This design comes from an exercise in tuning for small area on the open sky130 flow, not from production work. The RTL was checked by simulation tests, not by an equivalence proof against the original design. Not every run is shown, and edits may drop behaviour that the tests do not exercise.

### Hierarchy map of the flops, run 1

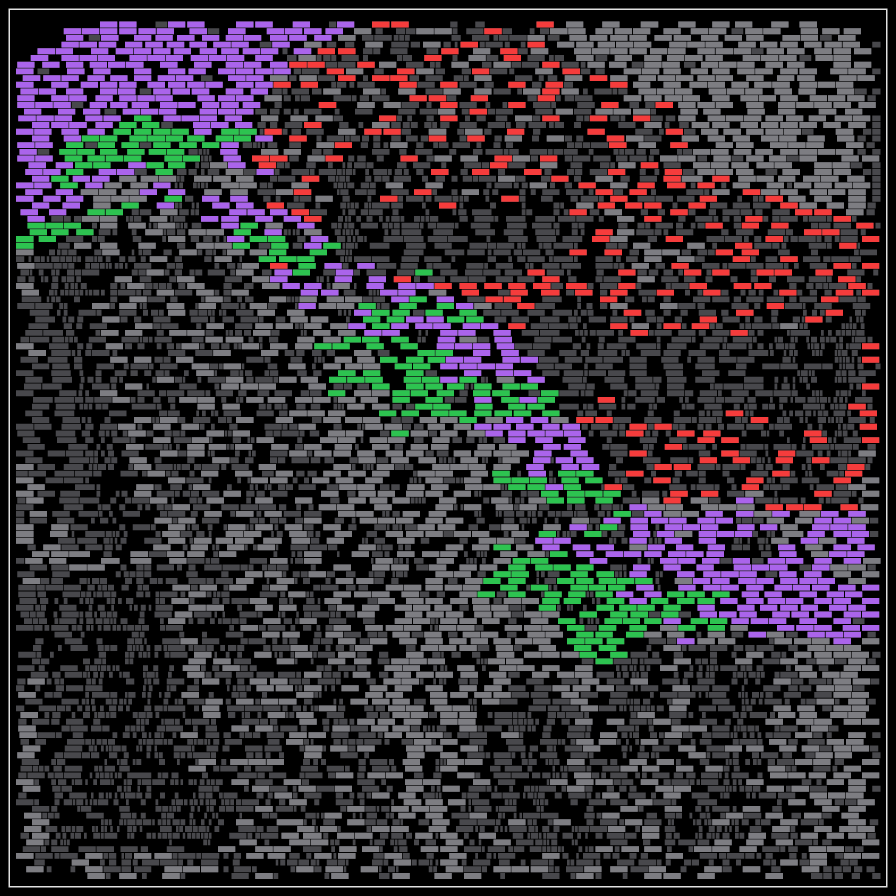
### Wire density map, run 1

36 x 36 tiles, from dark purple (low) to yellow (high), scaled to the fullest tile. Values are wire area over tile area, all layers added.
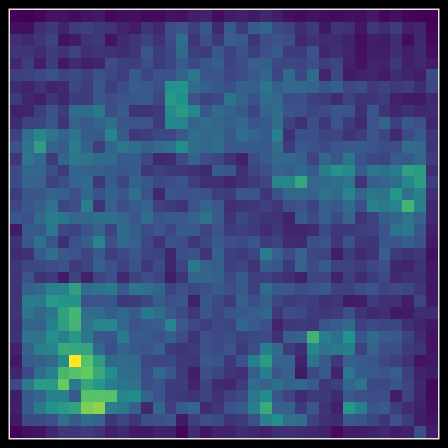
### M3 wires, run 1

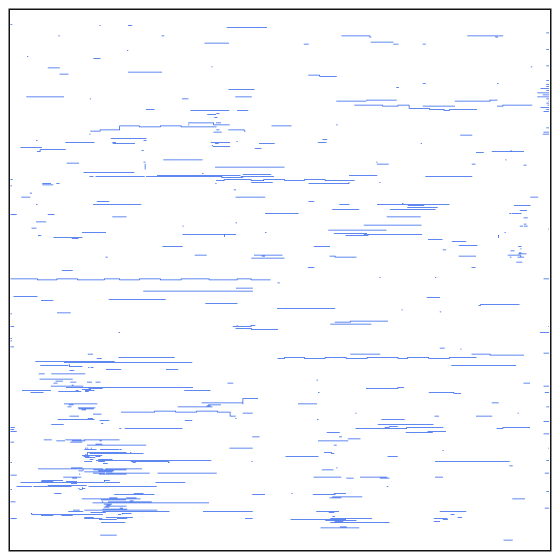
### Placed standard cells, run 1

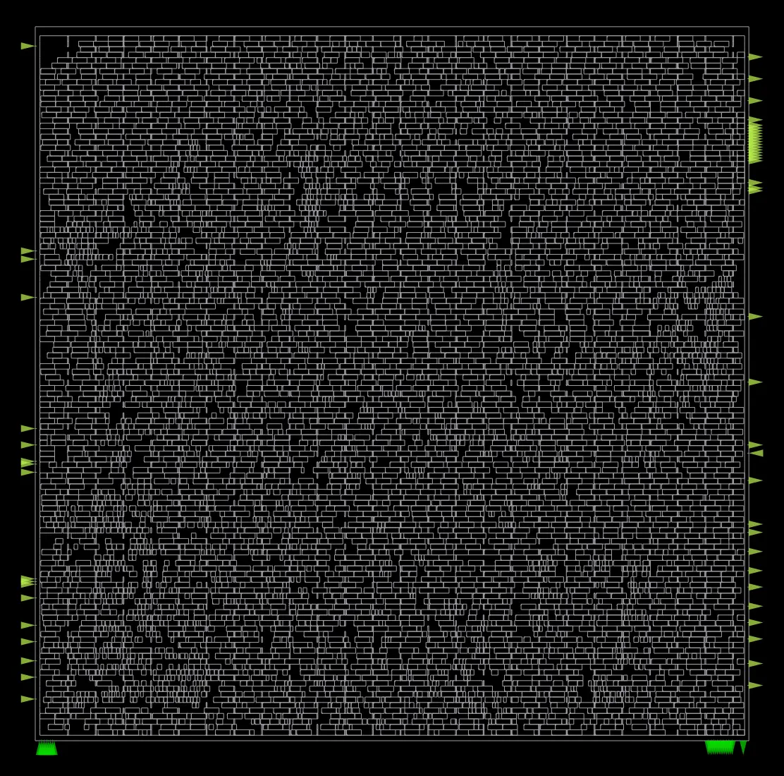
==> flow/design.v, too long to show whole: its modules and the start of the top module <==
// module idct_swap: 32 lines
// module idct_mac1: 860 lines
// module idct_mac2: 892 lines
// module idct_mac4: 526 lines
// module IDCT_all: 195 lines
module IDCT_all(seq_in, mode, clk, reset, seq_out_4, seq_out_8);
  // ...
==> flow/flow/run.sh <==
#!/bin/bash
set -uo pipefail

RES=orfs/results/${FLOW_PLATFORM}/IDCT_all/base
LOGS=orfs/logs/${FLOW_PLATFORM}/IDCT_all/base

flops() {
    grep -oE 'sky130_fd_sc_hd__[a-z0-9_]+ +[^ (]+ *\(' "$1" \
        | grep -E 'sky130_fd_sc_hd__(s?e?df|dl)' | sed 's/ *($//' | sort
}

# 1. reference: the standard synthesis
bash standard.sh synth > synth_standard.log 2>&1 || exit 1
cp "$RES/1_2_yosys.v" synth_standard.v
cp "$LOGS/1_2_yosys.log" synth_standard_yosys.log 2>/dev/null

# 2. synthesis without the generic abc pass
rm -f "$RES/1_2_yosys.v" "$RES/1_2_yosys.sdc" "$RES/1_synth.odb" "$RES/1_synth.sdc"
if SYNTH_OPERATIONS_ARGS=-noabc bash standard.sh synth > synth_noabc.log 2>&1 \
    && [[ -s "$RES/1_2_yosys.v" ]] \
    && flops synth_standard.v > flops_standard.txt \
    && flops "$RES/1_2_yosys.v" > flops_noabc.txt \
    && [[ -s flops_standard.txt ]] \
    && cmp -s flops_standard.txt flops_noabc.txt; then
    echo "using the -noabc synthesis" > synth_choice.txt
else
    echo "registers differ or synthesis failed: using the standard synthesis" > synth_choice.txt
    rm -f "$RES/1_2_yosys.v" "$RES/1_2_yosys.sdc" "$RES/1_synth.odb" "$RES/1_synth.sdc"
    cp synth_standard.v "$RES/1_2_yosys.v"
    cp "$FLOW_SDC" "$RES/1_2_yosys.sdc"
    bash standard.sh synth > synth_restore.log 2>&1 || exit 1
fi

# 3. the rest of the standard flow, with the clock tree settings
CTS_ARGS="-sink_clustering_enable -repair_clock_nets -dont_use_dummy_load -sink_clustering_size 16 -sink_clustering_max_diameter 60 -buf_list sky130_fd_sc_hd__clkbuf_8" \
    bash standard.sh finish > finish.log 2>&1 || exit 1

[[ -s out/final.def ]]
==> flow/standard.sh <==
#!/bin/bash
# synth_recipe.tcl (not shown) runs the flow's synth.tcl, then flattens the netlist and writes it again
# the make line also repeats each setting of config.mk as NAME=value (left out here)
make -C /OpenROAD-flow-scripts/flow DESIGN_CONFIG=/design/flow/config.mk WORK_HOME=/design/flow/orfs CLKGATE_MAP_FILE= SYNTH_SCRIPT=/design/flow/synth_recipe.tcl "${@:-finish}"
==> flow/config.mk <==
export PLATFORM = sky130hd
export DESIGN_NAME = IDCT_all
export DESIGN_NICKNAME = IDCT_all
export VERILOG_FILES = /design/flow/design.v
export SDC_FILE = /design/flow/constraint.sdc
export NUM_CORES = 8
export LEC_CHECK = 0
export CAP_MARGIN = 20
export CORE_MARGIN = 2
export CORE_UTILIZATION = 65
export SLEW_MARGIN = 20
==> flow/constraint.sdc <==
create_clock -name core_clock -period 10.0 [get_ports {clk}]
set_input_delay 2.0000 -clock core_clock [delete_from_list [all_inputs] [get_ports {clk}]]
set_output_delay 2.0000 -clock core_clock [all_outputs]
set_load 0.01 [all_outputs]
==> flow_metrics.tcl, run 1 <==
set metrics [dict create \
    slew-limit-headroom_pct 32.6 \
    die_w_um 355 \
    antenna_left 0 \
    highest_layer "met4" \
    ys_types 87 \
    dp_worst_setup_slack_ns 1.06 \
    outcome "complete, no violations" \
    layout_common_cells "dfxtp_1, fa_1, nor2b_1" \
    cp_common_cell "fa_1" \
    fin_nets 6843 \
    postLayoutSetupSlackWorst_ns 1.11 \
    cts-root-buf "clkbuf_8" \
    dpl.hpwl_um 93700 \
    finalCritPeriodShare_pct 88.9 \
    hold_violations 0 \
    cp.depth 17 \
    syn_inst 6129 \
    met3_length_um 5840 \
    cp_max_fo 11 \
    cp_slowest_cell "fa_1" \
    drt_iter0_drc 2780 \
    cts_hold_buf 0 \
    vias_per_cell 5.32 \
    synth_warnings 17 \
    overflow 0 \
    crit_type "reg2reg" \
    grt_pass1_vias 41700 \
    maxCapViolations 0 \
    report.final.slew_viol_count 0 \
    cts_tree "built" \
    setup_violations 0 \
    netlist_area_um2 80300 \
    async_flop_share_pct 0 \
    gp_congestion 0.848 \
    regToRegSetupSlack_ns 1.11 \
    worstMarginPinSlew_ns 1.01 \
    ys.flop_type "dfxtp_1" \
    largest_reg_flops 448 \
    cts_setup_buffers 0 \
    ios 78 \
    cts_num_sinks 2177 \
    cts-resized-gates 0 \
    fin_skew_ns 0.120 \
    synth_nets 6882 \
    crit_chain "ha_1, fa_1, fa_1, fa_1, fa_1, fa_1, fa_1, fa_1, fa_1, fa_1, fa_1, fa_1, fa_1, a222oi_1, o21ai_2, xnor2_1, fa_1" \
    synth.avg_cell_area_um2 13.1 \
    hold_path_class "reg2reg" \
    wl_met2_um 59500 \
    end_kind "flip-flop" \
    clk_path_buf_depth 3 \
    startpoint_type "flip-flop" \
    worstPathArrival_ns 9.62 \
    area_growth_pct 4.94 \
    dr.pass1.iters 6 \
    post-place-cells 7545 \
    mostFrequentLayoutCell "dfxtp_1" \
    insertion_delay_ns 0.91 \
    core_area_um2 122000 \
    antenna_found_initial 5 \
    max_freq_mhz 112 \
    wl_met1_um 64600 \
    whs_path_depth 0 \
    start_util_pct 65.7 \
    cp_top_family "adder cells" \
    slowest_delay_ns 0.85 \
    drive_gt1_share_pct 10.4 \
    seq_area_frac_synth_pct 54.3 \
    critPathBufInv 0 \
]
About 'Hierarchy map of the flops':
Key: green = sw8b [flops 231]; purple = sw8c [flops 455, where widely spread]; red = pass2 [flops 228]
Another 1263 sequential cells are not coloured.
Final Util: 68.9%
Final Non-Filler Cells: 7714
die footprint: 126000 um2

About 'Wire density map':
The mean over all tiles is 0.17. The fullest tile reaches 0.68. The densest ninth of the die: lower left. 0.70% of the tiles are nearly empty.
Post-Route WL: 133000 um
GRT Util Overall: 21.9%
Avg WL per Cell: 17.2 um
total number of vias: 41.0k

About 'M3 wires':
The longest straight run is 84.2 um. 272 nets have wire on it. The layer carries 5840 um of wire.
met3 usage: 3.65%

About 'Placed standard cells':
fillers: 8749
register share of the cell area: 51.8%
# rows: 128

-- run 1: through the flow --
step	utilization, %	area (um2)	hold slack (ns)
floorplan	-	80300	0.310
global placement	67.0	81900	0.310
detailed placement	67.0	81900	0.312
CTS	68.9	84200	0.247
global route	68.9	84200	0.259
finish	68.9	84200	0.252
-- run 1: synth_stat cells (6+ instances only) --
library cell,n,area (um2)
o21ai_1,10,50.1
and3_1,14,87.6
o21ai_2,8,70.1
nor3_1,27,135
o21ai_0,225,1130
nor2_1,242,908
o221ai_1,23,201
inv_1,42,158
nand3_1,35,175
clkbuf_1,167,627
nor2b_1,482,3020
nand2_1,209,785
buf_4,59,443
and2_1,18,113
o311ai_0,10,87.6
or2_2,32,200
a211oi_1,20,150
a21boi_0,17,128
xor2_1,52,455
a31oi_2,7,87.6
o22ai_1,44,275
a21oi_1,298,1490
fa_1,667,13400
o21a_1,23,173
mux4_2,96,2160
a31oi_1,10,62.6
ha_1,58,726
o31a_1,6,52.6
dfxtp_1,2176,43600
a21o_1,54,405
xnor2_1,278,2430
a221o_1,10,100
mux2i_1,211,2110
o21bai_1,26,195
buf_2,90,450
mux2_2,200,2250
a311oi_1,8,70.1
nand2b_1,43,269
buf_1,25,93.8
nand3b_1,15,113
-- run 1: cells by family (layout without fill, tap and decap cells) --
kind of cell	Yosys count	count (layout)	synth area share, %
fa+ha+maj	725	725	17.5
buf+inv	396	355	2.31
other cells	0	1	0
compound gates	846	846	6.42
xor+xnor	335	335	3.74
mux	510	510	8.20
simple gates	1140	1140	7.48
flops	2177	2177	54.3
-- run 1: layout make-up --
class	count	area (um2)
clock buffer	168	2310
timing repair buffer	137	1200
multi-input combinational	3556	34900
antenna	1	2.50
tap	1625	2030
sequential	2177	43600
fill	8749	38000
inverter	50	188
-- run 1: metal layers --
layer	track usage, %	vias to the layer above
li1	-	20000
met1	32.8	20000
met2	33.2	755
met3	3.65	223
met4	6.27	0
met5	0	-
-- run 1: worst register-to-register path: cells and delay by family (launching register included) --
family	cells	cell delay (ns)
adder cells (fa/ha/maj)	14	7.11
XOR/XNOR	1	0.27
flip-flops	1	0.43
AO/OA/AOI/OAI	2	0.97
### Routing view, run 1

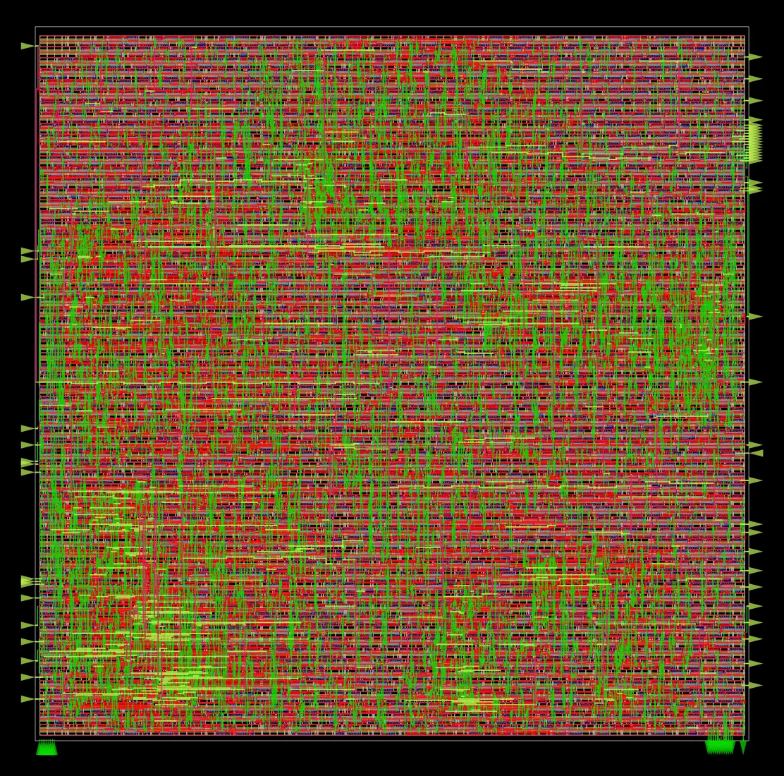

## Run 2: what changed since run 1
--- a/flow/config.mk
+++ b/flow/config.mk
@@ -8,4 +8,4 @@
 export CAP_MARGIN = 20
 export CORE_MARGIN = 2
-export CORE_UTILIZATION = 65
+export CORE_UTILIZATION = 45
 export SLEW_MARGIN = 20
### Routing view, run 2

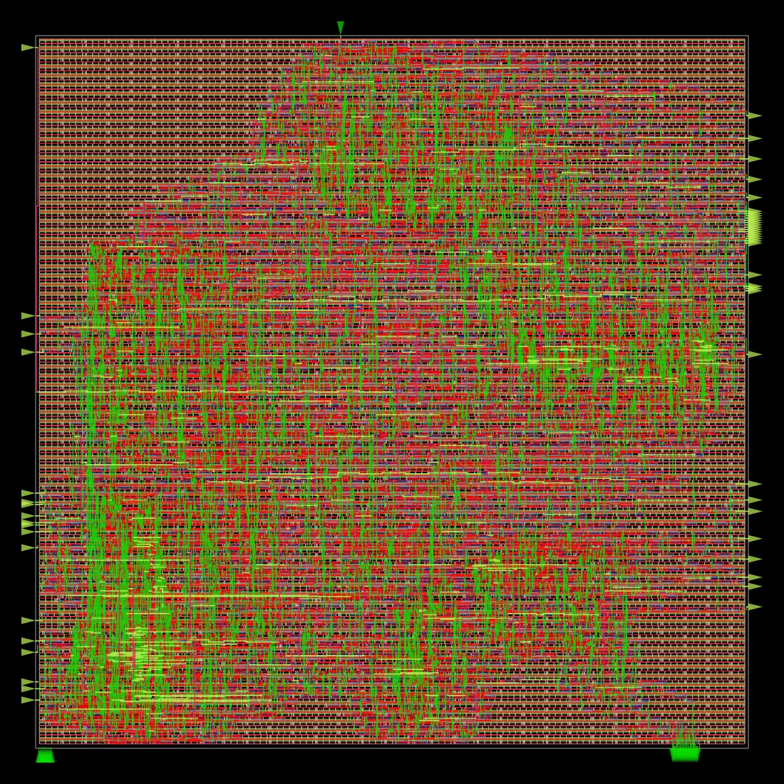
WL met1: 67300 um
WL met3: 5610 um
total number of vias: 40.9k
top sig layer: met4

### Placed standard cells, run 2

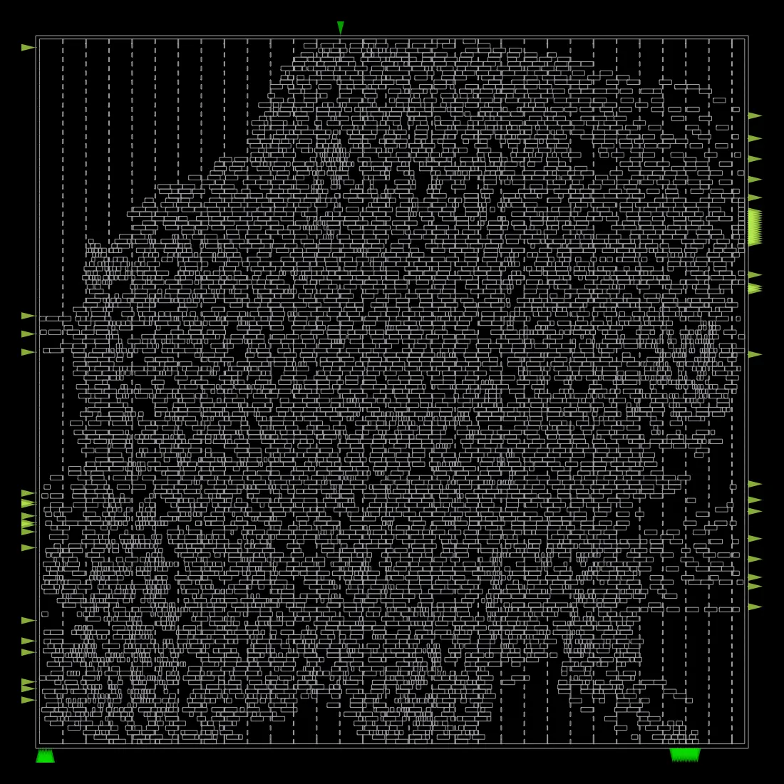
register share of the cell area: 51.2%
core box area: 178000 um2

### M3 wires, run 2

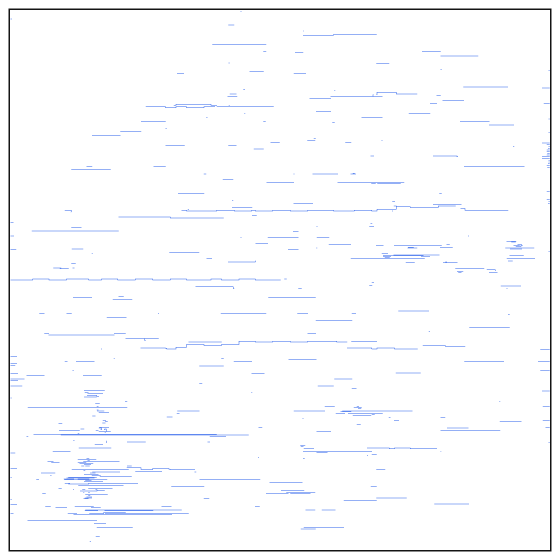
The layer holds 4.1% of the routed length. 217 nets have wire on it. The layer carries 5610 um of wire.
Post-Route WL: 136000 um
met3 usage: 2.95%

==> run 2 against run 1 <==
  * Critical path type unchanged
  * Largest cell class unchanged
  * Synthesized cell count is the same
  * Clock skew is 0.011 ns lower
  * Still clean
==> flow_metrics.tcl, run 2 <==
set metrics [dict create \
    fin_nets 6852 \
    synth.top_cells.by_area "dfxtp_1, fa_1, nor2b_1" \
    synth-adder-area-share_pct 17.5 \
    ys.flop_type "dfxtp_1" \
    post-place-cells 8277 \
    overflow 0 \
    insertion_delay_ns 0.93 \
    antenna_found_initial 4 \
    crit_type "reg2reg" \
    seq_area_frac_synth_pct 54.3 \
    netlist_area_um2 80300 \
    mostFrequentLayoutCell "dfxtp_1" \
    grt_pass1_vias 41600 \
    vias_per_cell 4.83 \
    regToRegSetupSlack_ns 0.94 \
    fin_skew_ns 0.109 \
    worstPathArrival_ns 9.81 \
    placed_area_um2 82800 \
    antenna_left 0 \
    ys_types 87 \
    cts-root-buf "clkbuf_8" \
    maxCapViolations 0 \
    drive_gt1_share_pct 10.5 \
    async_flop_share_pct 0 \
    largest_reg_flops 448 \
    syn_inst 6129 \
    worstMarginPinSlew_ns 1.04 \
    layout_common_cells "dfxtp_1, fa_1, nor2b_1" \
    synth_commonest_cells "dfxtp_1, fa_1, nor2b_1" \
    area_growth_pct 6.23 \
    n_fill_cell 15600 \
    synth_warnings 17 \
    wl_per_cell_um 16.0 \
    slew-limit-headroom_pct 30.6 \
    whs_path_depth 0 \
    yosys.area_share.xor_xnor_pct 3.74 \
    timing.hold.ws_ns 0.284 \
    cts_hold_buf 0 \
    top_usage_layer "met2" \
    synth_most_common_cell "dfxtp_1" \
    dpl.hpwl_um 93800 \
    synthSimpleGateAreaFrac_pct 7.48 \
    synth.avg_cell_area_um2 13.1 \
    ios 78 \
    yosys.area.top_type "dfxtp_1" \
    layout.cells.non_filler 8454 \
    multi_input_area_um2 34900 \
    cp_max_fo 11 \
    cts_tree "built" \
    outcome "complete, no violations" \
    start_util_pct 45.1 \
    synth_nets 6882 \
    cts_setup_buffers 0 \
    gp_congestion 0.832 \
    end_kind "flip-flop" \
    dr.pass1.iters 5 \
    use_met1_pct 22.7 \
    cts_num_sinks 2177 \
    synth_top_family_by_area "adder cells" \
    die_area_um2 182000 \
    seqCellArea_um2 43600 \
    synth_compound_area_share_pct 6.42 \
    port_buffers 68 \
    clk_path_buf_depth 3 \
    cts-resized-gates 0 \
    fin_area_um2 85300 \
    grt_usage_pct 15.4 \
    die_w_um 426 \
]
-- run 2: cell counts after synthesis --
Identical to the previous run, type by type.
-- run 2: critical path: stages (launching register included) --
cell and delay (ns):
dfxtp_1 0.46, ha_1 0.28, fa_1 0.44, fa_1 0.44, fa_1 0.49, fa_1 0.47, fa_1 0.47, fa_1 0.46
fa_1 0.88, fa_1 0.65, fa_1 0.47, fa_1 0.47, fa_1 0.72, fa_1 0.53, mux2i_1 0.15, nor2_1 0.05
a211oi_1 0.62, o21ai_2 0.19, xnor2_1 0.24, fa_1 0.45
-- run 2: layer usage --
metal	vias to the layer above	routed length, um
li1	20000	-
met2	632	59700
met1	20000	67300
met4	0	3050
met5	-	0
met3	212	5610
-- run 2: logic make-up after synthesis --
| group | after synthesis |
|---|---|
| and+or+nand+nor | 1140 |
| buffers and inverters | 396 |
| adders and majority gates | 725 |
| xor gates and xnor gates | 335 |
| AOI/OAI and AO/OA | 846 |
| DFF | 2177 |
| muxes | 510 |
-- run 2: final cells by class --
cell class	instances	share of cell area, %
clock buffer	175	2.83
multi-input combinational	3556	40.9
tap	2355	3.46
inverter	50	0.220
sequential	2177	51.2
timing repair buffer	139	1.44
antenna	2	0.00587
-- run 2: stage by stage --
stage	util, %	setup slack [ns]
after floorplan	-	1.85
after global placement	46.6	0.999
after detailed placement	46.6	0.982
after CTS	47.9	0.941
after global routing	47.9	0.558
final	47.9	0.936
### Hierarchy map of the flops, run 2

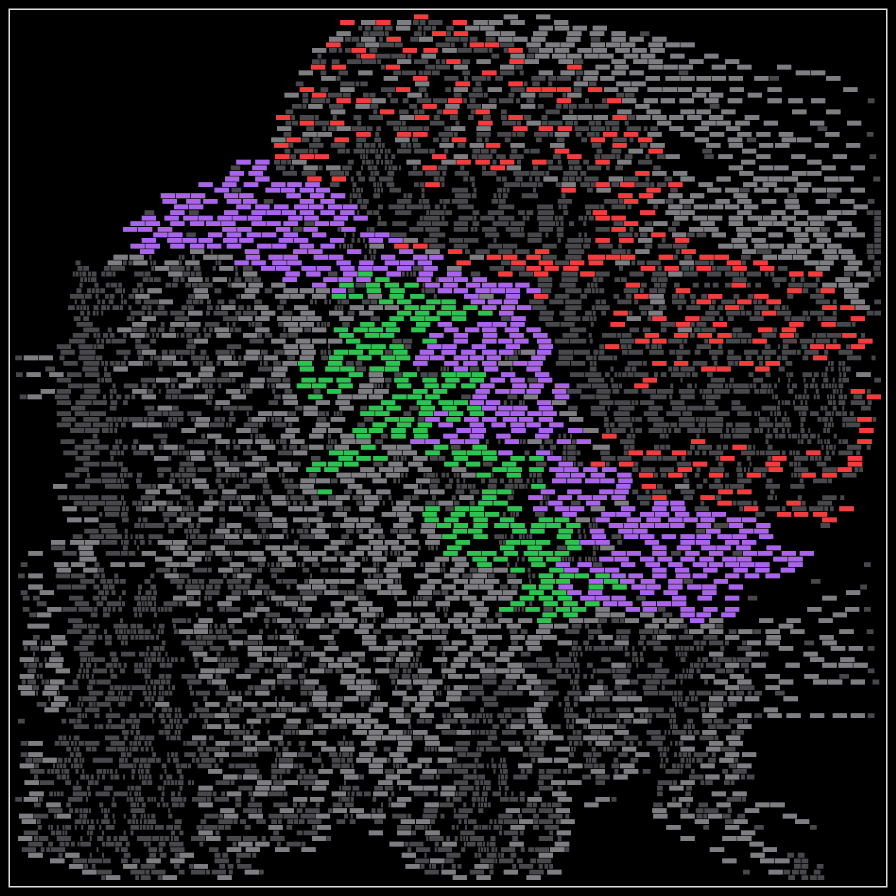

## Run 3: large edit since run 2, in outline
flow/design.v: 2505 -> 2489 lines; modules unchanged: 3
  idct_mac2: edited, 892 -> 892 lines
  IDCT_all: edited, 195 -> 179 lines
==> module IDCT_all as of run 3 <==
module IDCT_all(seq_in, mode, clk, reset, seq_out_4, seq_out_8);
input  signed [24:0] seq_in;
input                mode;
input                clk;
input                reset;
output signed [24:0] seq_out_4;
output signed [24:0] seq_out_8;
reg       act;         
reg       m8;          
reg [5:0] cnt;         
always @(posedge clk) begin
    if (reset)
        act <= 1'b0;
    else if (!act)
        act <= 1'b1;
    else if (cnt == (m8 ? 6'd63 : 6'd15))
        act <= 1'b0;
    if (!act) begin
        m8  <= mode;
        cnt <= 6'd0;
    end else
        cnt <= cnt + 6'd1;
end
reg [15:0] xr;
reg        xv;
reg        xm;
reg [5:0]  xi;
always @(posedge clk) begin
    xr <= seq_in[15:0];
    xi <= cnt;
    xm <= m8;
    xv <= act & ~reset;
end
wire [2:0]  c1     = xm ? xi[2:0] : {xi[1:0], 1'b0};
wire        first1 = xm ? (xi[2:0] == 3'd0) : (xi[1:0] == 2'd0);
localparam S1 = 13;              
localparam YA = S1 - 7;          
localparam YB = 23 - S1;         
wire [8*S1-1:0] a1;              
wire [8*YB-1:0] b1;              
idct_mac1 pass1 (.clk(clk), .x(xr), .c(c1), .first(first1), .acca(a1), .accb(b1));
reg rd, rdm;         
reg rd2, rdm2;       
always @(posedge clk) begin
    rd   <= xv & (xm ? (xi[2:0] == 3'd7) : (xi[1:0] == 2'd3));
    rdm  <= xm;
    rd2  <= rd;
    rdm2 <= rdm;
end
wire [YA-1:0] ya0 = a1[0*S1+7 +: YA];
wire [YA-1:0] ya1 = a1[1*S1+7 +: YA];
wire [YA-1:0] ya2 = a1[2*S1+7 +: YA];
wire [YA-1:0] ya3 = a1[3*S1+7 +: YA];
wire [YA-1:0] ya4 = a1[4*S1+7 +: YA];
wire [YA-1:0] ya5 = a1[5*S1+7 +: YA];
wire [YA-1:0] ya6 = a1[6*S1+7 +: YA];
wire [YA-1:0] ya7 = a1[7*S1+7 +: YA];
wire [YB-1:0] yb0 = b1[0*YB +: YB];
wire [YB-1:0] yb1 = b1[1*YB +: YB];
wire [YB-1:0] yb2 = b1[2*YB +: YB];
wire [YB-1:0] yb3 = b1[3*YB +: YB];
wire [YB-1:0] yb4 = b1[4*YB +: YB];
wire [YB-1:0] yb5 = b1[5*YB +: YB];
wire [YB-1:0] yb6 = b1[6*YB +: YB];
wire [YB-1:0] yb7 = b1[7*YB +: YB];
reg [YA-1:0] sa1, sa2, sa3, sa4, sa5, sa6, sa7, sa8;
reg [YB-1:0] sb1, sb2, sb3, sb4, sb5, sb6, sb7;
wire ld8a = rd  &  rdm;
wire ld4a = rd  & ~rdm;
wire ld8b = rd2 &  rdm2;
wire ld4b = rd2 & ~rdm2;
always @(posedge clk) begin
    sa1 <= ld8a ? ya0 : sa2;
    sa2 <= ld8a ? ya1 : sa3;
    sa3 <= ld8a ? ya2 : sa4;
    sa4 <= ld8a ? ya3 : ld4a ? ya0 : sa5;
    sa5 <= ld8a ? ya4 : ld4a ? ya1 : sa6;
    sa6 <= ld8a ? ya5 : ld4a ? ya2 : sa7;
    sa7 <= ld8a ? ya6 : ld4a ? ya3 : sa8;
    sa8 <= ya7;
    sb1 <= ld8b ? yb1 : sb2;
    sb2 <= ld8b ? yb2 : sb3;
    sb3 <= ld8b ? yb3 : ld4b ? yb0 : sb4;
    sb4 <= ld8b ? yb4 : ld4b ? yb1 : sb5;
    sb5 <= ld8b ? yb5 : ld4b ? yb2 : sb6;
    sb6 <= ld8b ? yb6 : ld4b ? yb3 : sb7;
    sb7 <= yb7;
end
wire [15:0] ystr = {ld8b ? yb0 : sb1, sa1};    
wire [15:0] ys1  = {sb1, sa1};                 
reg       s8v;
reg [5:0] s8p;
reg       s4v;
reg [3:0] s4p;
always @(posedge clk) begin
    if (reset)
        s8v <= 1'b0;
    else if (xv & xm & (xi == 6'd8))
        s8v <= 1'b1;
    else if (s8p == 6'd63)
        s8v <= 1'b0;
    if (xv & xm & (xi == 6'd8))
        s8p <= 6'd0;
    else
        s8p <= s8p + 6'd1;
    if (reset)
        s4v <= 1'b0;
    else if (xv & ~xm & (xi == 6'd7))
        s4v <= 1'b1;
    else if (s4p == 4'd15)
        s4v <= 1'b0;
    if (xv & ~xm & (xi == 6'd7))
        s4p <= 4'd0;
    else
        s4p <= s4p + 4'd1;
end
wire [15:0] ta, tb, tc;
wire        pav, pbv, pcv;
wire [5:0]  pa, pb, pc;
idct_swap #(.W(16), .PW(6), .D(7),  .I(0), .J(3)) sw8a (
    .clk(clk), .reset(reset), .din(ystr), .piv(s8v), .pin(s8p), .dout(ta), .pov(pav), .pout(pa));
idct_swap #(.W(16), .PW(6), .D(14), .I(1), .J(4)) sw8b (
    .clk(clk), .reset(reset), .din(ta), .piv(pav), .pin(pa), .dout(tb), .pov(pbv), .pout(pb));
idct_swap #(.W(16), .PW(6), .D(28), .I(2), .J(5)) sw8c (
    .clk(clk), .reset(reset), .din(tb), .piv(pbv), .pin(pb), .dout(tc), .pov(pcv), .pout(pc));
localparam S2 = 13;              
localparam ZA = S2 - 12;         
localparam ZB = 25 - S2;         
wire [8*S2-1:0] a2;
wire [8*ZB-1:0] b2;
idct_mac2 pass2 (.clk(clk), .x(tc), .c(pc[2:0]), .first(pc[2:0] == 3'd0), .acca(a2), .accb(b2));
reg cd8a, cd8;       
always @(posedge clk) begin
    cd8a <= pcv & (pc[2:0] == 3'd7);
    cd8  <= cd8a;
end
reg [ZB-1:0] z8b [0:27];
reg [ZA-1:0] z8a [0:28];
integer n8;
always @(posedge clk) begin
    for (n8 = 0; n8 < 20; n8 = n8 + 1)
        z8b[n8] <= z8b[n8+1];
    for (n8 = 20; n8 < 27; n8 = n8 + 1)
        z8b[n8] <= cd8 ? b2[(n8-20)*ZB +: ZB] : z8b[n8+1];
    z8b[27] <= b2[7*ZB +: ZB];
    for (n8 = 0; n8 < 21; n8 = n8 + 1)
        z8a[n8] <= z8a[n8+1];
    for (n8 = 21; n8 < 28; n8 = n8 + 1)
        z8a[n8] <= cd8a ? a2[(n8-21)*S2+12 +: ZA] : z8a[n8+1];
    z8a[28] <= a2[7*S2+12 +: ZA];
end
wire [12:0] z8o = {z8b[0], z8a[0]};
assign seq_out_8 = {{12{z8o[12]}}, z8o};
wire [15:0] ua, ub;
wire        qav, qbv;
wire [3:0]  qa, qb;
idct_swap #(.W(16), .PW(4), .D(3), .I(0), .J(2)) sw4a (
    .clk(clk), .reset(reset), .din(ys1), .piv(s4v), .pin(s4p), .dout(ua), .pov(qav), .pout(qa));
idct_swap #(.W(16), .PW(4), .D(6), .I(1), .J(3)) sw4b (
    .clk(clk), .reset(reset), .din(ua), .piv(qav), .pin(qa), .dout(ub), .pov(qbv), .pout(qb));
wire [47:0] a4;      
wire [47:0] b4;      
idct_mac4 pass4 (.clk(clk), .x(ub), .c(qb[1:0]), .first(qb[1:0] == 2'd0), .acca(a4), .accb(b4));
reg cd4a, cd4;
always @(posedge clk) begin
    cd4a <= qbv & (qb[1:0] == 2'd3);
    cd4  <= cd4a;
end
reg [11:0] z4 [0:8];
integer n4;
always @(posedge clk) begin
    for (n4 = 0; n4 < 5; n4 = n4 + 1)
        z4[n4] <= z4[n4+1];
    for (n4 = 5; n4 < 8; n4 = n4 + 1)
        z4[n4] <= cd4 ? b4[(n4-5)*12 +: 12] : z4[n4+1];
    z4[8] <= b4[3*12 +: 12];
end
assign seq_out_4 = {{13{z4[0][11]}}, z4[0]};
endmodule
--- a/flow/config.mk
+++ b/flow/config.mk
@@ -9,3 +9,4 @@
 export CORE_MARGIN = 2
 export CORE_UTILIZATION = 45
+export GPL_TIMING_DRIVEN = 0
 export SLEW_MARGIN = 20
### Hierarchy map of the flops, run 3

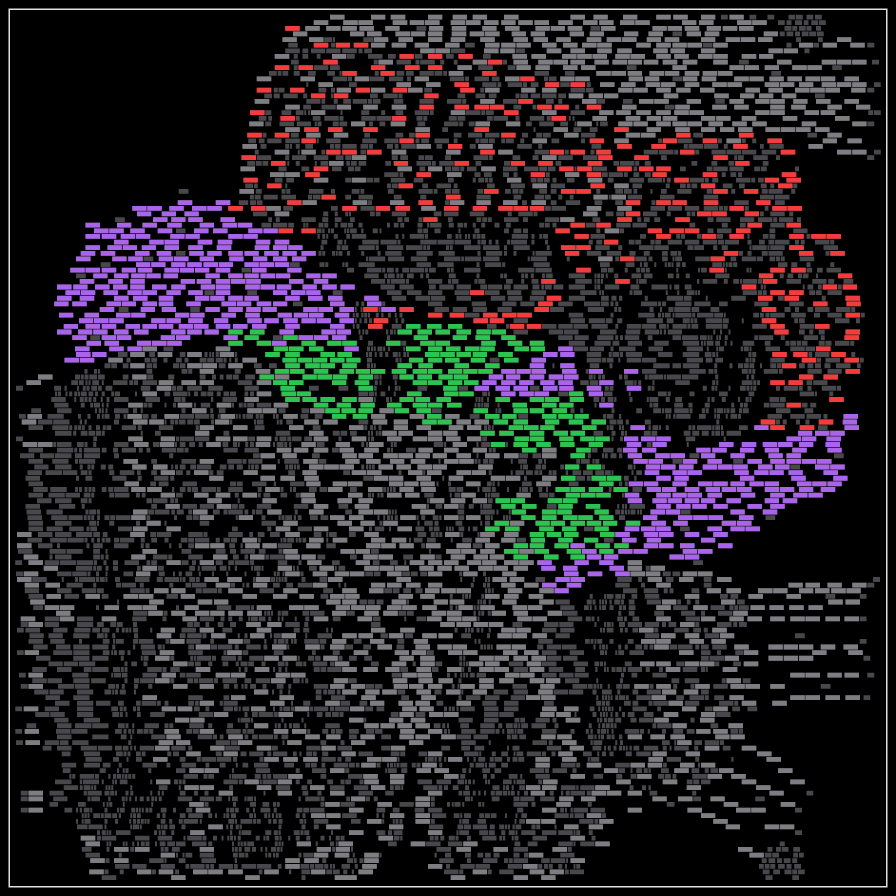
Key: red = pass2 [flops 229]; green = sw8b [flops 231, where centre]; purple = sw8c [flops 455]
Another 1248 sequential cells are not coloured.

### Routing view, run 3

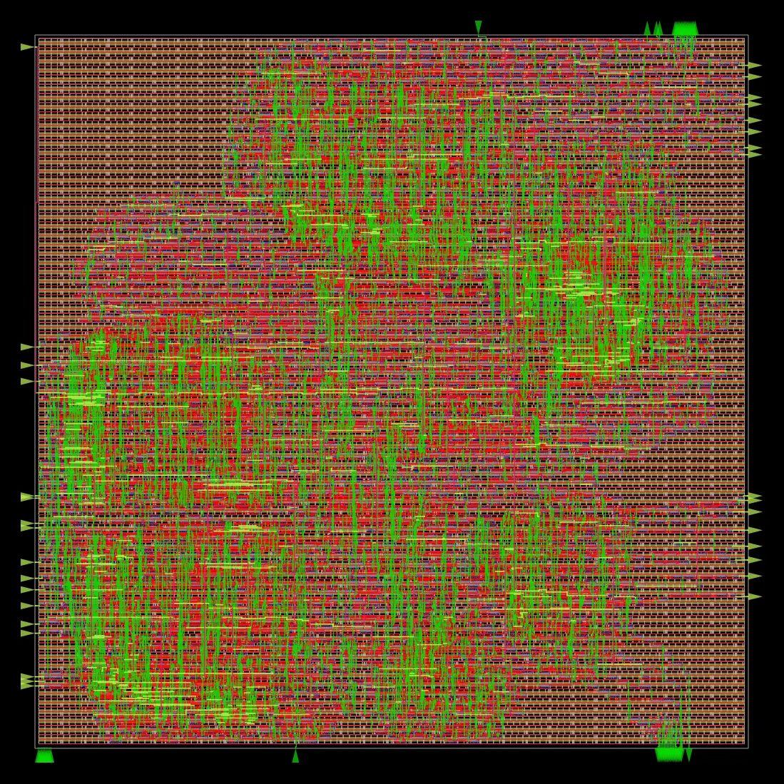
Avg WL per Cell: 17.8 um
GRT Util Overall: 17.2%
total number of vias: 41.3k

### Local utilization, run 3

Bar = 100 um. 21 x 21 tiles, from dark purple (low) to yellow (high), 0 to 100% covered.
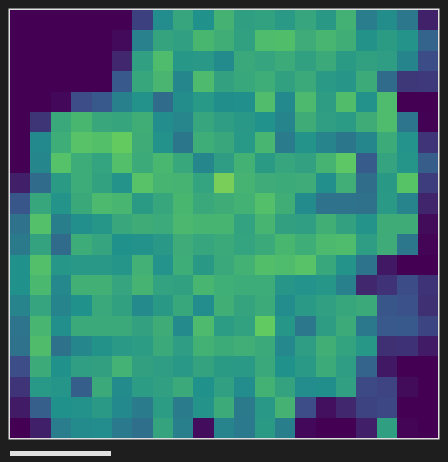
The mean over all tiles is 46%. 0.70% of the tiles are over 75% full. The densest ninth of the die: centre. The fullest tile reaches 79%. 9.5% of the tiles are nearly empty. The emptiest ninth of the die: upper left.

==> run 3 against run 2 <==
  * Clock skew about the same
  * Core utilization up 0.66 points
  * Fmax down 7.0%
  * Non-clock buffer count up 246
  * Synthesized cell count down 3.3%
  * Clock-buffer cell count down 3
==> flow_metrics.tcl, run 3 <==
set metrics [dict create \
    outcome "complete, no violations" \
    overflow 0 \
    path_clk_slew_ns 0.10 \
    cts-root-buf "clkbuf_8" \
    ys.flop_type "dfxtp_1" \
    maxCapViolations 0 \
    vias_per_cell 4.85 \
    post-place-cells 8333 \
    synth_most_common_cell "dfxtp_1" \
    die_w_um 424 \
    n_fill_cell 15400 \
    seq_area_frac_synth_pct 54.6 \
    grt_pass1_vias 43300 \
    synth_warnings 17 \
    worstMarginPinSlew_ns 1.05 \
    fin_nets 6924 \
    finalCritPeriodShare_pct 97.5 \
    syn_inst 5925 \
    antenna_left 0 \
    cts_tree "built" \
    gp_congestion 0.864 \
    cts_hold_buf 0 \
    dr.pass1.iters 5 \
    layout.cells.non_filler 8509 \
    netlist_area_um2 79300 \
    synth_commonest_cells "dfxtp_1, fa_1, nor2b_1" \
    wl_um 151000 \
    mostFrequentLayoutCell "dfxtp_1" \
    antenna_found_initial 3 \
    utilization_pct 48.6 \
    use_met1_pct 25.1 \
    core_area_um2 176000 \
    port_buffers 67 \
    ys_types 92 \
    whs_path_depth 0 \
    synth.top_cells.by_area "dfxtp_1, fa_1, nor2b_1" \
    synth.avg_cell_area_um2 13.4 \
    slew-limit-headroom_pct 29.8 \
    area_growth_pct 7.64 \
    async_flop_share_pct 0 \
    synth_nets 6680 \
    end_kind "flip-flop" \
    drive_gt1_share_pct 11.5 \
    fin_skew_ns 0.109 \
    clk_path_buf_depth 3 \
    start_util_pct 45.1 \
    cp_max_fo 10 \
    dp_worst_setup_slack_ns -0.207 \
    dpl.hpwl_um 114000 \
    regToRegSetupSlack_ns 0.25 \
    numCtsBuffers 172 \
    worstPathArrival_ns 10.49 \
    period_needed_ns 9.75 \
    timing.hold.ws_ns 0.255 \
    die_area_um2 179000 \
    yosys.area.top_type "dfxtp_1" \
    cts_num_sinks 2163 \
    insertion_delay_ns 0.92 \
    synth_edf_count 1 \
    crit_type "reg2reg" \
]
run 3: kinds of logic after synthesis:
family | Yosys count | share of synthesized area (%)
adder cells (fa/ha/maj) | 727 | 17.8
AO/OA/AOI/OAI | 674 | 5.25
AND/OR/NAND/NOR | 1143 | 7.58
multiplexers | 499 | 8.63
buffers and inverters | 356 | 2.07
flip-flops | 2163 | 54.6
XOR/XNOR | 363 | 4.03
run 3: metrics by stage:
step	TNS [ns]	instance area, um2
floorplan	0	79300
finish	0	85300
detailed placement	-0.792	82900
CTS	0	85200
global placement	-1.39	82900
global route	0	85300
run 3: critical path: stages (launching register included):
cell      delay [ns]
dfxtp_1         0.34
buf_4           0.16
nand3b_1        0.15
buf_4           0.23
a211oi_2        0.49
o31ai_4         0.24
ha_1            0.27
fa_1            0.42
fa_1            0.43
fa_1            0.75
fa_1            0.61
fa_1            0.45
fa_1            0.61
fa_1            0.46
fa_1            0.46
fa_1            0.48
fa_1            0.47
fa_1            0.60
mux2i_1         0.09
a21oi_1         0.18
o21ai_0         0.36
xnor2_1         0.27
fa_1            0.55
fa_1            0.51
run 3: routing by layer:
metal	up-vias	routed length [um]
li1	19800	-
met1	20500	74400
met2	792	67500
met3	214	6110
met4	0	3340
met5	-	0
run 3: layout make-up:
class	instances	area, um2	area share, %
well taps	2340	2930	3.43
clock buffers	172	2370	2.77
plain buffers	315	1490	1.74
repair buffers	70	691	0.810
flip-flops and latches	2163	43300	50.8
inverters	41	159	0.186
diodes	2	5.00	0.00587
multi-input cells	3406	34400	40.3
run 3: timing repair:
action / 4_1_cts / 5_1_grt
endpoints found under the setup margin: 7 / 14
gates resized for setup: 2 / 17
pin swaps: 0 / 1
buffers inserted: 0 / 2
### M3 wires, run 3

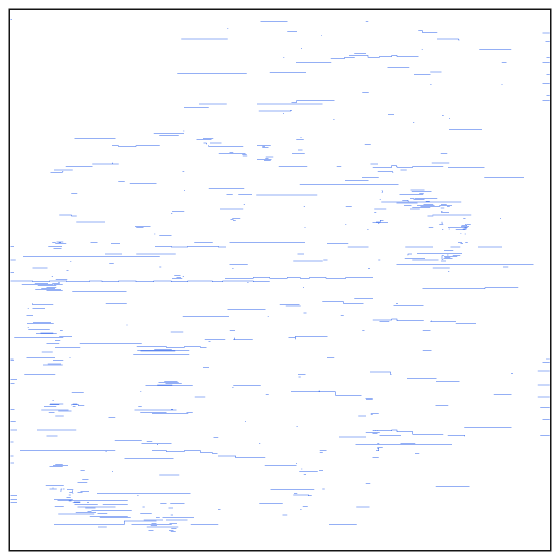

## Run 4: what changed since run 3
--- a/flow/config.mk
+++ b/flow/config.mk
@@ -9,4 +9,3 @@
 export CORE_MARGIN = 2
 export CORE_UTILIZATION = 45
-export GPL_TIMING_DRIVEN = 0
 export SLEW_MARGIN = 20
### M3 wires, run 4

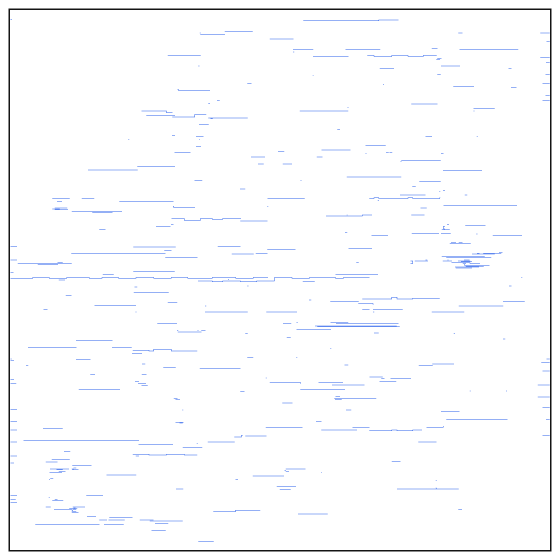
180 nets have wire on it. The layer carries 4740 um of wire. The wires run mostly horizontal. The longest straight run is 90.2 um.

### Placed standard cells, run 4

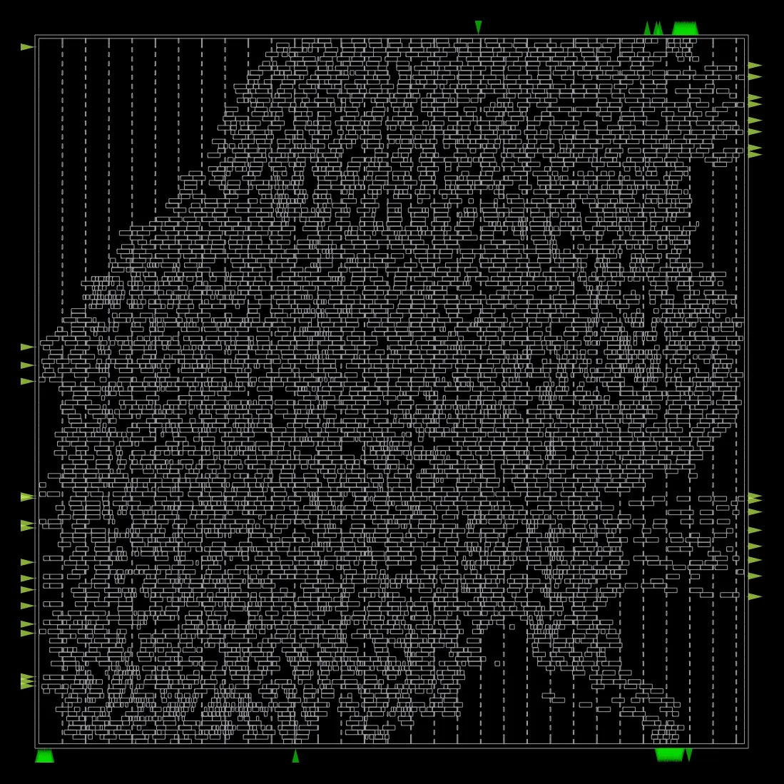
fillers: 15.3k
Seq Cell Count: 2163
Final Non-Filler Cells: 8291
n_taps: 2340
# rows: 154

### Routing view, run 4

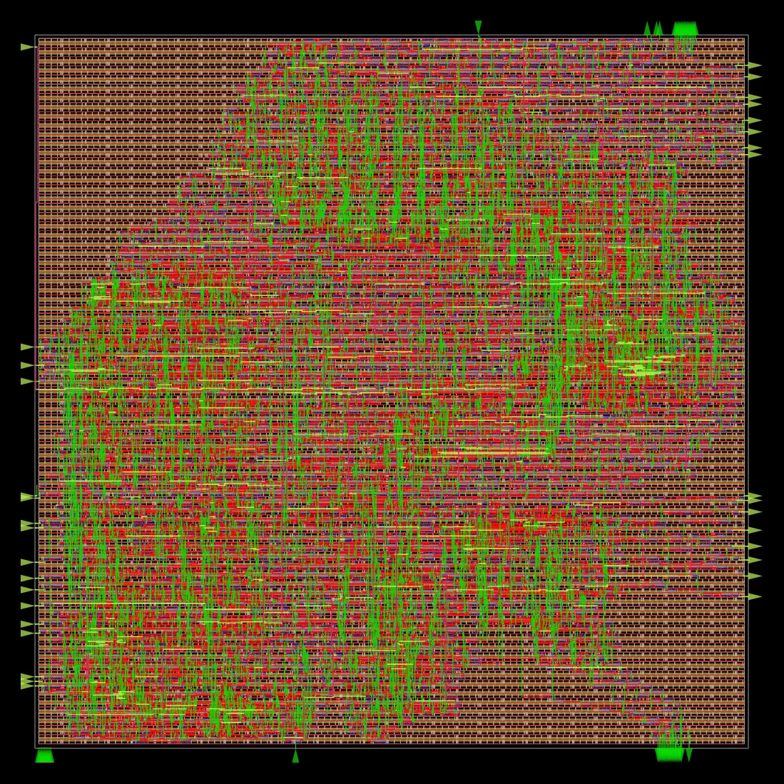
WL met3: 4740 um
Avg WL per Cell: 15.9 um
WL met1: 66300 um
Post-Route WL: 132000 um

==> run 4 against run 3 <==
  * First-iteration DRC count decreased by 16%
  * Still clean
  * Die area unchanged
  * Critical path depth unchanged
==> flow_metrics.tcl, run 4 <==
set metrics [dict create \
    synth.top_cells.by_area "dfxtp_1, fa_1, nor2b_1" \
    synth.avg_cell_area_um2 13.4 \
    maxCapViolations 0 \
    outcome "complete, no violations" \
    cts_num_sinks 2163 \
    cp_data_required_time_ns 10.77 \
    worstPathArrival_ns 10.19 \
    finalCritPeriodShare_pct 94.2 \
    fin_skew_ns 0.102 \
    mostFrequentLayoutCell "dfxtp_1" \
    netlist_area_um2 79300 \
    ys_types 92 \
    max_freq_mhz 106 \
    cts-resized-gates 0 \
    seqCellArea_um2 43300 \
    crit_type "reg2reg" \
    cp_top_family "adder cells" \
    area_growth_pct 6.70 \
    seq_area_frac_synth_pct 54.6 \
    cts-root-buf "clkbuf_8" \
    hold_path_class "reg2reg" \
    vias_per_cell 4.75 \
    end_kind "flip-flop" \
    grt_usage_pct 15.2 \
    period_needed_ns 9.42 \
    synth_edf_count 1 \
    reg2reg_depth 23 \
    critPathBufInv 2 \
    cts_setup_buffers 0 \
    gp_congestion 0.787 \
    drive_gt1_share_pct 11.6 \
    setup_tns_ns 0 \
    cts_hold_buf 0 \
    cp_common_cell "fa_1" \
    core_area_um2 176000 \
    start_util_pct 45.1 \
    synth_most_common_cell "dfxtp_1" \
    numCtsBuffers 173 \
    cp_max_fo 12 \
    dpl.hpwl_um 92100 \
    antenna_left 0 \
    dp_worst_setup_slack_ns 0.480 \
    yosys.area.top_type "dfxtp_1" \
    async_flop_share_pct 0 \
    cts_tree "built" \
    synth_warnings 17 \
    regToRegSetupSlack_ns 0.58 \
    dr.pass1.iters 5 \
    syn_inst 5925 \
    grt_pass1_wl_um 220000 \
    synth_commonest_cells "dfxtp_1, fa_1, nor2b_1" \
    antenna_found_initial 3 \
    fin_nets 6707 \
    cp_slowest_cell "fa_1" \
    postLayoutSetupSlackWorst_ns 0.578 \
    post-place-cells 8117 \
    die_w_um 424 \
    whs_path_depth 0 \
    slew-limit-headroom_pct 30.5 \
    setup_violations 0 \
    ys.flop_type "dfxtp_1" \
    route.detailed.drc 0 \
    hold_violations 0 \
    slowest_delay_ns 0.73 \
    num_vias 39400 \
    overflow 0 \
    synth_nets 6680 \
    port_buffers 68 \
    largest_reg_flops 448 \
    grt_pass1_vias 40600 \
    timing.hold.ws_ns 0.274 \
    insertion_delay_ns 0.94 \
    crit_chain "nand3b_1, a211oi_1, buf_4, o31a_2, inv_2, ha_1, fa_1, fa_1, fa_1, fa_1, fa_1, fa_1, fa_1, fa_1, fa_1, fa_1, fa_1, mux2i_1, a21oi_1, o21ai_0, xnor2_1, fa_1, fa_1" \
    worstMarginPinSlew_ns 1.04 \
    path_clk_slew_ns 0.09 \
    multi_input_area_um2 34300 \
    clk_path_buf_depth 3 \
    cp.depth 23 \
    die_area_um2 179000 \
]
==> run 4: cell counts after synthesis <==
Identical to the previous run, type by type.
==> run 4: stage by stage <==
step	area, um2	utilization [%]
after floorplan	79300	-
final	84600	48.2
after CTS	84600	48.2
after global routing	84600	48.2
after global placement	82200	46.8
after detailed placement	82200	46.8
==> run 4: kinds of logic after synthesis <==
logic type	count (synthesis)	synth area share, %
AO/OA/AOI/OAI	674	5.25
XOR/XNOR	363	4.03
adder cells (fa/ha/maj)	727	17.8
buffers and inverters	356	2.07
flip-flops	2163	54.6
multiplexers	499	8.63
AND/OR/NAND/NOR	1143	7.58
==> run 4: layer usage <==
layer | vias to the layer above | wire [um] | global-route usage, %
li1 | 19400 | - | -
met1 | 19300 | 66300 | 22.7
met2 | 545 | 57900 | 22.9
met3 | 194 | 4740 | 2.38
met4 | 0 | 2800 | 4.30
met5 | - | 0 | 0
==> run 4: worst register-to-register path, stage by stage (launching register included) <==
cell and delay, ns:
dfxtp_1 0.54, nand3b_1 0.33, a211oi_1 0.32, buf_4 0.19, o31a_2 0.25, inv_2 0.06
ha_1 0.21, fa_1 0.41, fa_1 0.44, fa_1 0.46, fa_1 0.46, fa_1 0.47
fa_1 0.63, fa_1 0.46, fa_1 0.47, fa_1 0.73, fa_1 0.56, fa_1 0.59
mux2i_1 0.09, a21oi_1 0.18, o21ai_0 0.27, xnor2_1 0.24, fa_1 0.47, fa_1 0.48
==> run 4: layout make-up <==
class | instances | share of cell area, %
Tap cell | 2340 | 3.46
Multi-Input combinational cell | 3406 | 40.6
Antenna cell | 1 | 0.00296
Clock buffer | 173 | 2.82
Sequential cell | 2163 | 51.2
Timing Repair Buffer | 167 | 1.69
Inverter | 41 | 0.188
### Local utilization, run 4

Bar = 100 um. 21 x 21 tiles, from dark purple (low) to yellow (high), 0 to 100% covered.
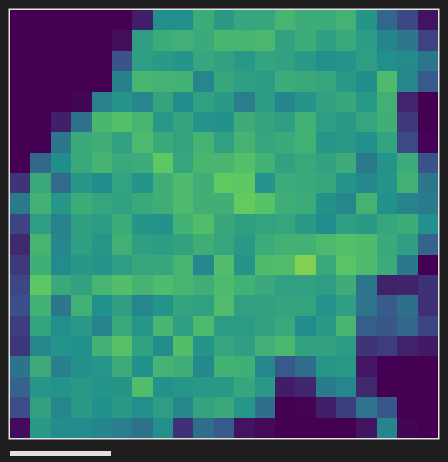

## Run 5: what changed since run 4
--- a/flow/flow/run.sh
+++ b/flow/flow/run.sh
@@ -33,5 +33,5 @@
 
 # 3. the rest of the standard flow, with the clock tree settings
-CTS_ARGS="-sink_clustering_enable -repair_clock_nets -dont_use_dummy_load -sink_clustering_size 16 -sink_clustering_max_diameter 60 -buf_list sky130_fd_sc_hd__clkbuf_8" \
+BUFFER_PORTS_ARGS="-buffer_cell sky130_fd_sc_hd__buf_1" CTS_ARGS="-sink_clustering_enable -repair_clock_nets -dont_use_dummy_load -sink_clustering_size 16 -sink_clustering_max_diameter 60 -buf_list sky130_fd_sc_hd__clkbuf_8" \
     bash standard.sh finish > finish.log 2>&1 || exit 1
 
### Local utilization, run 5

Bar = 100 um. 21 x 21 tiles, from dark purple (low) to yellow (high), 0 to 100% covered.
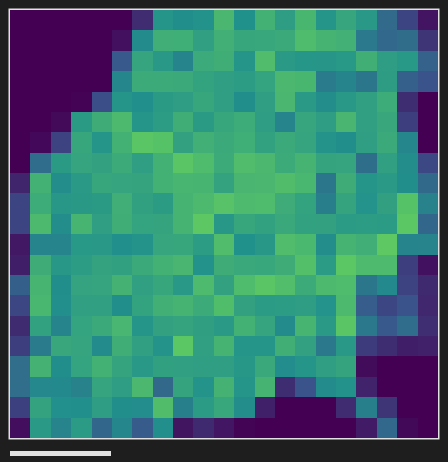
The fullest tile reaches 75%. The emptiest ninth of the die: upper left. The densest ninth of the die: centre. 11% of the tiles are nearly empty.
Final Util: 47.9%
core box area: 176000 um2

### Placed standard cells, run 5

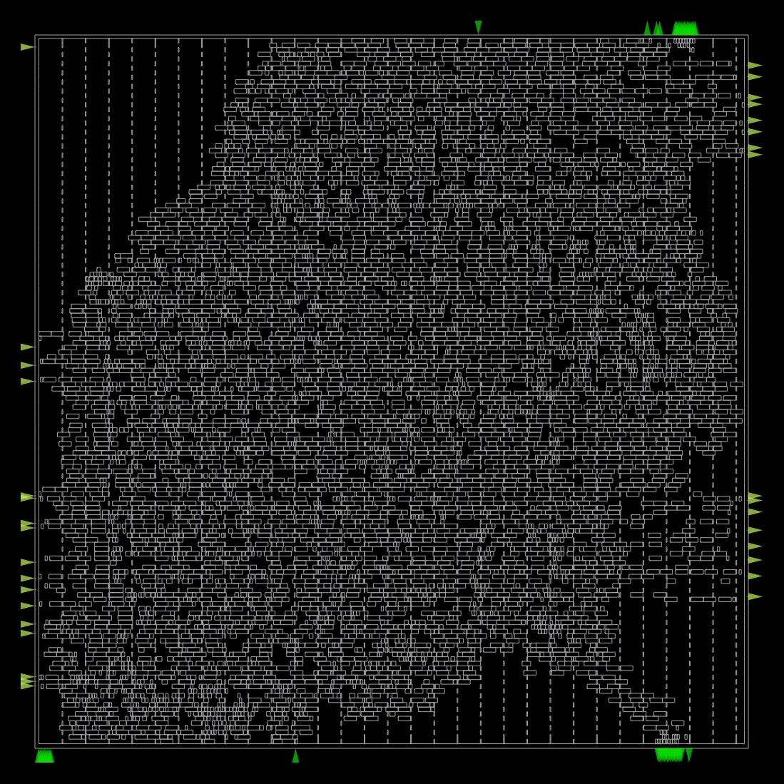
fillers: 15.4k
register share of the cell area: 51.5%

### M3 wires, run 5

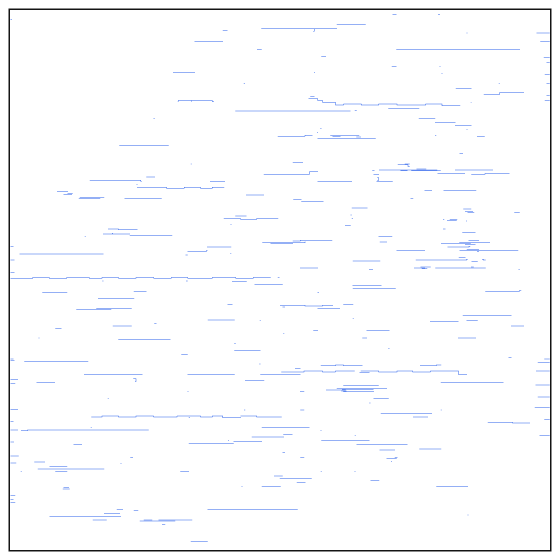
138 nets have wire on it. The longest straight run is 96.8 um. The wires run mostly horizontal.

==> run 5 against run 4 <==
  * Still clean
  * Routed wire length down 0.37%
  * Hold slack worse by 0.011 ns
  * Flip-flop and latch count unchanged
  * Critical path type unchanged
  * Critical endpoint is now pass2.a4[12]$_DFF_P_
==> flow_metrics.tcl, run 5 <==
set metrics [dict create \
    whs_path_depth 0 \
    die_w_um 424 \
    dr.pass1.iters 5 \
    area_growth_pct 6.14 \
    grt_pass1_vias 40800 \
    cp_slowest_cell "fa_1" \
    clk_path_buf_depth 3 \
    multi_input_area_um2 34300 \
    numCtsBuffers 172 \
    crit_chain "nand3b_1, buf_4, a211oi_2, o31ai_2, ha_1, fa_1, fa_1, fa_1, fa_1, fa_1, fa_1, fa_1, fa_1, fa_1, fa_1, fa_1, mux2i_1, a21oi_1, o21ai_0, xnor2_1, fa_1, fa_1" \
    fin_skew_ns 0.106 \
    reg2reg_depth 22 \
    layout.cells.non_filler 8291 \
    worstMarginPinSlew_ns 1.07 \
    finalCritPeriodShare_pct 94.4 \
    yosys.area.top_type "dfxtp_1" \
    outcome "complete, no violations" \
    critPathBufInv 1 \
    antenna_left 0 \
    insertion_delay_ns 0.91 \
    core.rowCount 154 \
    worstPathArrival_ns 10.19 \
    cp_top_family "adder cells" \
    grt_max_degree 97 \
    path_clk_slew_ns 0.09 \
    largest_reg_flops 448 \
    slew-limit-headroom_pct 27.9 \
    num_vias 39200 \
    regToRegSetupSlack_ns 0.56 \
    setup_tns_ns 0 \
    cp_common_cell "fa_1" \
    hold_path_class "reg2reg" \
    cts_tree "built" \
    dpl.hpwl_um 91600 \
    startpoint_type "flip-flop" \
    ys.flop_type "dfxtp_1" \
    cp.depth 22 \
    ios 78 \
    post-place-cells 8115 \
    fin_nets 6705 \
    fin_area_um2 84100 \
    wl_met1_um 66500 \
    die_area_um2 179000 \
    route.detailed.drc 0 \
    async_flop_share_pct 0 \
    cts_setup_buffers 0 \
    vias_per_cell 4.73 \
    gp_congestion 0.783 \
    slowest_delay_ns 0.78 \
    grt_pass1_wl_um 220000 \
    cp_max_fo 12 \
    seqCellArea_um2 43300 \
    report.final.slew_viol_count 0 \
    cts-resized-gates 0 \
    met3_length_um 4560 \
    cts-root-buf "clkbuf_8" \
    wl_um 131000 \
    netlist_area_um2 79300 \
    cts_hold_buf 0 \
    end_kind "flip-flop" \
    ys_types 92 \
    synth_edf_count 1 \
    port_buffers 68 \
    ys_ff_latch 2163 \
    max_freq_mhz 106 \
    synth_commonest_cells "dfxtp_1, fa_1, nor2b_1" \
    hold_violations 0 \
    overflow 0 \
    highest_layer "met4" \
    cts_num_sinks 2163 \
    crit_type "reg2reg" \
    synth.avg_cell_area_um2 13.4 \
    synth.top_cells.by_area "dfxtp_1, fa_1, nor2b_1" \
    mostFrequentLayoutCell "dfxtp_1" \
    synth_warnings 17 \
    maxCapViolations 0 \
    start_util_pct 45.1 \
    setup_violations 0 \
    synth_most_common_cell "dfxtp_1" \
    grt_usage_pct 15.1 \
    cp_data_required_time_ns 10.75 \
    drive_gt1_share_pct 11.6 \
    wl_per_cell_um 15.8 \
    syn_inst 5925 \
    synth_nets 6680 \
    seq_area_frac_synth_pct 54.6 \
    wl_met2_um 57100 \
    placed_area_um2 81700 \
    antenna_found_initial 3 \
    period_needed_ns 9.44 \
    layout_common_cells "dfxtp_1, fa_1, nor2b_1" \
]
run 5: cell counts after synthesis:
No cell type changed its count.
run 5: cell type report:
cell class              count  area share (%)
flip-flops and latches   2163            51.5
multi-input cells        3406            40.8
well taps                2340            3.48
clock buffers             172            2.81
repair buffers            166            1.20
inverters                  41           0.189
diodes                      3         0.00892
run 5: stage by stage:
| step | setup slack, ns | hold WS, ns |
|---|---|---|
| final | 0.564 | 0.262 |
| after global routing | 0.0961 | 0.260 |
| after CTS | 0.539 | 0.247 |
| after detailed placement | 0.574 | 0.312 |
| after global placement | 0.684 | 0.310 |
| after floorplan | 1.31 | 0.310 |
run 5: layer usage:
layer  GRT usage [%]  vias up
met5               0        -
met4            4.01        0
met3            2.66      198
met2            22.8      440
met1            22.4    19200
li1                -    19300
run 5: cells by family (layout without fill, tap and decap cells):
| logic type | Yosys count | in the layout | synth area share, % |
|---|---|---|---|
| DFF | 2163 | 2163 | 54.6 |
| xor gates and xnor gates | 363 | 363 | 4.03 |
| AOI/OAI and AO/OA | 674 | 674 | 5.25 |
| and+or+nand+nor | 1143 | 1143 | 7.58 |
| adders and majority gates | 727 | 727 | 17.8 |
| buffers and inverters | 356 | 379 | 2.07 |
| muxes | 499 | 499 | 8.63 |
| other | 0 | 3 | 0 |
## Run 6: what changed since run 5
--- a/flow/flow/run.sh
+++ b/flow/flow/run.sh
@@ -32,5 +32,5 @@
 fi
 
-# 3. the rest of the standard flow, with the clock tree settings
+# 3. the rest of the standard flow, with the clock tree and port buffer settings
 BUFFER_PORTS_ARGS="-buffer_cell sky130_fd_sc_hd__buf_1" CTS_ARGS="-sink_clustering_enable -repair_clock_nets -dont_use_dummy_load -sink_clustering_size 16 -sink_clustering_max_diameter 60 -buf_list sky130_fd_sc_hd__clkbuf_8" \
     bash standard.sh finish > finish.log 2>&1 || exit 1
### Wire density map, run 6

21 x 21 tiles, from dark purple (low) to yellow (high), scaled to the fullest tile. Values are wire area over tile area, all layers added.
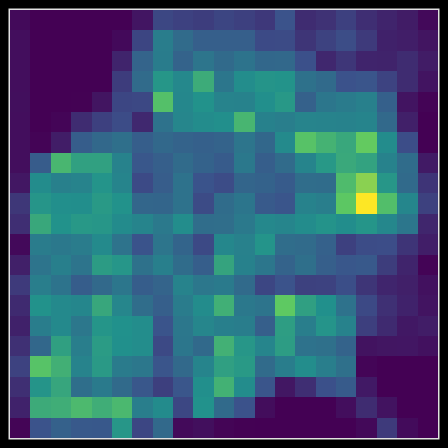
The fullest tile reaches 0.37. The emptiest ninth of the die: upper left. The mean over all tiles is 0.11. 15% of the tiles are over half the peak.
Avg WL per Cell: 15.8 um
total number of vias: 39.2k
Post-Route WL: 131000 um
GRT Util Overall: 15.1%

### Routing view, run 6

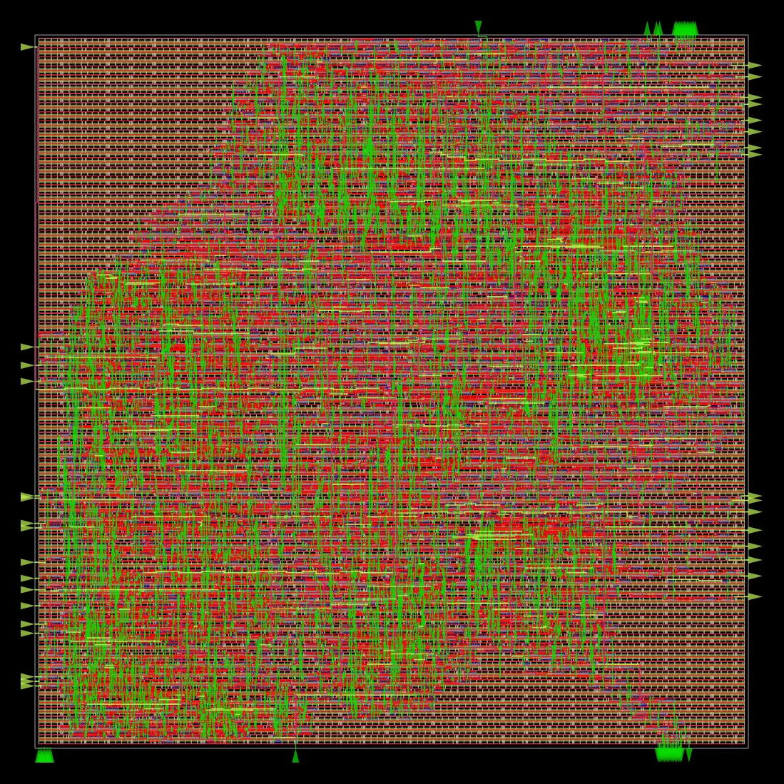
WL met3: 4560 um
WL met1: 66500 um
Met2 Wirelength: 57100 um

==> run 6 against run 5 <==
  * Critical path type unchanged
  * Cell count did not move
  * Cell area unchanged
  * Fmax did not move
  * Area after synthesis stayed put
  * First-iteration DRC count is the same
  * Die area unchanged
  * Sequential share of layout area stayed put
  * Global-route usage unchanged
  * Core utilization is the same
  * Synthesized cell count unchanged
==> flow_metrics.tcl, run 6 <==
set metrics [dict create \
    ys.flop_type "dfxtp_1" \
    fin_area_um2 84100 \
    drive_gt1_share_pct 11.6 \
    crit_type "reg2reg" \
    grt_pass1_wl_um 220000 \
    cts_num_sinks 2163 \
    whs_path_depth 0 \
    syn_inst 5925 \
    numCtsBuffers 172 \
    synth.avg_cell_area_um2 13.4 \
    netlist_area_um2 79300 \
    ys_ff_latch 2163 \
    cp_max_fo 12 \
    maxCapViolations 0 \
    worstMarginPinSlew_ns 1.07 \
    synth.top_cells.by_area "dfxtp_1, fa_1, nor2b_1" \
    vias_per_cell 4.73 \
    layout_common_cells "dfxtp_1, fa_1, nor2b_1" \
    cp_data_required_time_ns 10.75 \
    synth_edf_count 1 \
    report.final.slew_viol_count 0 \
    path_clk_slew_ns 0.09 \
    crit_chain "nand3b_1, buf_4, a211oi_2, o31ai_2, ha_1, fa_1, fa_1, fa_1, fa_1, fa_1, fa_1, fa_1, fa_1, fa_1, fa_1, fa_1, mux2i_1, a21oi_1, o21ai_0, xnor2_1, fa_1, fa_1" \
    placed_area_um2 81700 \
    cts-root-buf "clkbuf_8" \
    period_needed_ns 9.44 \
    clk_path_buf_depth 3 \
    fin_skew_ns 0.106 \
    cp_common_cell "fa_1" \
    synth_commonest_cells "dfxtp_1, fa_1, nor2b_1" \
    reg2reg_depth 22 \
    slowest_delay_ns 0.78 \
    dp_worst_setup_slack_ns 0.574 \
    async_flop_share_pct 0 \
    fin_nets 6705 \
    cts_tree "built" \
    dr.pass1.iters 5 \
    setup_tns_ns 0 \
    core.rowCount 154 \
    hold_violations 0 \
    max_freq_mhz 106 \
    ios 78 \
    synth_nets 6680 \
    port_buffers 68 \
    postLayoutSetupSlackWorst_ns 0.564 \
    outcome "complete, no violations" \
    synth_most_common_cell "dfxtp_1" \
    seq_area_frac_synth_pct 54.6 \
    setup_violations 0 \
    ys_types 92 \
    dpl.hpwl_um 91600 \
    die_w_um 424 \
    hold_path_class "reg2reg" \
    mostFrequentLayoutCell "dfxtp_1" \
    cts_hold_buf 0 \
    cp_slowest_cell "fa_1" \
    antenna_left 0 \
    route.detailed.drc 0 \
    finalCritPeriodShare_pct 94.4 \
    grt_max_degree 97 \
    cts_setup_buffers 0 \
]
### Hierarchy map of the flops, run 6

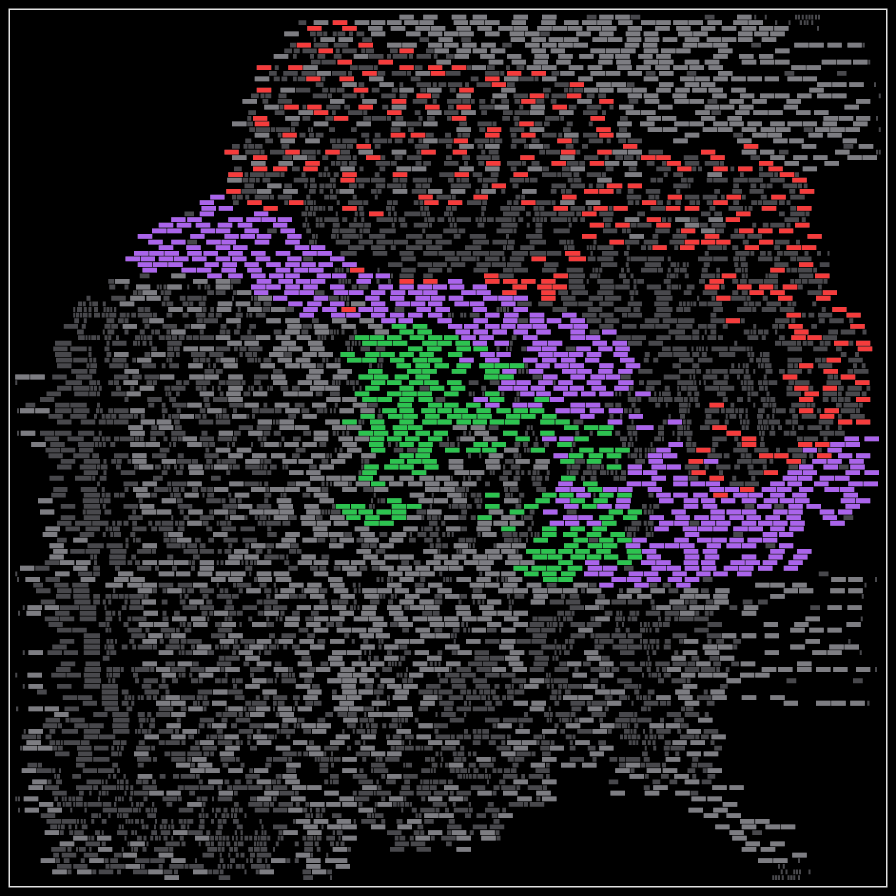
Key: red = pass2 [flops 229]; green = sw8b [flops 231, where centre]; purple = sw8c [flops 455]
die footprint: 179000 um2

==> run 6: cell counts after synthesis <==
No cell type changed its count.
==> run 6: cell families (layout without fill, tap and decap cells) <==
logic type / after synthesis / count (layout) / synth area share, %
adder cells (fa/ha/maj): 727 / 727 / 17.8
AO/OA/AOI/OAI: 674 / 674 / 5.25
buffers and inverters: 356 / 379 / 2.07
other: 0 / 3 / 0
AND/OR/NAND/NOR: 1143 / 1143 / 7.58
flip-flops: 2163 / 2163 / 54.6
XOR/XNOR: 363 / 363 / 4.03
multiplexers: 499 / 499 / 8.63
==> run 6: final cells by class <==
| cell class | count | area [um2] |
|---|---|---|
| fill | 15400 | 91400 |
| antenna | 3 | 7.51 |
| inverter | 41 | 159 |
| tap | 2340 | 2930 |
| timing repair buffer | 166 | 1010 |
| multi-input combinational | 3406 | 34300 |
| sequential | 2163 | 43300 |
| clock buffer | 172 | 2370 |
==> run 6: through the flow <==
step | cells | utilization, % | hold slack, ns
floorplan | 5925 | - | 0.310
global placement | 8115 | 46.6 | 0.310
detailed placement | 8115 | 46.6 | 0.312
CTS | 8287 | 47.9 | 0.247
global route | 8291 | 47.9 | 0.260
finish | 8291 | 47.9 | 0.262
==> run 6: metal layers <==
layer	track usage [%]	vias to the layer above	wire [um]	share of wire [%]
met5	0	-	0	0
met2	22.8	440	57100	44
met3	2.66	198	4560	3.5
met1	22.4	19200	66500	51
met4	4.01	0	2990	2.3
li1	-	19300	-	-
==> run 6: worst max-delay path, delay by kind of cell (launching register included) <==
| family | cells | cell delay (ns) |
|---|---|---|
| flops | 1 | 0.55 |
| compound gates | 4 | 1.06 |
| fa+ha+maj | 14 | 6.95 |
| simple gates | 1 | 0.21 |
| mux | 1 | 0.07 |
| buf+inv | 1 | 0.22 |
| xor+xnor | 1 | 0.24 |
## Run 7: what changed since run 6
==> flow/flow/run.sh (replaced) <==
#!/bin/bash
# Layout flow: the standard flow (standard.sh) with these changes.
#
#  1. Synthesis runs with SYNTH_OPERATIONS_ARGS=-noabc: Yosys's generic
#     "abc -fast" pass is skipped before full-adder extraction, so the
#     ripple-carry adders of the RTL map straight onto full-adder cells
#     instead of full adders wrapped in inverters.
#  2. The combinational logic of that netlist (all but registers, full/half
#     adders and tie cells) is mapped again by ABC with a shorter script
#     (flow/reopt.ys, flow/reopt.abc), and checked equivalent to it
#     (flow/equiv.ys).
#     After each of steps 1 and 2 the registers are compared with the
#     standard synthesis (same instance names and cell types); if a step
#     fails or changes them, the flow goes back to the previous netlist.
#  3. Clock tree synthesis without dummy loads and with larger sink clusters
#     driven by clkbuf_8 leaf buffers (CTS_ARGS).
#  4. Every input and output port still gets its own buffer, but a buf_1
#     instead of the default clkdlybuf4s50_1 (BUFFER_PORTS_ARGS).
#
# Everything else (floorplan, power grid, placement, routing, finishing) is
# standard.sh unchanged. Each step's output goes to its own log file here.
set -uo pipefail

RES=orfs/results/${FLOW_PLATFORM}/IDCT_all/base
LOGS=orfs/logs/${FLOW_PLATFORM}/IDCT_all/base
YOSYS=$(command -v yosys || echo "$FLOW_HOME/../tools/install/yosys/bin/yosys")

flops() {
    grep -oE 'sky130_fd_sc_hd__[a-z0-9_]+ +[^ (]+ *\(' "$1" \
        | grep -E 'sky130_fd_sc_hd__(s?e?df|dl)' | sed 's/ *($//' | sort
}

same_flops() {   # $1: netlist; compared with the standard synthesis
    flops "$1" > flops_check.txt && [[ -s flops_standard.txt ]] \
        && cmp -s flops_standard.txt flops_check.txt
}

use_netlist() {  # $1: netlist to lay out; rebuilds 1_synth.odb from it
    rm -f "$RES/1_2_yosys.v" "$RES/1_synth.odb" "$RES/1_synth.sdc"
    cp "$1" "$RES/1_2_yosys.v"
    [[ -f "$RES/1_2_yosys.sdc" ]] || cp "$FLOW_SDC" "$RES/1_2_yosys.sdc"
    bash standard.sh synth > "synth_odb_$(basename "$1" .v).log" 2>&1
}

# 1. reference: the standard synthesis
bash standard.sh synth > synth_standard.log 2>&1 || exit 1
cp "$RES/1_2_yosys.v" synth_standard.v
cp "$LOGS/1_2_yosys.log" synth_standard_yosys.log 2>/dev/null
flops synth_standard.v > flops_standard.txt
chosen=synth_standard.v

# 1'. synthesis without the generic abc pass
rm -f "$RES/1_2_yosys.v" "$RES/1_2_yosys.sdc" "$RES/1_synth.odb" "$RES/1_synth.sdc"
if SYNTH_OPERATIONS_ARGS=-noabc bash standard.sh synth > synth_noabc.log 2>&1 \
    && [[ -s "$RES/1_2_yosys.v" ]] && same_flops "$RES/1_2_yosys.v"; then
    cp "$RES/1_2_yosys.v" synth_noabc.v
    chosen=synth_noabc.v
    echo "noabc synthesis: used" > synth_choice.txt
else
    echo "noabc synthesis: failed or registers differ, not used" > synth_choice.txt
fi

# 2. re-map the combinational logic
LIB=$(make -s -C "$FLOW_HOME" DESIGN_CONFIG="$PWD/config.mk" WORK_HOME="$PWD/orfs" print-LIB_FILES 2>/dev/null | sed 's/^LIB_FILES: *//' | awk '{print $1}')
DONTUSE=$(make -s -C "$FLOW_HOME" DESIGN_CONFIG="$PWD/config.mk" WORK_HOME="$PWD/orfs" print-DONT_USE_CELLS 2>/dev/null | sed 's/^DONT_USE_CELLS: *//' | awk '{for (i = 1; i <= NF; i++) printf "-dont_use %s ", $i}')
PERIOD_PS=$(awk -v p="$FLOW_PERIOD_NS" 'BEGIN {printf "%d", p * 1000}')
printf 'set_driving_cell sky130_fd_sc_hd__buf_1\nset_load 5\n' > reopt.constr
sed -e "s#@LIB@#$LIB#g" -e "s#@IN@#$chosen#" -e "s#@OUT@#reopt.v#" -e "s#@TOP@#$FLOW_TOP#" \
    -e "s#@DONTUSE@#$DONTUSE#" -e "s#@CONSTR@#-constr reopt.constr#" -e "s#@PERIOD_PS@#$PERIOD_PS#" \
    -e "s#@ABC@#flow/reopt.abc#" flow/reopt.ys > reopt.ys
sed -e "s#@LIB@#$LIB#g" -e "s#@GOLD@#$chosen#" -e "s#@GATE@#reopt.v#" -e "s#@TOP@#$FLOW_TOP#g" \
    flow/equiv.ys > equiv.ys
if [[ -n "$LIB" ]] && timeout 1800 "$YOSYS" -s reopt.ys > reopt_yosys.log 2>&1 \
    && [[ -s reopt.v ]] && same_flops reopt.v \
    && timeout 1800 "$YOSYS" -s equiv.ys > reopt_equiv.log 2>&1; then
    chosen=reopt.v
    echo "re-mapped netlist: used" >> synth_choice.txt
else
    echo "re-mapped netlist: failed, not equivalent or registers differ, not used" >> synth_choice.txt
fi
use_netlist "$chosen" || { use_netlist synth_standard.v || exit 1; }

# 3. the rest of the standard flow, with the clock tree and port buffer settings
BUFFER_PORTS_ARGS="-buffer_cell sky130_fd_sc_hd__buf_1" \
CTS_ARGS="-sink_clustering_enable -repair_clock_nets -dont_use_dummy_load -sink_clustering_size 16 -sink_clustering_max_diameter 60 -buf_list sky130_fd_sc_hd__clkbuf_8" \
    bash standard.sh finish > finish.log 2>&1 || exit 1

[[ -s out/final.def ]]
==> flow/flow/equiv.ys (new file) <==
# The re-mapped netlist must do what the synthesized one does, register for
# register (registers are black boxes with the same names in both).
read_liberty -ignore_miss_func @LIB@
read_verilog @GOLD@
rename @TOP@ gold
read_verilog @GATE@
rename @TOP@ gate
blackbox sky130_fd_sc_hd__*df* sky130_fd_sc_hd__*dl* sky130_fd_sc_hd__fa_* sky130_fd_sc_hd__ha_* sky130_fd_sc_hd__conb_*
flatten
equiv_make gold gate eq
hierarchy -top eq
equiv_simple
equiv_status -assert
==> flow/flow/reopt.abc (new file) <==
&get -n
&st
&dch
&nf
&put
buffer -c
topo
stime -c
upsize -c
dnsize -c
==> flow/flow/reopt.ys (new file) <==
# Re-map the combinational logic of the synthesized netlist with a shorter
# ABC script. Registers, full/half adders and tie cells are kept as they are
# (black boxes); everything else is flattened into logic and mapped again.
read_liberty -ignore_miss_func @LIB@
read_verilog @IN@
hierarchy -top @TOP@
blackbox sky130_fd_sc_hd__*df* sky130_fd_sc_hd__*dl* sky130_fd_sc_hd__fa_* sky130_fd_sc_hd__ha_* sky130_fd_sc_hd__conb_*
flatten
opt_clean -purge
abc -liberty @LIB@ @DONTUSE@ @CONSTR@ -D @PERIOD_PS@ -script @ABC@
opt_clean -purge
setundef -zero
hilomap -singleton -hicell sky130_fd_sc_hd__conb_1 HI -locell sky130_fd_sc_hd__conb_1 LO
splitnets
opt_clean -purge
insbuf -buf sky130_fd_sc_hd__buf_4 A X
stat -liberty @LIB@
write_verilog -noattr -nohex -nodec @OUT@
### M3 wires, run 7

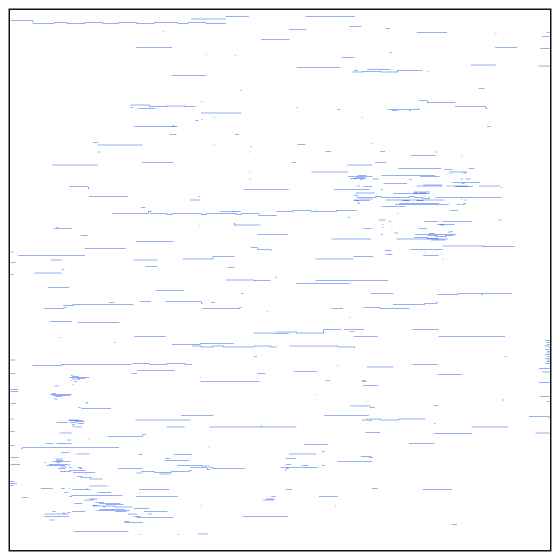
The layer holds 4.3% of the routed length. The wires run mostly horizontal. 230 nets have wire on it. The layer carries 5800 um of wire. The longest straight run is 75.4 um.

### Placed standard cells, run 7

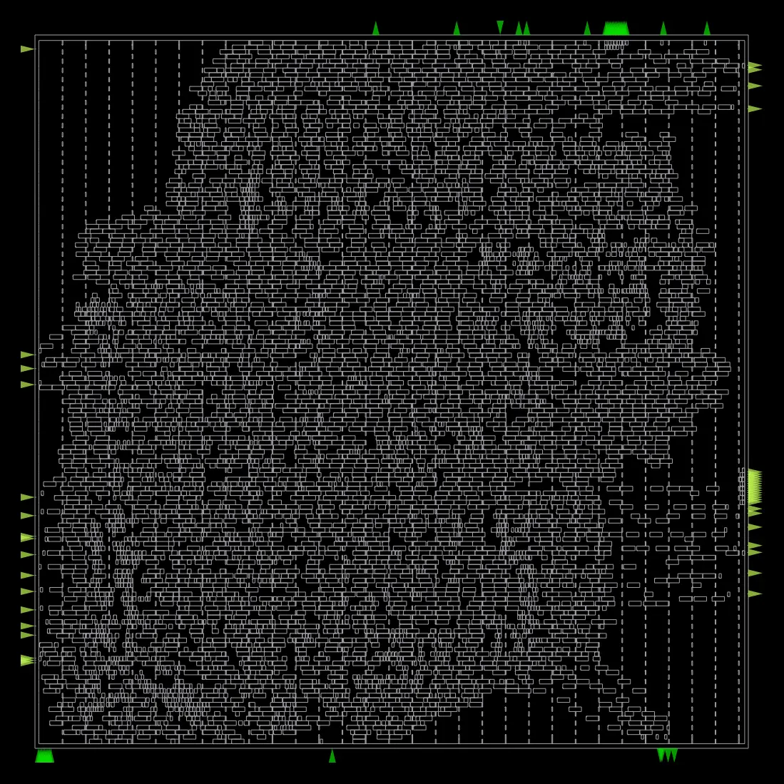
n_taps: 2325
core box area: 174000 um2
fillers: 15.4k
Final Non-Filler Cells: 8454
# rows: 153

==> run 7 against run 6 <==
  * Still clean on timing, DRC and antenna
  * Die area fell by 0.72%
  * Worst setup slack got worse by 0.049 ns
  * Area after synthesis decreased by 0.73%
  * Flip-flop and latch count is the same
  * Fmax is 0.51% lower
  * Clock-buffer cell count rose by 4
  * Synthesized cell count up 2.9%
  * Hold slack got worse by 0.021 ns
  * Critical endpoint unchanged
  * Highest routed layer unchanged
==> flow_metrics.tcl, run 7 <==
set metrics [dict create \
    outcome "complete, no violations" \
    setup_tns_ns 0 \
    route.detailed.drc 0 \
    cts-root-buf "clkbuf_8" \
    report.final.slew_viol_count 0 \
    top_usage_layer "met2" \
    ios 78 \
    num_vias 40600 \
    fin_skew_ns 0.110 \
    mostFrequentLayoutCell "dfxtp_1" \
    dpl.hpwl_um 95000 \
    reg2reg_depth 23 \
    post-place-cells 8273 \
    grt.met3_usage_pct 2.81 \
    startpoint_type "flip-flop" \
    clk_path_buf_depth 3 \
    cp_data_required_time_ns 10.72 \
    die_y_um 422 \
    vias_per_cell 4.80 \
    cts_num_sinks 2163 \
    fin_nets 6883 \
    h-tree-depth 4 \
    finalCritPeriodShare_pct 94.8 \
    grt_max_degree 97 \
    wl_um 136000 \
    max_freq_mhz 105 \
    grt_util_met2_pct 23.4 \
    syn_inst 6097 \
    hold_path_class "reg2reg" \
    synth.avg_cell_area_um2 12.9 \
    layout_common_cells "dfxtp_1, fa_1, nor2b_1" \
    whs_path_depth 0 \
    port_buffers 68 \
    maxCapViolations 0 \
    worstPathArrival_ns 10.20 \
    setup_violations 0 \
    cp_max_fo 12 \
    die_area_um2 178000 \
    overflow 0 \
    drive_gt1_share_pct 10.4 \
    wl_per_cell_um 16.0 \
    synth_nets 6852 \
    path_clk_slew_ns 0.10 \
    grt_pass1_wl_um 227000 \
    rsz0062_at_grt "no" \
    period_needed_ns 9.48 \
    dr.pass1.iters 6 \
    netlist_area_um2 78700 \
    cts_hold_buf 0 \
    placed_area_um2 81300 \
    numCtsBuffers 176 \
    die_w_um 422 \
    hold_violations 0 \
    worstMarginPinSlew_ns 1.08 \
    crit_type "reg2reg" \
    fin_area_um2 83700 \
    cts_tree "built" \
    use_met1_pct 23.3 \
    antenna_left 0 \
]
### Local utilization, run 7

Bar = 100 um. 21 x 21 tiles, from dark purple (low) to yellow (high), 0 to 100% covered.
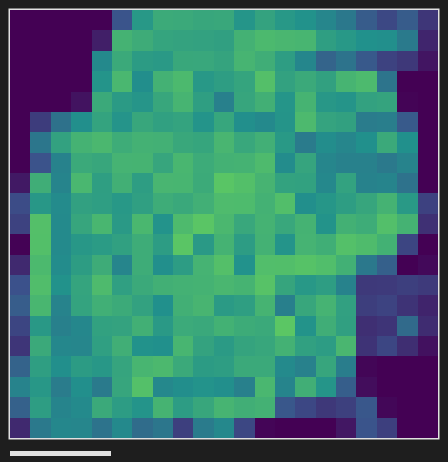
11% of the tiles are nearly empty. The mean over all tiles is 45%. The emptiest ninth of the die: lower right. The fullest tile reaches 74%.
initial core utilization: 45.3%
Final Util: 48.2%

run 7: worst max-delay path: stages (launching register included):
cell	delay [ns]
dfxtp_1	0.53
and4b_1	0.26
a211oi_2	0.38
a2bb2oi_2	0.29
inv_1	0.09
ha_1	0.21
fa_1	0.42
fa_1	0.44
fa_1	0.59
fa_1	0.43
fa_1	0.78
fa_1	0.57
fa_1	0.47
fa_1	0.51
nand2_1	0.08
a31o_2	0.14
a21oi_1	0.05
a311oi_2	0.50
xnor2_1	0.17
fa_1	0.44
fa_1	0.51
fa_1	0.47
fa_1	0.46
fa_1	0.47
run 7: final cells by class:
cell class	count	area, um2	area share (%)
flip-flops and latches	2163	43300	51.7
multi-input cells	3569	33800	40.4
inverters	41	156	0.187
well taps	2325	2910	3.47
diodes	3	7.51	0.00897
clock buffers	176	2420	2.89
repair buffers	177	1090	1.30
run 7: stage by stage:
stage | worst slack (ns) | hold slack (ns)
floorplan | 1.05 | 0.310
global placement | 0.331 | 0.310
detailed placement | 0.236 | 0.312
CTS | 0.203 | 0.238
global route | 0.0172 | 0.250
finish | 0.515 | 0.241
run 7: repair_timing:
item                       4_1_cts  5_1_grt
setup endpoints to repair        0       15
resized for setup                0        7
setup buffers                    0        2
run 7: routing by layer:
layer  vias up  wire length [um]
met4         0              3380
met5         -                 0
li1      19900                 -
met2       729             58700
met1     19700             67800
met3       232              5800
### Wire density map, run 7

21 x 21 tiles, from dark purple (low) to yellow (high), scaled to the fullest tile. Values are wire area over tile area, all layers added.
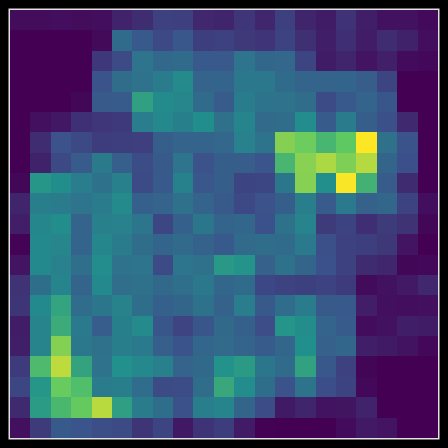

## Run 8: what changed since run 7
==> flow/flow/reopt.abc (replaced) <==
&get -n
&st
&dch
&nf -R 1000
&put
buffer -c
topo
stime -c
upsize -c
dnsize -c
### Wire density map, run 8

21 x 21 tiles, from dark purple (low) to yellow (high), scaled to the fullest tile. Values are wire area over tile area, all layers added.
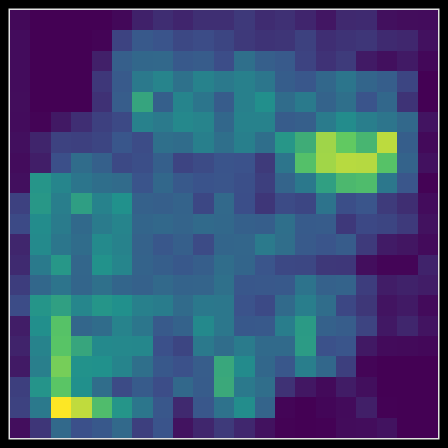
8.8% of the tiles are over half the peak. The densest ninth of the die: lower left. The mean over all tiles is 0.12.
Post-Route WL: 134000 um
total number of vias: 40.5k
Avg WL per Cell: 15.8 um

### Local utilization, run 8

Bar = 100 um. 21 x 21 tiles, from dark purple (low) to yellow (high), 0 to 100% covered.
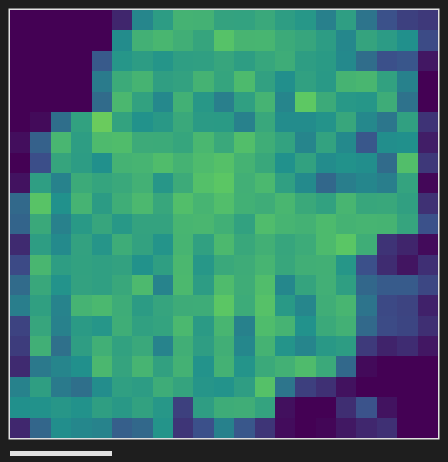
9.5% of the tiles are nearly empty. The emptiest ninth of the die: lower right. The fullest tile reaches 77%. 0.20% of the tiles are over 75% full. The mean over all tiles is 45%.
initial core utilization: 45.1%
core box area: 173000 um2
Final Util: 48.1%

==> run 8 against run 7 <==
  * Synthesized cell count decreased by 0.16%
  * Global-route usage is 0.27 points lower
  * Register-to-register slack lost 0.04 ns
==> flow_metrics.tcl, run 8 <==
set metrics [dict create \
    outcome "complete, no violations" \
    setup_tns_ns 0 \
    seqCellArea_um2 43300 \
    h-tree-depth 4 \
    hold_path_class "reg2reg" \
    syn_inst 6087 \
    crit_chain "inv_2, and3_4, and2_2, a211oi_1, o31ai_2, ha_1, fa_1, fa_1, fa_1, fa_1, fa_1, fa_1, fa_1, fa_1, fa_1, fa_1, mux2_2, o21ai_1, a211oi_1, buf_4, xor2_1, fa_1, fa_1, fa_1" \
    setup_violations 0 \
    drive_gt1_share_pct 10.4 \
    placed_area_um2 81000 \
    clk_path_buf_depth 3 \
    slowest_delay_ns 0.75 \
    crit_type "reg2reg" \
    antenna_found_initial 1 \
    n_fill_cell 15400 \
    startpoint_type "flip-flop" \
    cp_data_required_time_ns 10.73 \
    hold_violations 0 \
    overflow 0 \
    ios 78 \
    die_y_um 421 \
    port_buffers 68 \
    grt_pass1_vias 41400 \
    cts_num_sinks 2163 \
    gp_congestion 0.877 \
    rsz0062_at_grt "no" \
    fin_nets 6880 \
    slew-limit-headroom_pct 26.4 \
    die_area_um2 177000 \
    worstPathArrival_ns 10.25 \
    maxCapViolations 0 \
    synth_nets 6842 \
    cts_hold_buf 0 \
    report.final.slew_viol_count 0 \
    dpl.hpwl_um 93800 \
    netlist_area_um2 78300 \
    dr.pass1.iters 6 \
    reg2reg_depth 24 \
    worstMarginPinSlew_ns 1.09 \
    cp_common_cell "fa_1" \
    cp_max_fo 11 \
    grt_pass1_wl_um 223000 \
    cp_slowest_cell "fa_1" \
    mostFrequentLayoutCell "dfxtp_1" \
    die_w_um 421 \
    period_needed_ns 9.53 \
    timing.hold.ws_ns 0.281 \
    area_growth_pct 6.43 \
    antenna_left 0 \
    synth.avg_cell_area_um2 12.9 \
    fin_skew_ns 0.0963 \
    layout.cells.non_filler 8449 \
    finalCritPeriodShare_pct 95.3 \
    drt_iter0_drc 2767 \
    cts_setup_buffers 0 \
    post-place-cells 8277 \
    fin_area_um2 83300 \
    max_freq_mhz 105 \
    core.rowCount 153 \
    cts-root-buf "clkbuf_8" \
    whs_path_depth 0 \
    cts-resized-gates 0 \
    grt_max_degree 86 \
    multi_input_area_um2 33500 \
    cts_tree "built" \
    vias_per_cell 4.79 \
    numCtsBuffers 171 \
    layout_common_cells "dfxtp_1, fa_1, nor2b_1" \
    path_clk_slew_ns 0.09 \
    largest_reg_flops 448 \
    synth_warnings 17 \
    route.detailed.drc 0 \
]
### Routing view, run 8

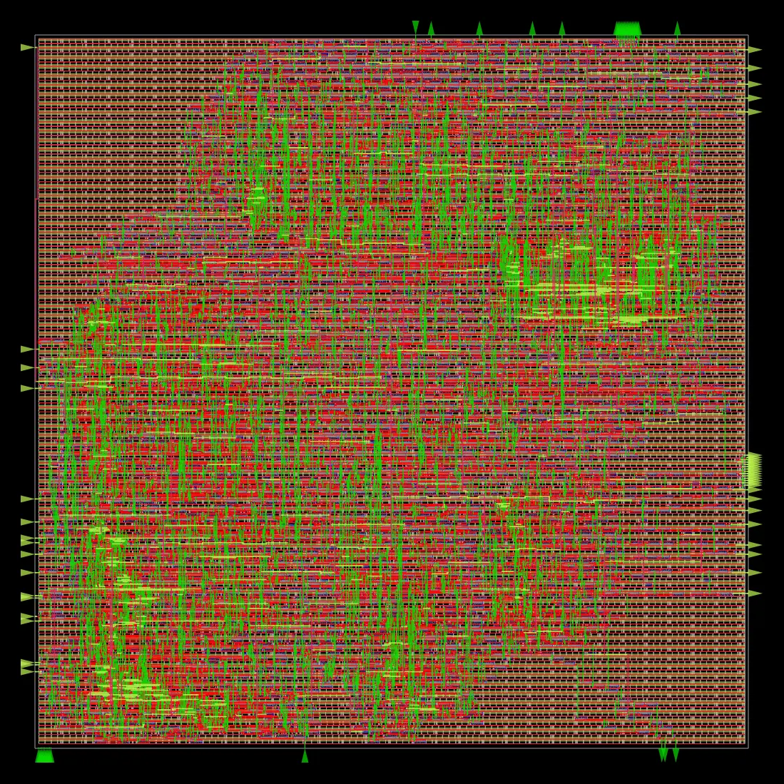
Met2 Wirelength: 56800 um
WL met3: 5920 um
WL met1: 67300 um
GRT Util Overall: 15.4%

-- run 8: worst max-delay path: cells and delay by family (launching register included) --
family	cells	cell delay, ns
adder cells (fa/ha/maj)	14	6.85
buffers and inverters	2	0.24
AO/OA/AOI/OAI	4	0.99
multiplexers	1	0.28
XOR/XNOR	1	0.15
AND/OR/NAND/NOR	2	0.44
flip-flops	1	0.40
-- run 8: cell type report --
type,count,share of cell area (%)
multi-input combinational,3569,40.2
clock buffer,171,2.82
inverter,41,0.185
antenna,1,0.00300
sequential,2163,52.0
timing repair buffer,179,1.31
tap,2325,3.49
-- run 8: metal layers --
metal	wire length, um	share of wire [%]	track usage [%]	vias to the layer above
met2	56800	43	22.9	798
met3	5920	4.4	2.89	249
met5	0	0	0	-
li1	-	-	-	19800
met4	3560	2.7	4.64	0
met1	67300	50	22.9	19600
-- run 8: stage by stage --
step,setup WS [ns]
2_1_floorplan,1.26
6_report,0.471
5_1_grt,0.0418
4_1_cts,0.329
3_3_place_gp,0.524
3_5_place_dp,0.391
### M3 wires, run 8

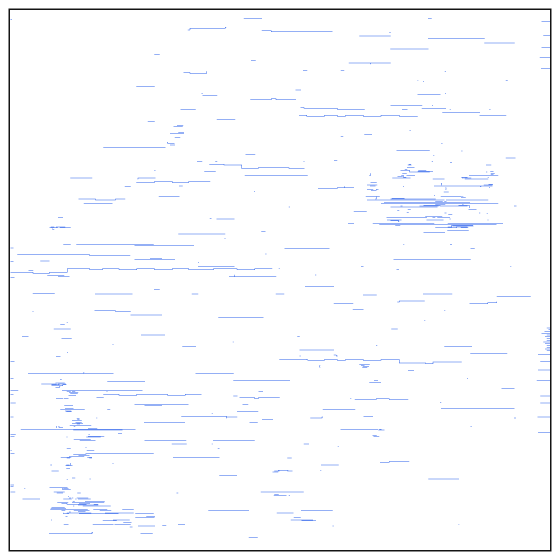

## Run 9: what changed since run 8
==> flow/flow/reopt.abc (replaced) <==
strash
dc2
dch
amap
topo
stime -c
buffer -c
upsize -c
dnsize -c
### M3 wires, run 9

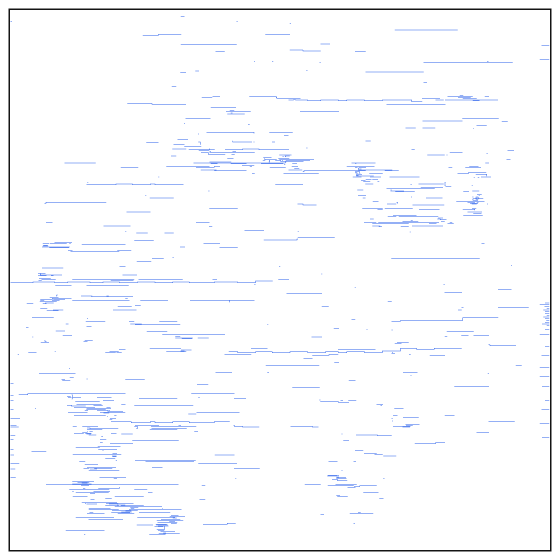
The longest straight run is 103 um. The layer holds 5.2% of the routed length. The wires run mostly horizontal.
met3 usage: 2.69%
total number of vias: 45.8k
Post-Route WL: 149000 um

### Wire density map, run 9

21 x 21 tiles, from dark purple (low) to yellow (high), scaled to the fullest tile. Values are wire area over tile area, all layers added.
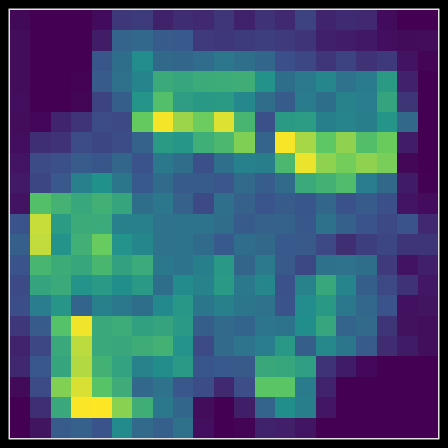
The fullest tile reaches 0.40. The mean over all tiles is 0.13. 11% of the tiles are nearly empty. 25% of the tiles are over half the peak.
Avg WL per Cell: 16.3 um
GRT Util Overall: 17.3%

==> run 9 against run 8 <==
  * Critical endpoint is now pass2.a2[12]$_DFF_P_
  * First-iteration DRC count up 23%
  * Largest cell class unchanged
  * Core utilization increased by 0.21 points
  * Register-to-register slack lost 0.02 ns
  * Area after synthesis decreased by 0.65%
==> flow_metrics.tcl, run 9 <==
set metrics [dict create \
    dr.pass1.iters 5 \
    die_w_um 420 \
    drt_iter0_drc 3410 \
    regToRegSetupSlack_ns 0.45 \
    hold_path_class "reg2reg" \
    seqCellArea_um2 43300 \
    cts-root-buf "clkbuf_8" \
    core_area_um2 172000 \
    cp_max_fo 8 \
    antenna_found_initial 1 \
    overflow 0 \
    numCtsBuffers 173 \
    vias_per_cell 5.01 \
    hold_violations 0 \
    clk_path_buf_depth 3 \
    synth_nets 7551 \
    start_util_pct 45.3 \
    die_area_um2 176000 \
    antenna_left 0 \
    insertion_delay_ns 0.91 \
    setup_violations 0 \
    end_kind "flip-flop" \
    fin_skew_ns 0.114 \
    outcome "complete, no violations" \
    whs_path_depth 0 \
    path_clk_slew_ns 0.10 \
    fin_nets 7575 \
    core.rowCount 152 \
    setup_tns_ns 0 \
    maxCapViolations 0 \
    report.final.slew_viol_count 0 \
    cts_tree "built" \
    area_growth_pct 6.54 \
    synth_warnings 17 \
    worstMarginPinSlew_ns 1.12 \
    max_freq_mhz 105 \
    largest_reg_flops 448 \
    gp_congestion 0.888 \
    grt_max_degree 105 \
    h-tree-depth 4 \
    layout_common_cells "dfxtp_1, nor2_1, fa_1" \
    reg2reg_depth 27 \
    synth.avg_cell_area_um2 11.4 \
    crit_type "reg2reg" \
    worstPathArrival_ns 10.28 \
    route.detailed.drc 0 \
    n_fill_cell 15400 \
    multi_input_area_um2 31200 \
    period_needed_ns 9.55 \
    grt_pass1_vias 46100 \
    mostFrequentLayoutCell "dfxtp_1" \
    cp_data_required_time_ns 10.73 \
    rsz0062_at_grt "yes" \
    syn_inst 6796 \
    startpoint_type "flip-flop" \
    netlist_area_um2 77800 \
    drive_gt1_share_pct 6.26 \
    cts_num_sinks 2163 \
    ios 78 \
    slew-limit-headroom_pct 24.5 \
    dpl.hpwl_um 105000 \
    finalCritPeriodShare_pct 95.5 \
    grt_pass1_wl_um 246000 \
    utilization_pct 48.3 \
    port_buffers 68 \
    die_y_um 420 \
]
### Hierarchy map of the flops, run 9

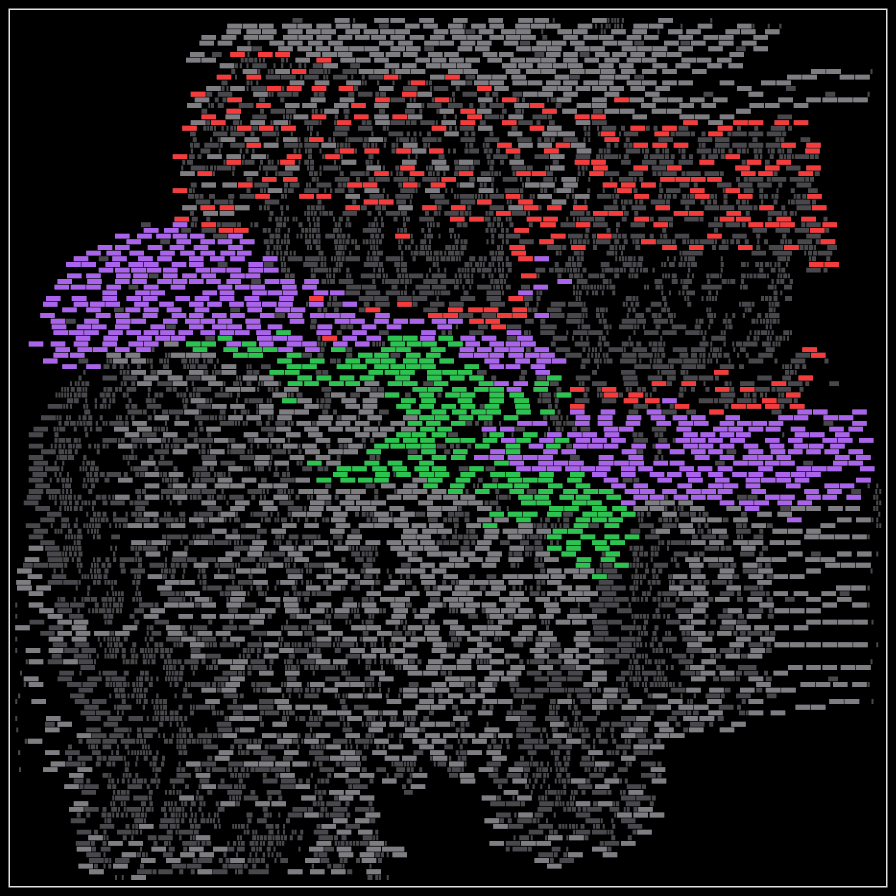
Key: green = sw8b [flops 231, where centre]; red = pass2 [flops 229]; purple = sw8c [flops 455, where a band across the middle]

-- run 9: cell types whose count changed in the layout (fill, tap and decap cells not counted), moves of 67 or more --
cell,change
o22a_1,+139
nor2_1,+538
mux2_2,-184
o22ai_1,+398
inv_1,+456
nor2b_1,-71
mux2i_1,-122
nand2_1,-125
mux4_2,-67
xnor2_1,-282
-- run 9: routing by layer --
metal / vias up / wire length, um / track usage (%) / part of all wire (%)
met4: 0 / 3550 / 4.90 / 2.4
met1: 22000 / 74200 / 26.2 / 50
li1: 22400 / - / - / -
met2: 1151 / 63700 / 25.5 / 43
met5: - / 0 / 0 / 0
met3: 258 / 7700 / 2.69 / 5.2
-- run 9: per-stage QoR --
step / cells / worst slack, ns / hold slack, ns / instance area, um2
floorplan: 6796 / 1.15 / 0.310 / 77800
global placement: 8949 / 0.327 / 0.310 / 80400
detailed placement: 8949 / 0.207 / 0.312 / 80400
CTS: 9122 / 0.143 / 0.249 / 82800
global route: 9129 / 0.00586 / 0.239 / 82900
finish: 9130 / 0.448 / 0.252 / 82900
-- run 9: what timing repair did --
| action | 4_1_cts | 5_1_grt |
|---|---|---|
| endpoints found under the hold margin | 0 | 0 |
| hold buffers | 0 | 0 |
| endpoints found under the setup margin | 0 | 16 |
| buffers inserted | 0 | 4 |
| gates resized for setup | 0 | 8 |
-- run 9: worst max-delay path: stages, from the launching register on --
cell	delay (ns)
dfxtp_1	0.42
inv_2	0.08
nor3_4	0.37
inv_2	0.15
o22ai_2	0.21
nor2_1	0.08
a21oi_2	0.28
o22ai_4	0.12
buf_4	0.22
ha_1	0.23
fa_1	0.45
fa_1	0.47
fa_1	0.48
fa_1	0.47
fa_1	0.48
fa_1	0.46
fa_1	0.47
fa_1	0.59
fa_1	0.47
fa_1	0.58
nor2_1	0.05
a211oi_1	0.28
o311ai_1	0.30
inv_1	0.15
o22ai_1	0.11
fa_1	0.46
fa_1	0.46
fa_1	0.48
-- run 9: area by class of cell --
cell class,instances,area share [%]
Clock buffer,173,2.87
Multi-Input combinational cell,3773,37.6
Antenna cell,2,0.00604
Tap cell,2310,3.49
Sequential cell,2163,52.3
Inverter,527,2.39
Timing Repair Buffer,182,1.39
### Local utilization, run 9

Bar = 100 um. 21 x 21 tiles, from dark purple (low) to yellow (high), 0 to 100% covered.
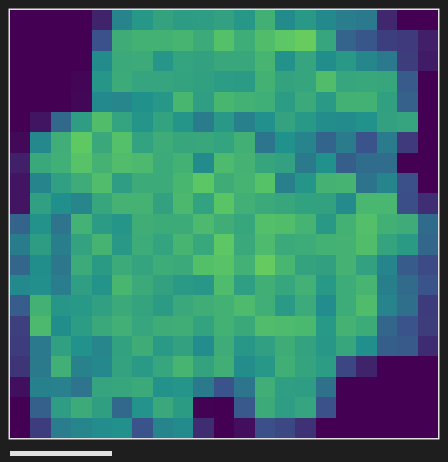

## Run 10: what changed since run 9
==> flow/flow/reopt.abc (replaced) <==
strash
dch
amap
topo
stime -c
buffer -c
upsize -c
dnsize -c
### Local utilization, run 10

Bar = 100 um. 21 x 21 tiles, from dark purple (low) to yellow (high), 0 to 100% covered.
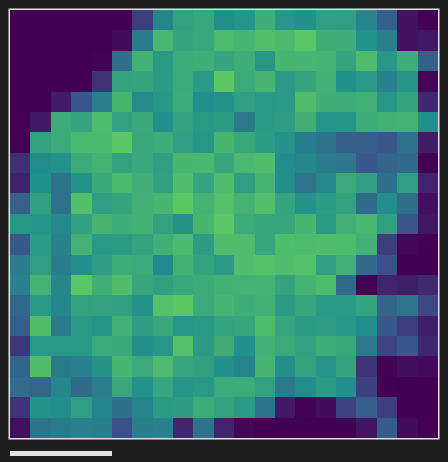
The emptiest ninth of the die: upper left. The fullest tile reaches 74%. The densest ninth of the die: centre. The mean over all tiles is 45%.
Final Util: 48.1%
core box area: 172000 um2
initial core utilization: 45.3%

### Routing view, run 10

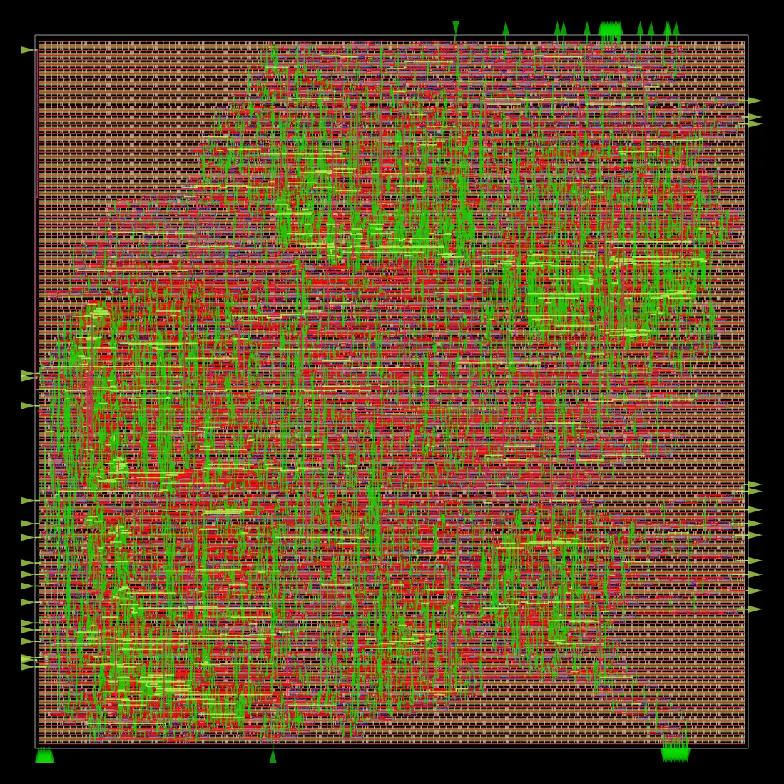
WL met1: 73200 um
WL met3: 7150 um
GRT Util Overall: 17.4%
total number of vias: 46.4k
Post-Route WL: 149000 um

==> run 10 against run 9 <==
  * Still clean on timing, DRC and antenna
  * Sequential share of layout area up 0.14 points
  * Core utilization down 0.13 points
  * Cell area down 0.27%
  * Clock skew down 0.032 ns
  * Routed wire length about the same
  * Register-to-register slack better by 0.02 ns
  * Largest cell class unchanged
  * Highest routed layer unchanged
==> flow_metrics.tcl, run 10 <==
set metrics [dict create \
    gp_congestion 0.897 \
    path_clk_slew_ns 0.09 \
    antenna_found_initial 2 \
    clk_path_buf_depth 3 \
    slew-limit-headroom_pct 32.0 \
    max_freq_mhz 105 \
    worstMarginPinSlew_ns 1.01 \
    insertion_delay_ns 0.92 \
    mostFrequentLayoutCell "dfxtp_1" \
    syn_inst 6965 \
    drt_iter0_drc 3301 \
    synth.avg_cell_area_um2 11.2 \
    crit_type "reg2reg" \
    hold_violations 0 \
    grt_pass1_vias 46400 \
    outcome "complete, no violations" \
    die_w_um 420 \
    dpl.hpwl_um 105000 \
    period_needed_ns 9.53 \
    ios 78 \
    post-place-cells 9099 \
    synth_warnings 17 \
    report.final.slew_viol_count 0 \
    layout_common_cells "dfxtp_1, nor2_1, fa_1" \
    cts-resized-gates 0 \
    maxCapViolations 0 \
    die_y_um 420 \
    whs_path_depth 0 \
    drive_gt1_share_pct 5.47 \
    startpoint_type "flip-flop" \
    h-tree-depth 4 \
    antenna_left 0 \
    regToRegSetupSlack_ns 0.47 \
    overflow 0 \
    setup_tns_ns 0 \
    numCtsBuffers 171 \
    cts_setup_buffers 0 \
    cts_num_sinks 2163 \
    seqCellArea_um2 43300 \
    grt_max_degree 87 \
    worstPathArrival_ns 10.29 \
    die_area_um2 176000 \
    finalCritPeriodShare_pct 95.3 \
    rsz0062_at_grt "no" \
    vias_per_cell 5.00 \
    cp_max_fo 35 \
    netlist_area_um2 77800 \
    dr.pass1.iters 6 \
    hold_path_class "reg2reg" \
]
### Placed standard cells, run 10

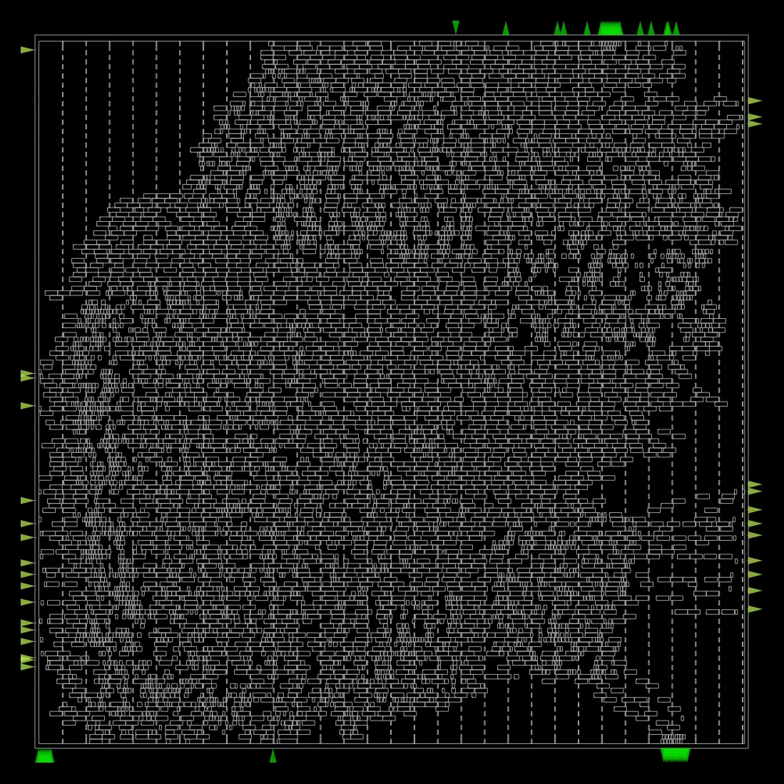
fillers: 15.5k
register share of the cell area: 52.4%
Final Non-Filler Cells: 9271
# rows: 152
n_taps: 2310

-- run 10: routing by layer --
layer  vias to the layer above  wire, um  global-route usage [%]
li1                      22700         -                       -
met1                     22400     73200                    25.5
met2                      1063     64900                    26.1
met3                       246      7150                    2.79
met4                         0      3870                    5.71
met5                         -         0                       0
-- run 10: layout make-up --
type | instances | area share, %
Antenna cell | 1 | 0.00303
Clock buffer | 171 | 2.85
Sequential cell | 2163 | 52.4
Inverter | 675 | 3.07
Multi-Input combinational cell | 3782 | 36.9
Timing Repair Buffer | 169 | 1.23
Tap cell | 2310 | 3.50
-- run 10: worst max-delay path, cell delays in order, from the launching register on --
cell	delay, ns
dfxtp_1	0.39
inv_1	0.09
nand3_2	0.15
buf_4	0.36
o22ai_1	0.21
o22ai_1	0.37
o22ai_1	0.23
fa_1	0.44
fa_1	0.57
fa_1	0.43
fa_1	0.74
fa_1	0.52
fa_1	0.57
a211oi_1	0.08
or3_1	0.44
o21ai_0	0.21
o21ai_0	0.19
fa_1	0.44
fa_1	0.47
fa_1	0.47
fa_1	0.54
fa_1	0.50
fa_1	0.46
fa_1	0.48
-- run 10: through the flow --
stage          hold WS (ns)  cell area, um2  worst slack [ns]
6_report              0.285           82700             0.472
2_1_floorplan         0.310           77800              1.25
3_5_place_dp          0.312           80300             0.352
3_3_place_gp          0.310           80300             0.500
5_1_grt               0.292           82700            0.0401
4_1_cts               0.280           82600             0.311

==> screenshots <==
Wire density map.
21 x 21 tiles, from dark purple (low) to yellow (high), scaled to the fullest tile. Values are wire area over tile area, all layers added.
panel A
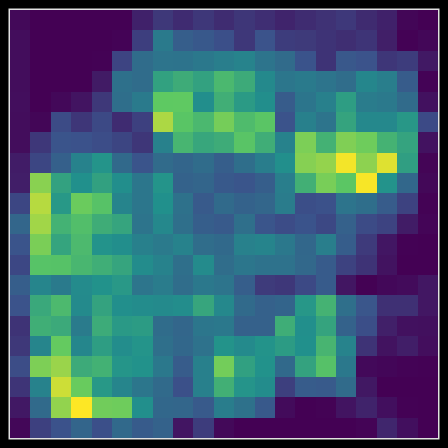
panel B
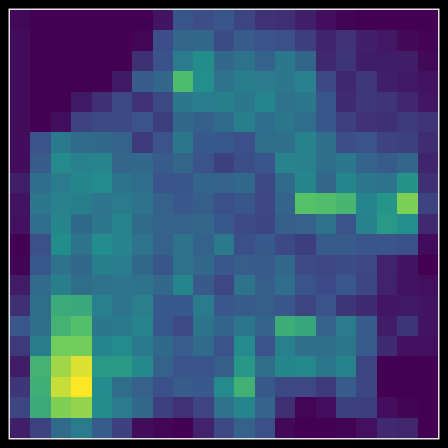
| from | picture |
|---|---|
| run 2 | panel B |
| run 10 | panel A |

## separate check: timing with driven ports
Ports are ideal in the flow. The routed layouts listed here were re-timed in OpenROAD.
Step 1 assumes that a clkbuf_16 drives the clock port and a buf_2 every other input.
Step 2 times the ports against the registers' clock, not the clock port: input delays grow and output delays shrink by t, the midpoint of the rising clock arrivals with the driver on.
Three values: ideal, step 1, step 2; two values: the first two.
| run | shift t [ns] | setup slack, ns | worst setup path after step 2 |
|---|---|---|---|
| run 1 | 0.923 | 1.106 / 1.106 / 1.106 | register to register |
| run 2 | 0.945 | 0.936 / 0.936 / 0.936 | register to register |
| run 3 | 0.944 | 0.255 / 0.255 / 0.255 | register to register |
| run 4 | 0.944 | 0.578 / 0.578 / 0.578 | register to register |
| run 5 | 0.930 | 0.564 / 0.564 / 0.564 | register to register |
| run 6 | 0.930 | 0.564 / 0.564 / 0.564 | register to register |
| run 7 | 0.952 | 0.515 / 0.515 / 0.515 | register to register |
| run 8 | 0.914 | 0.471 / 0.471 / 0.471 | register to register |
| run 9 | 0.929 | 0.448 / 0.448 / 0.448 | register to register |
| run 10 | 0.956 | 0.472 / 0.472 / 0.472 | register to register |
After both steps setup and hold are still met in every run listed.
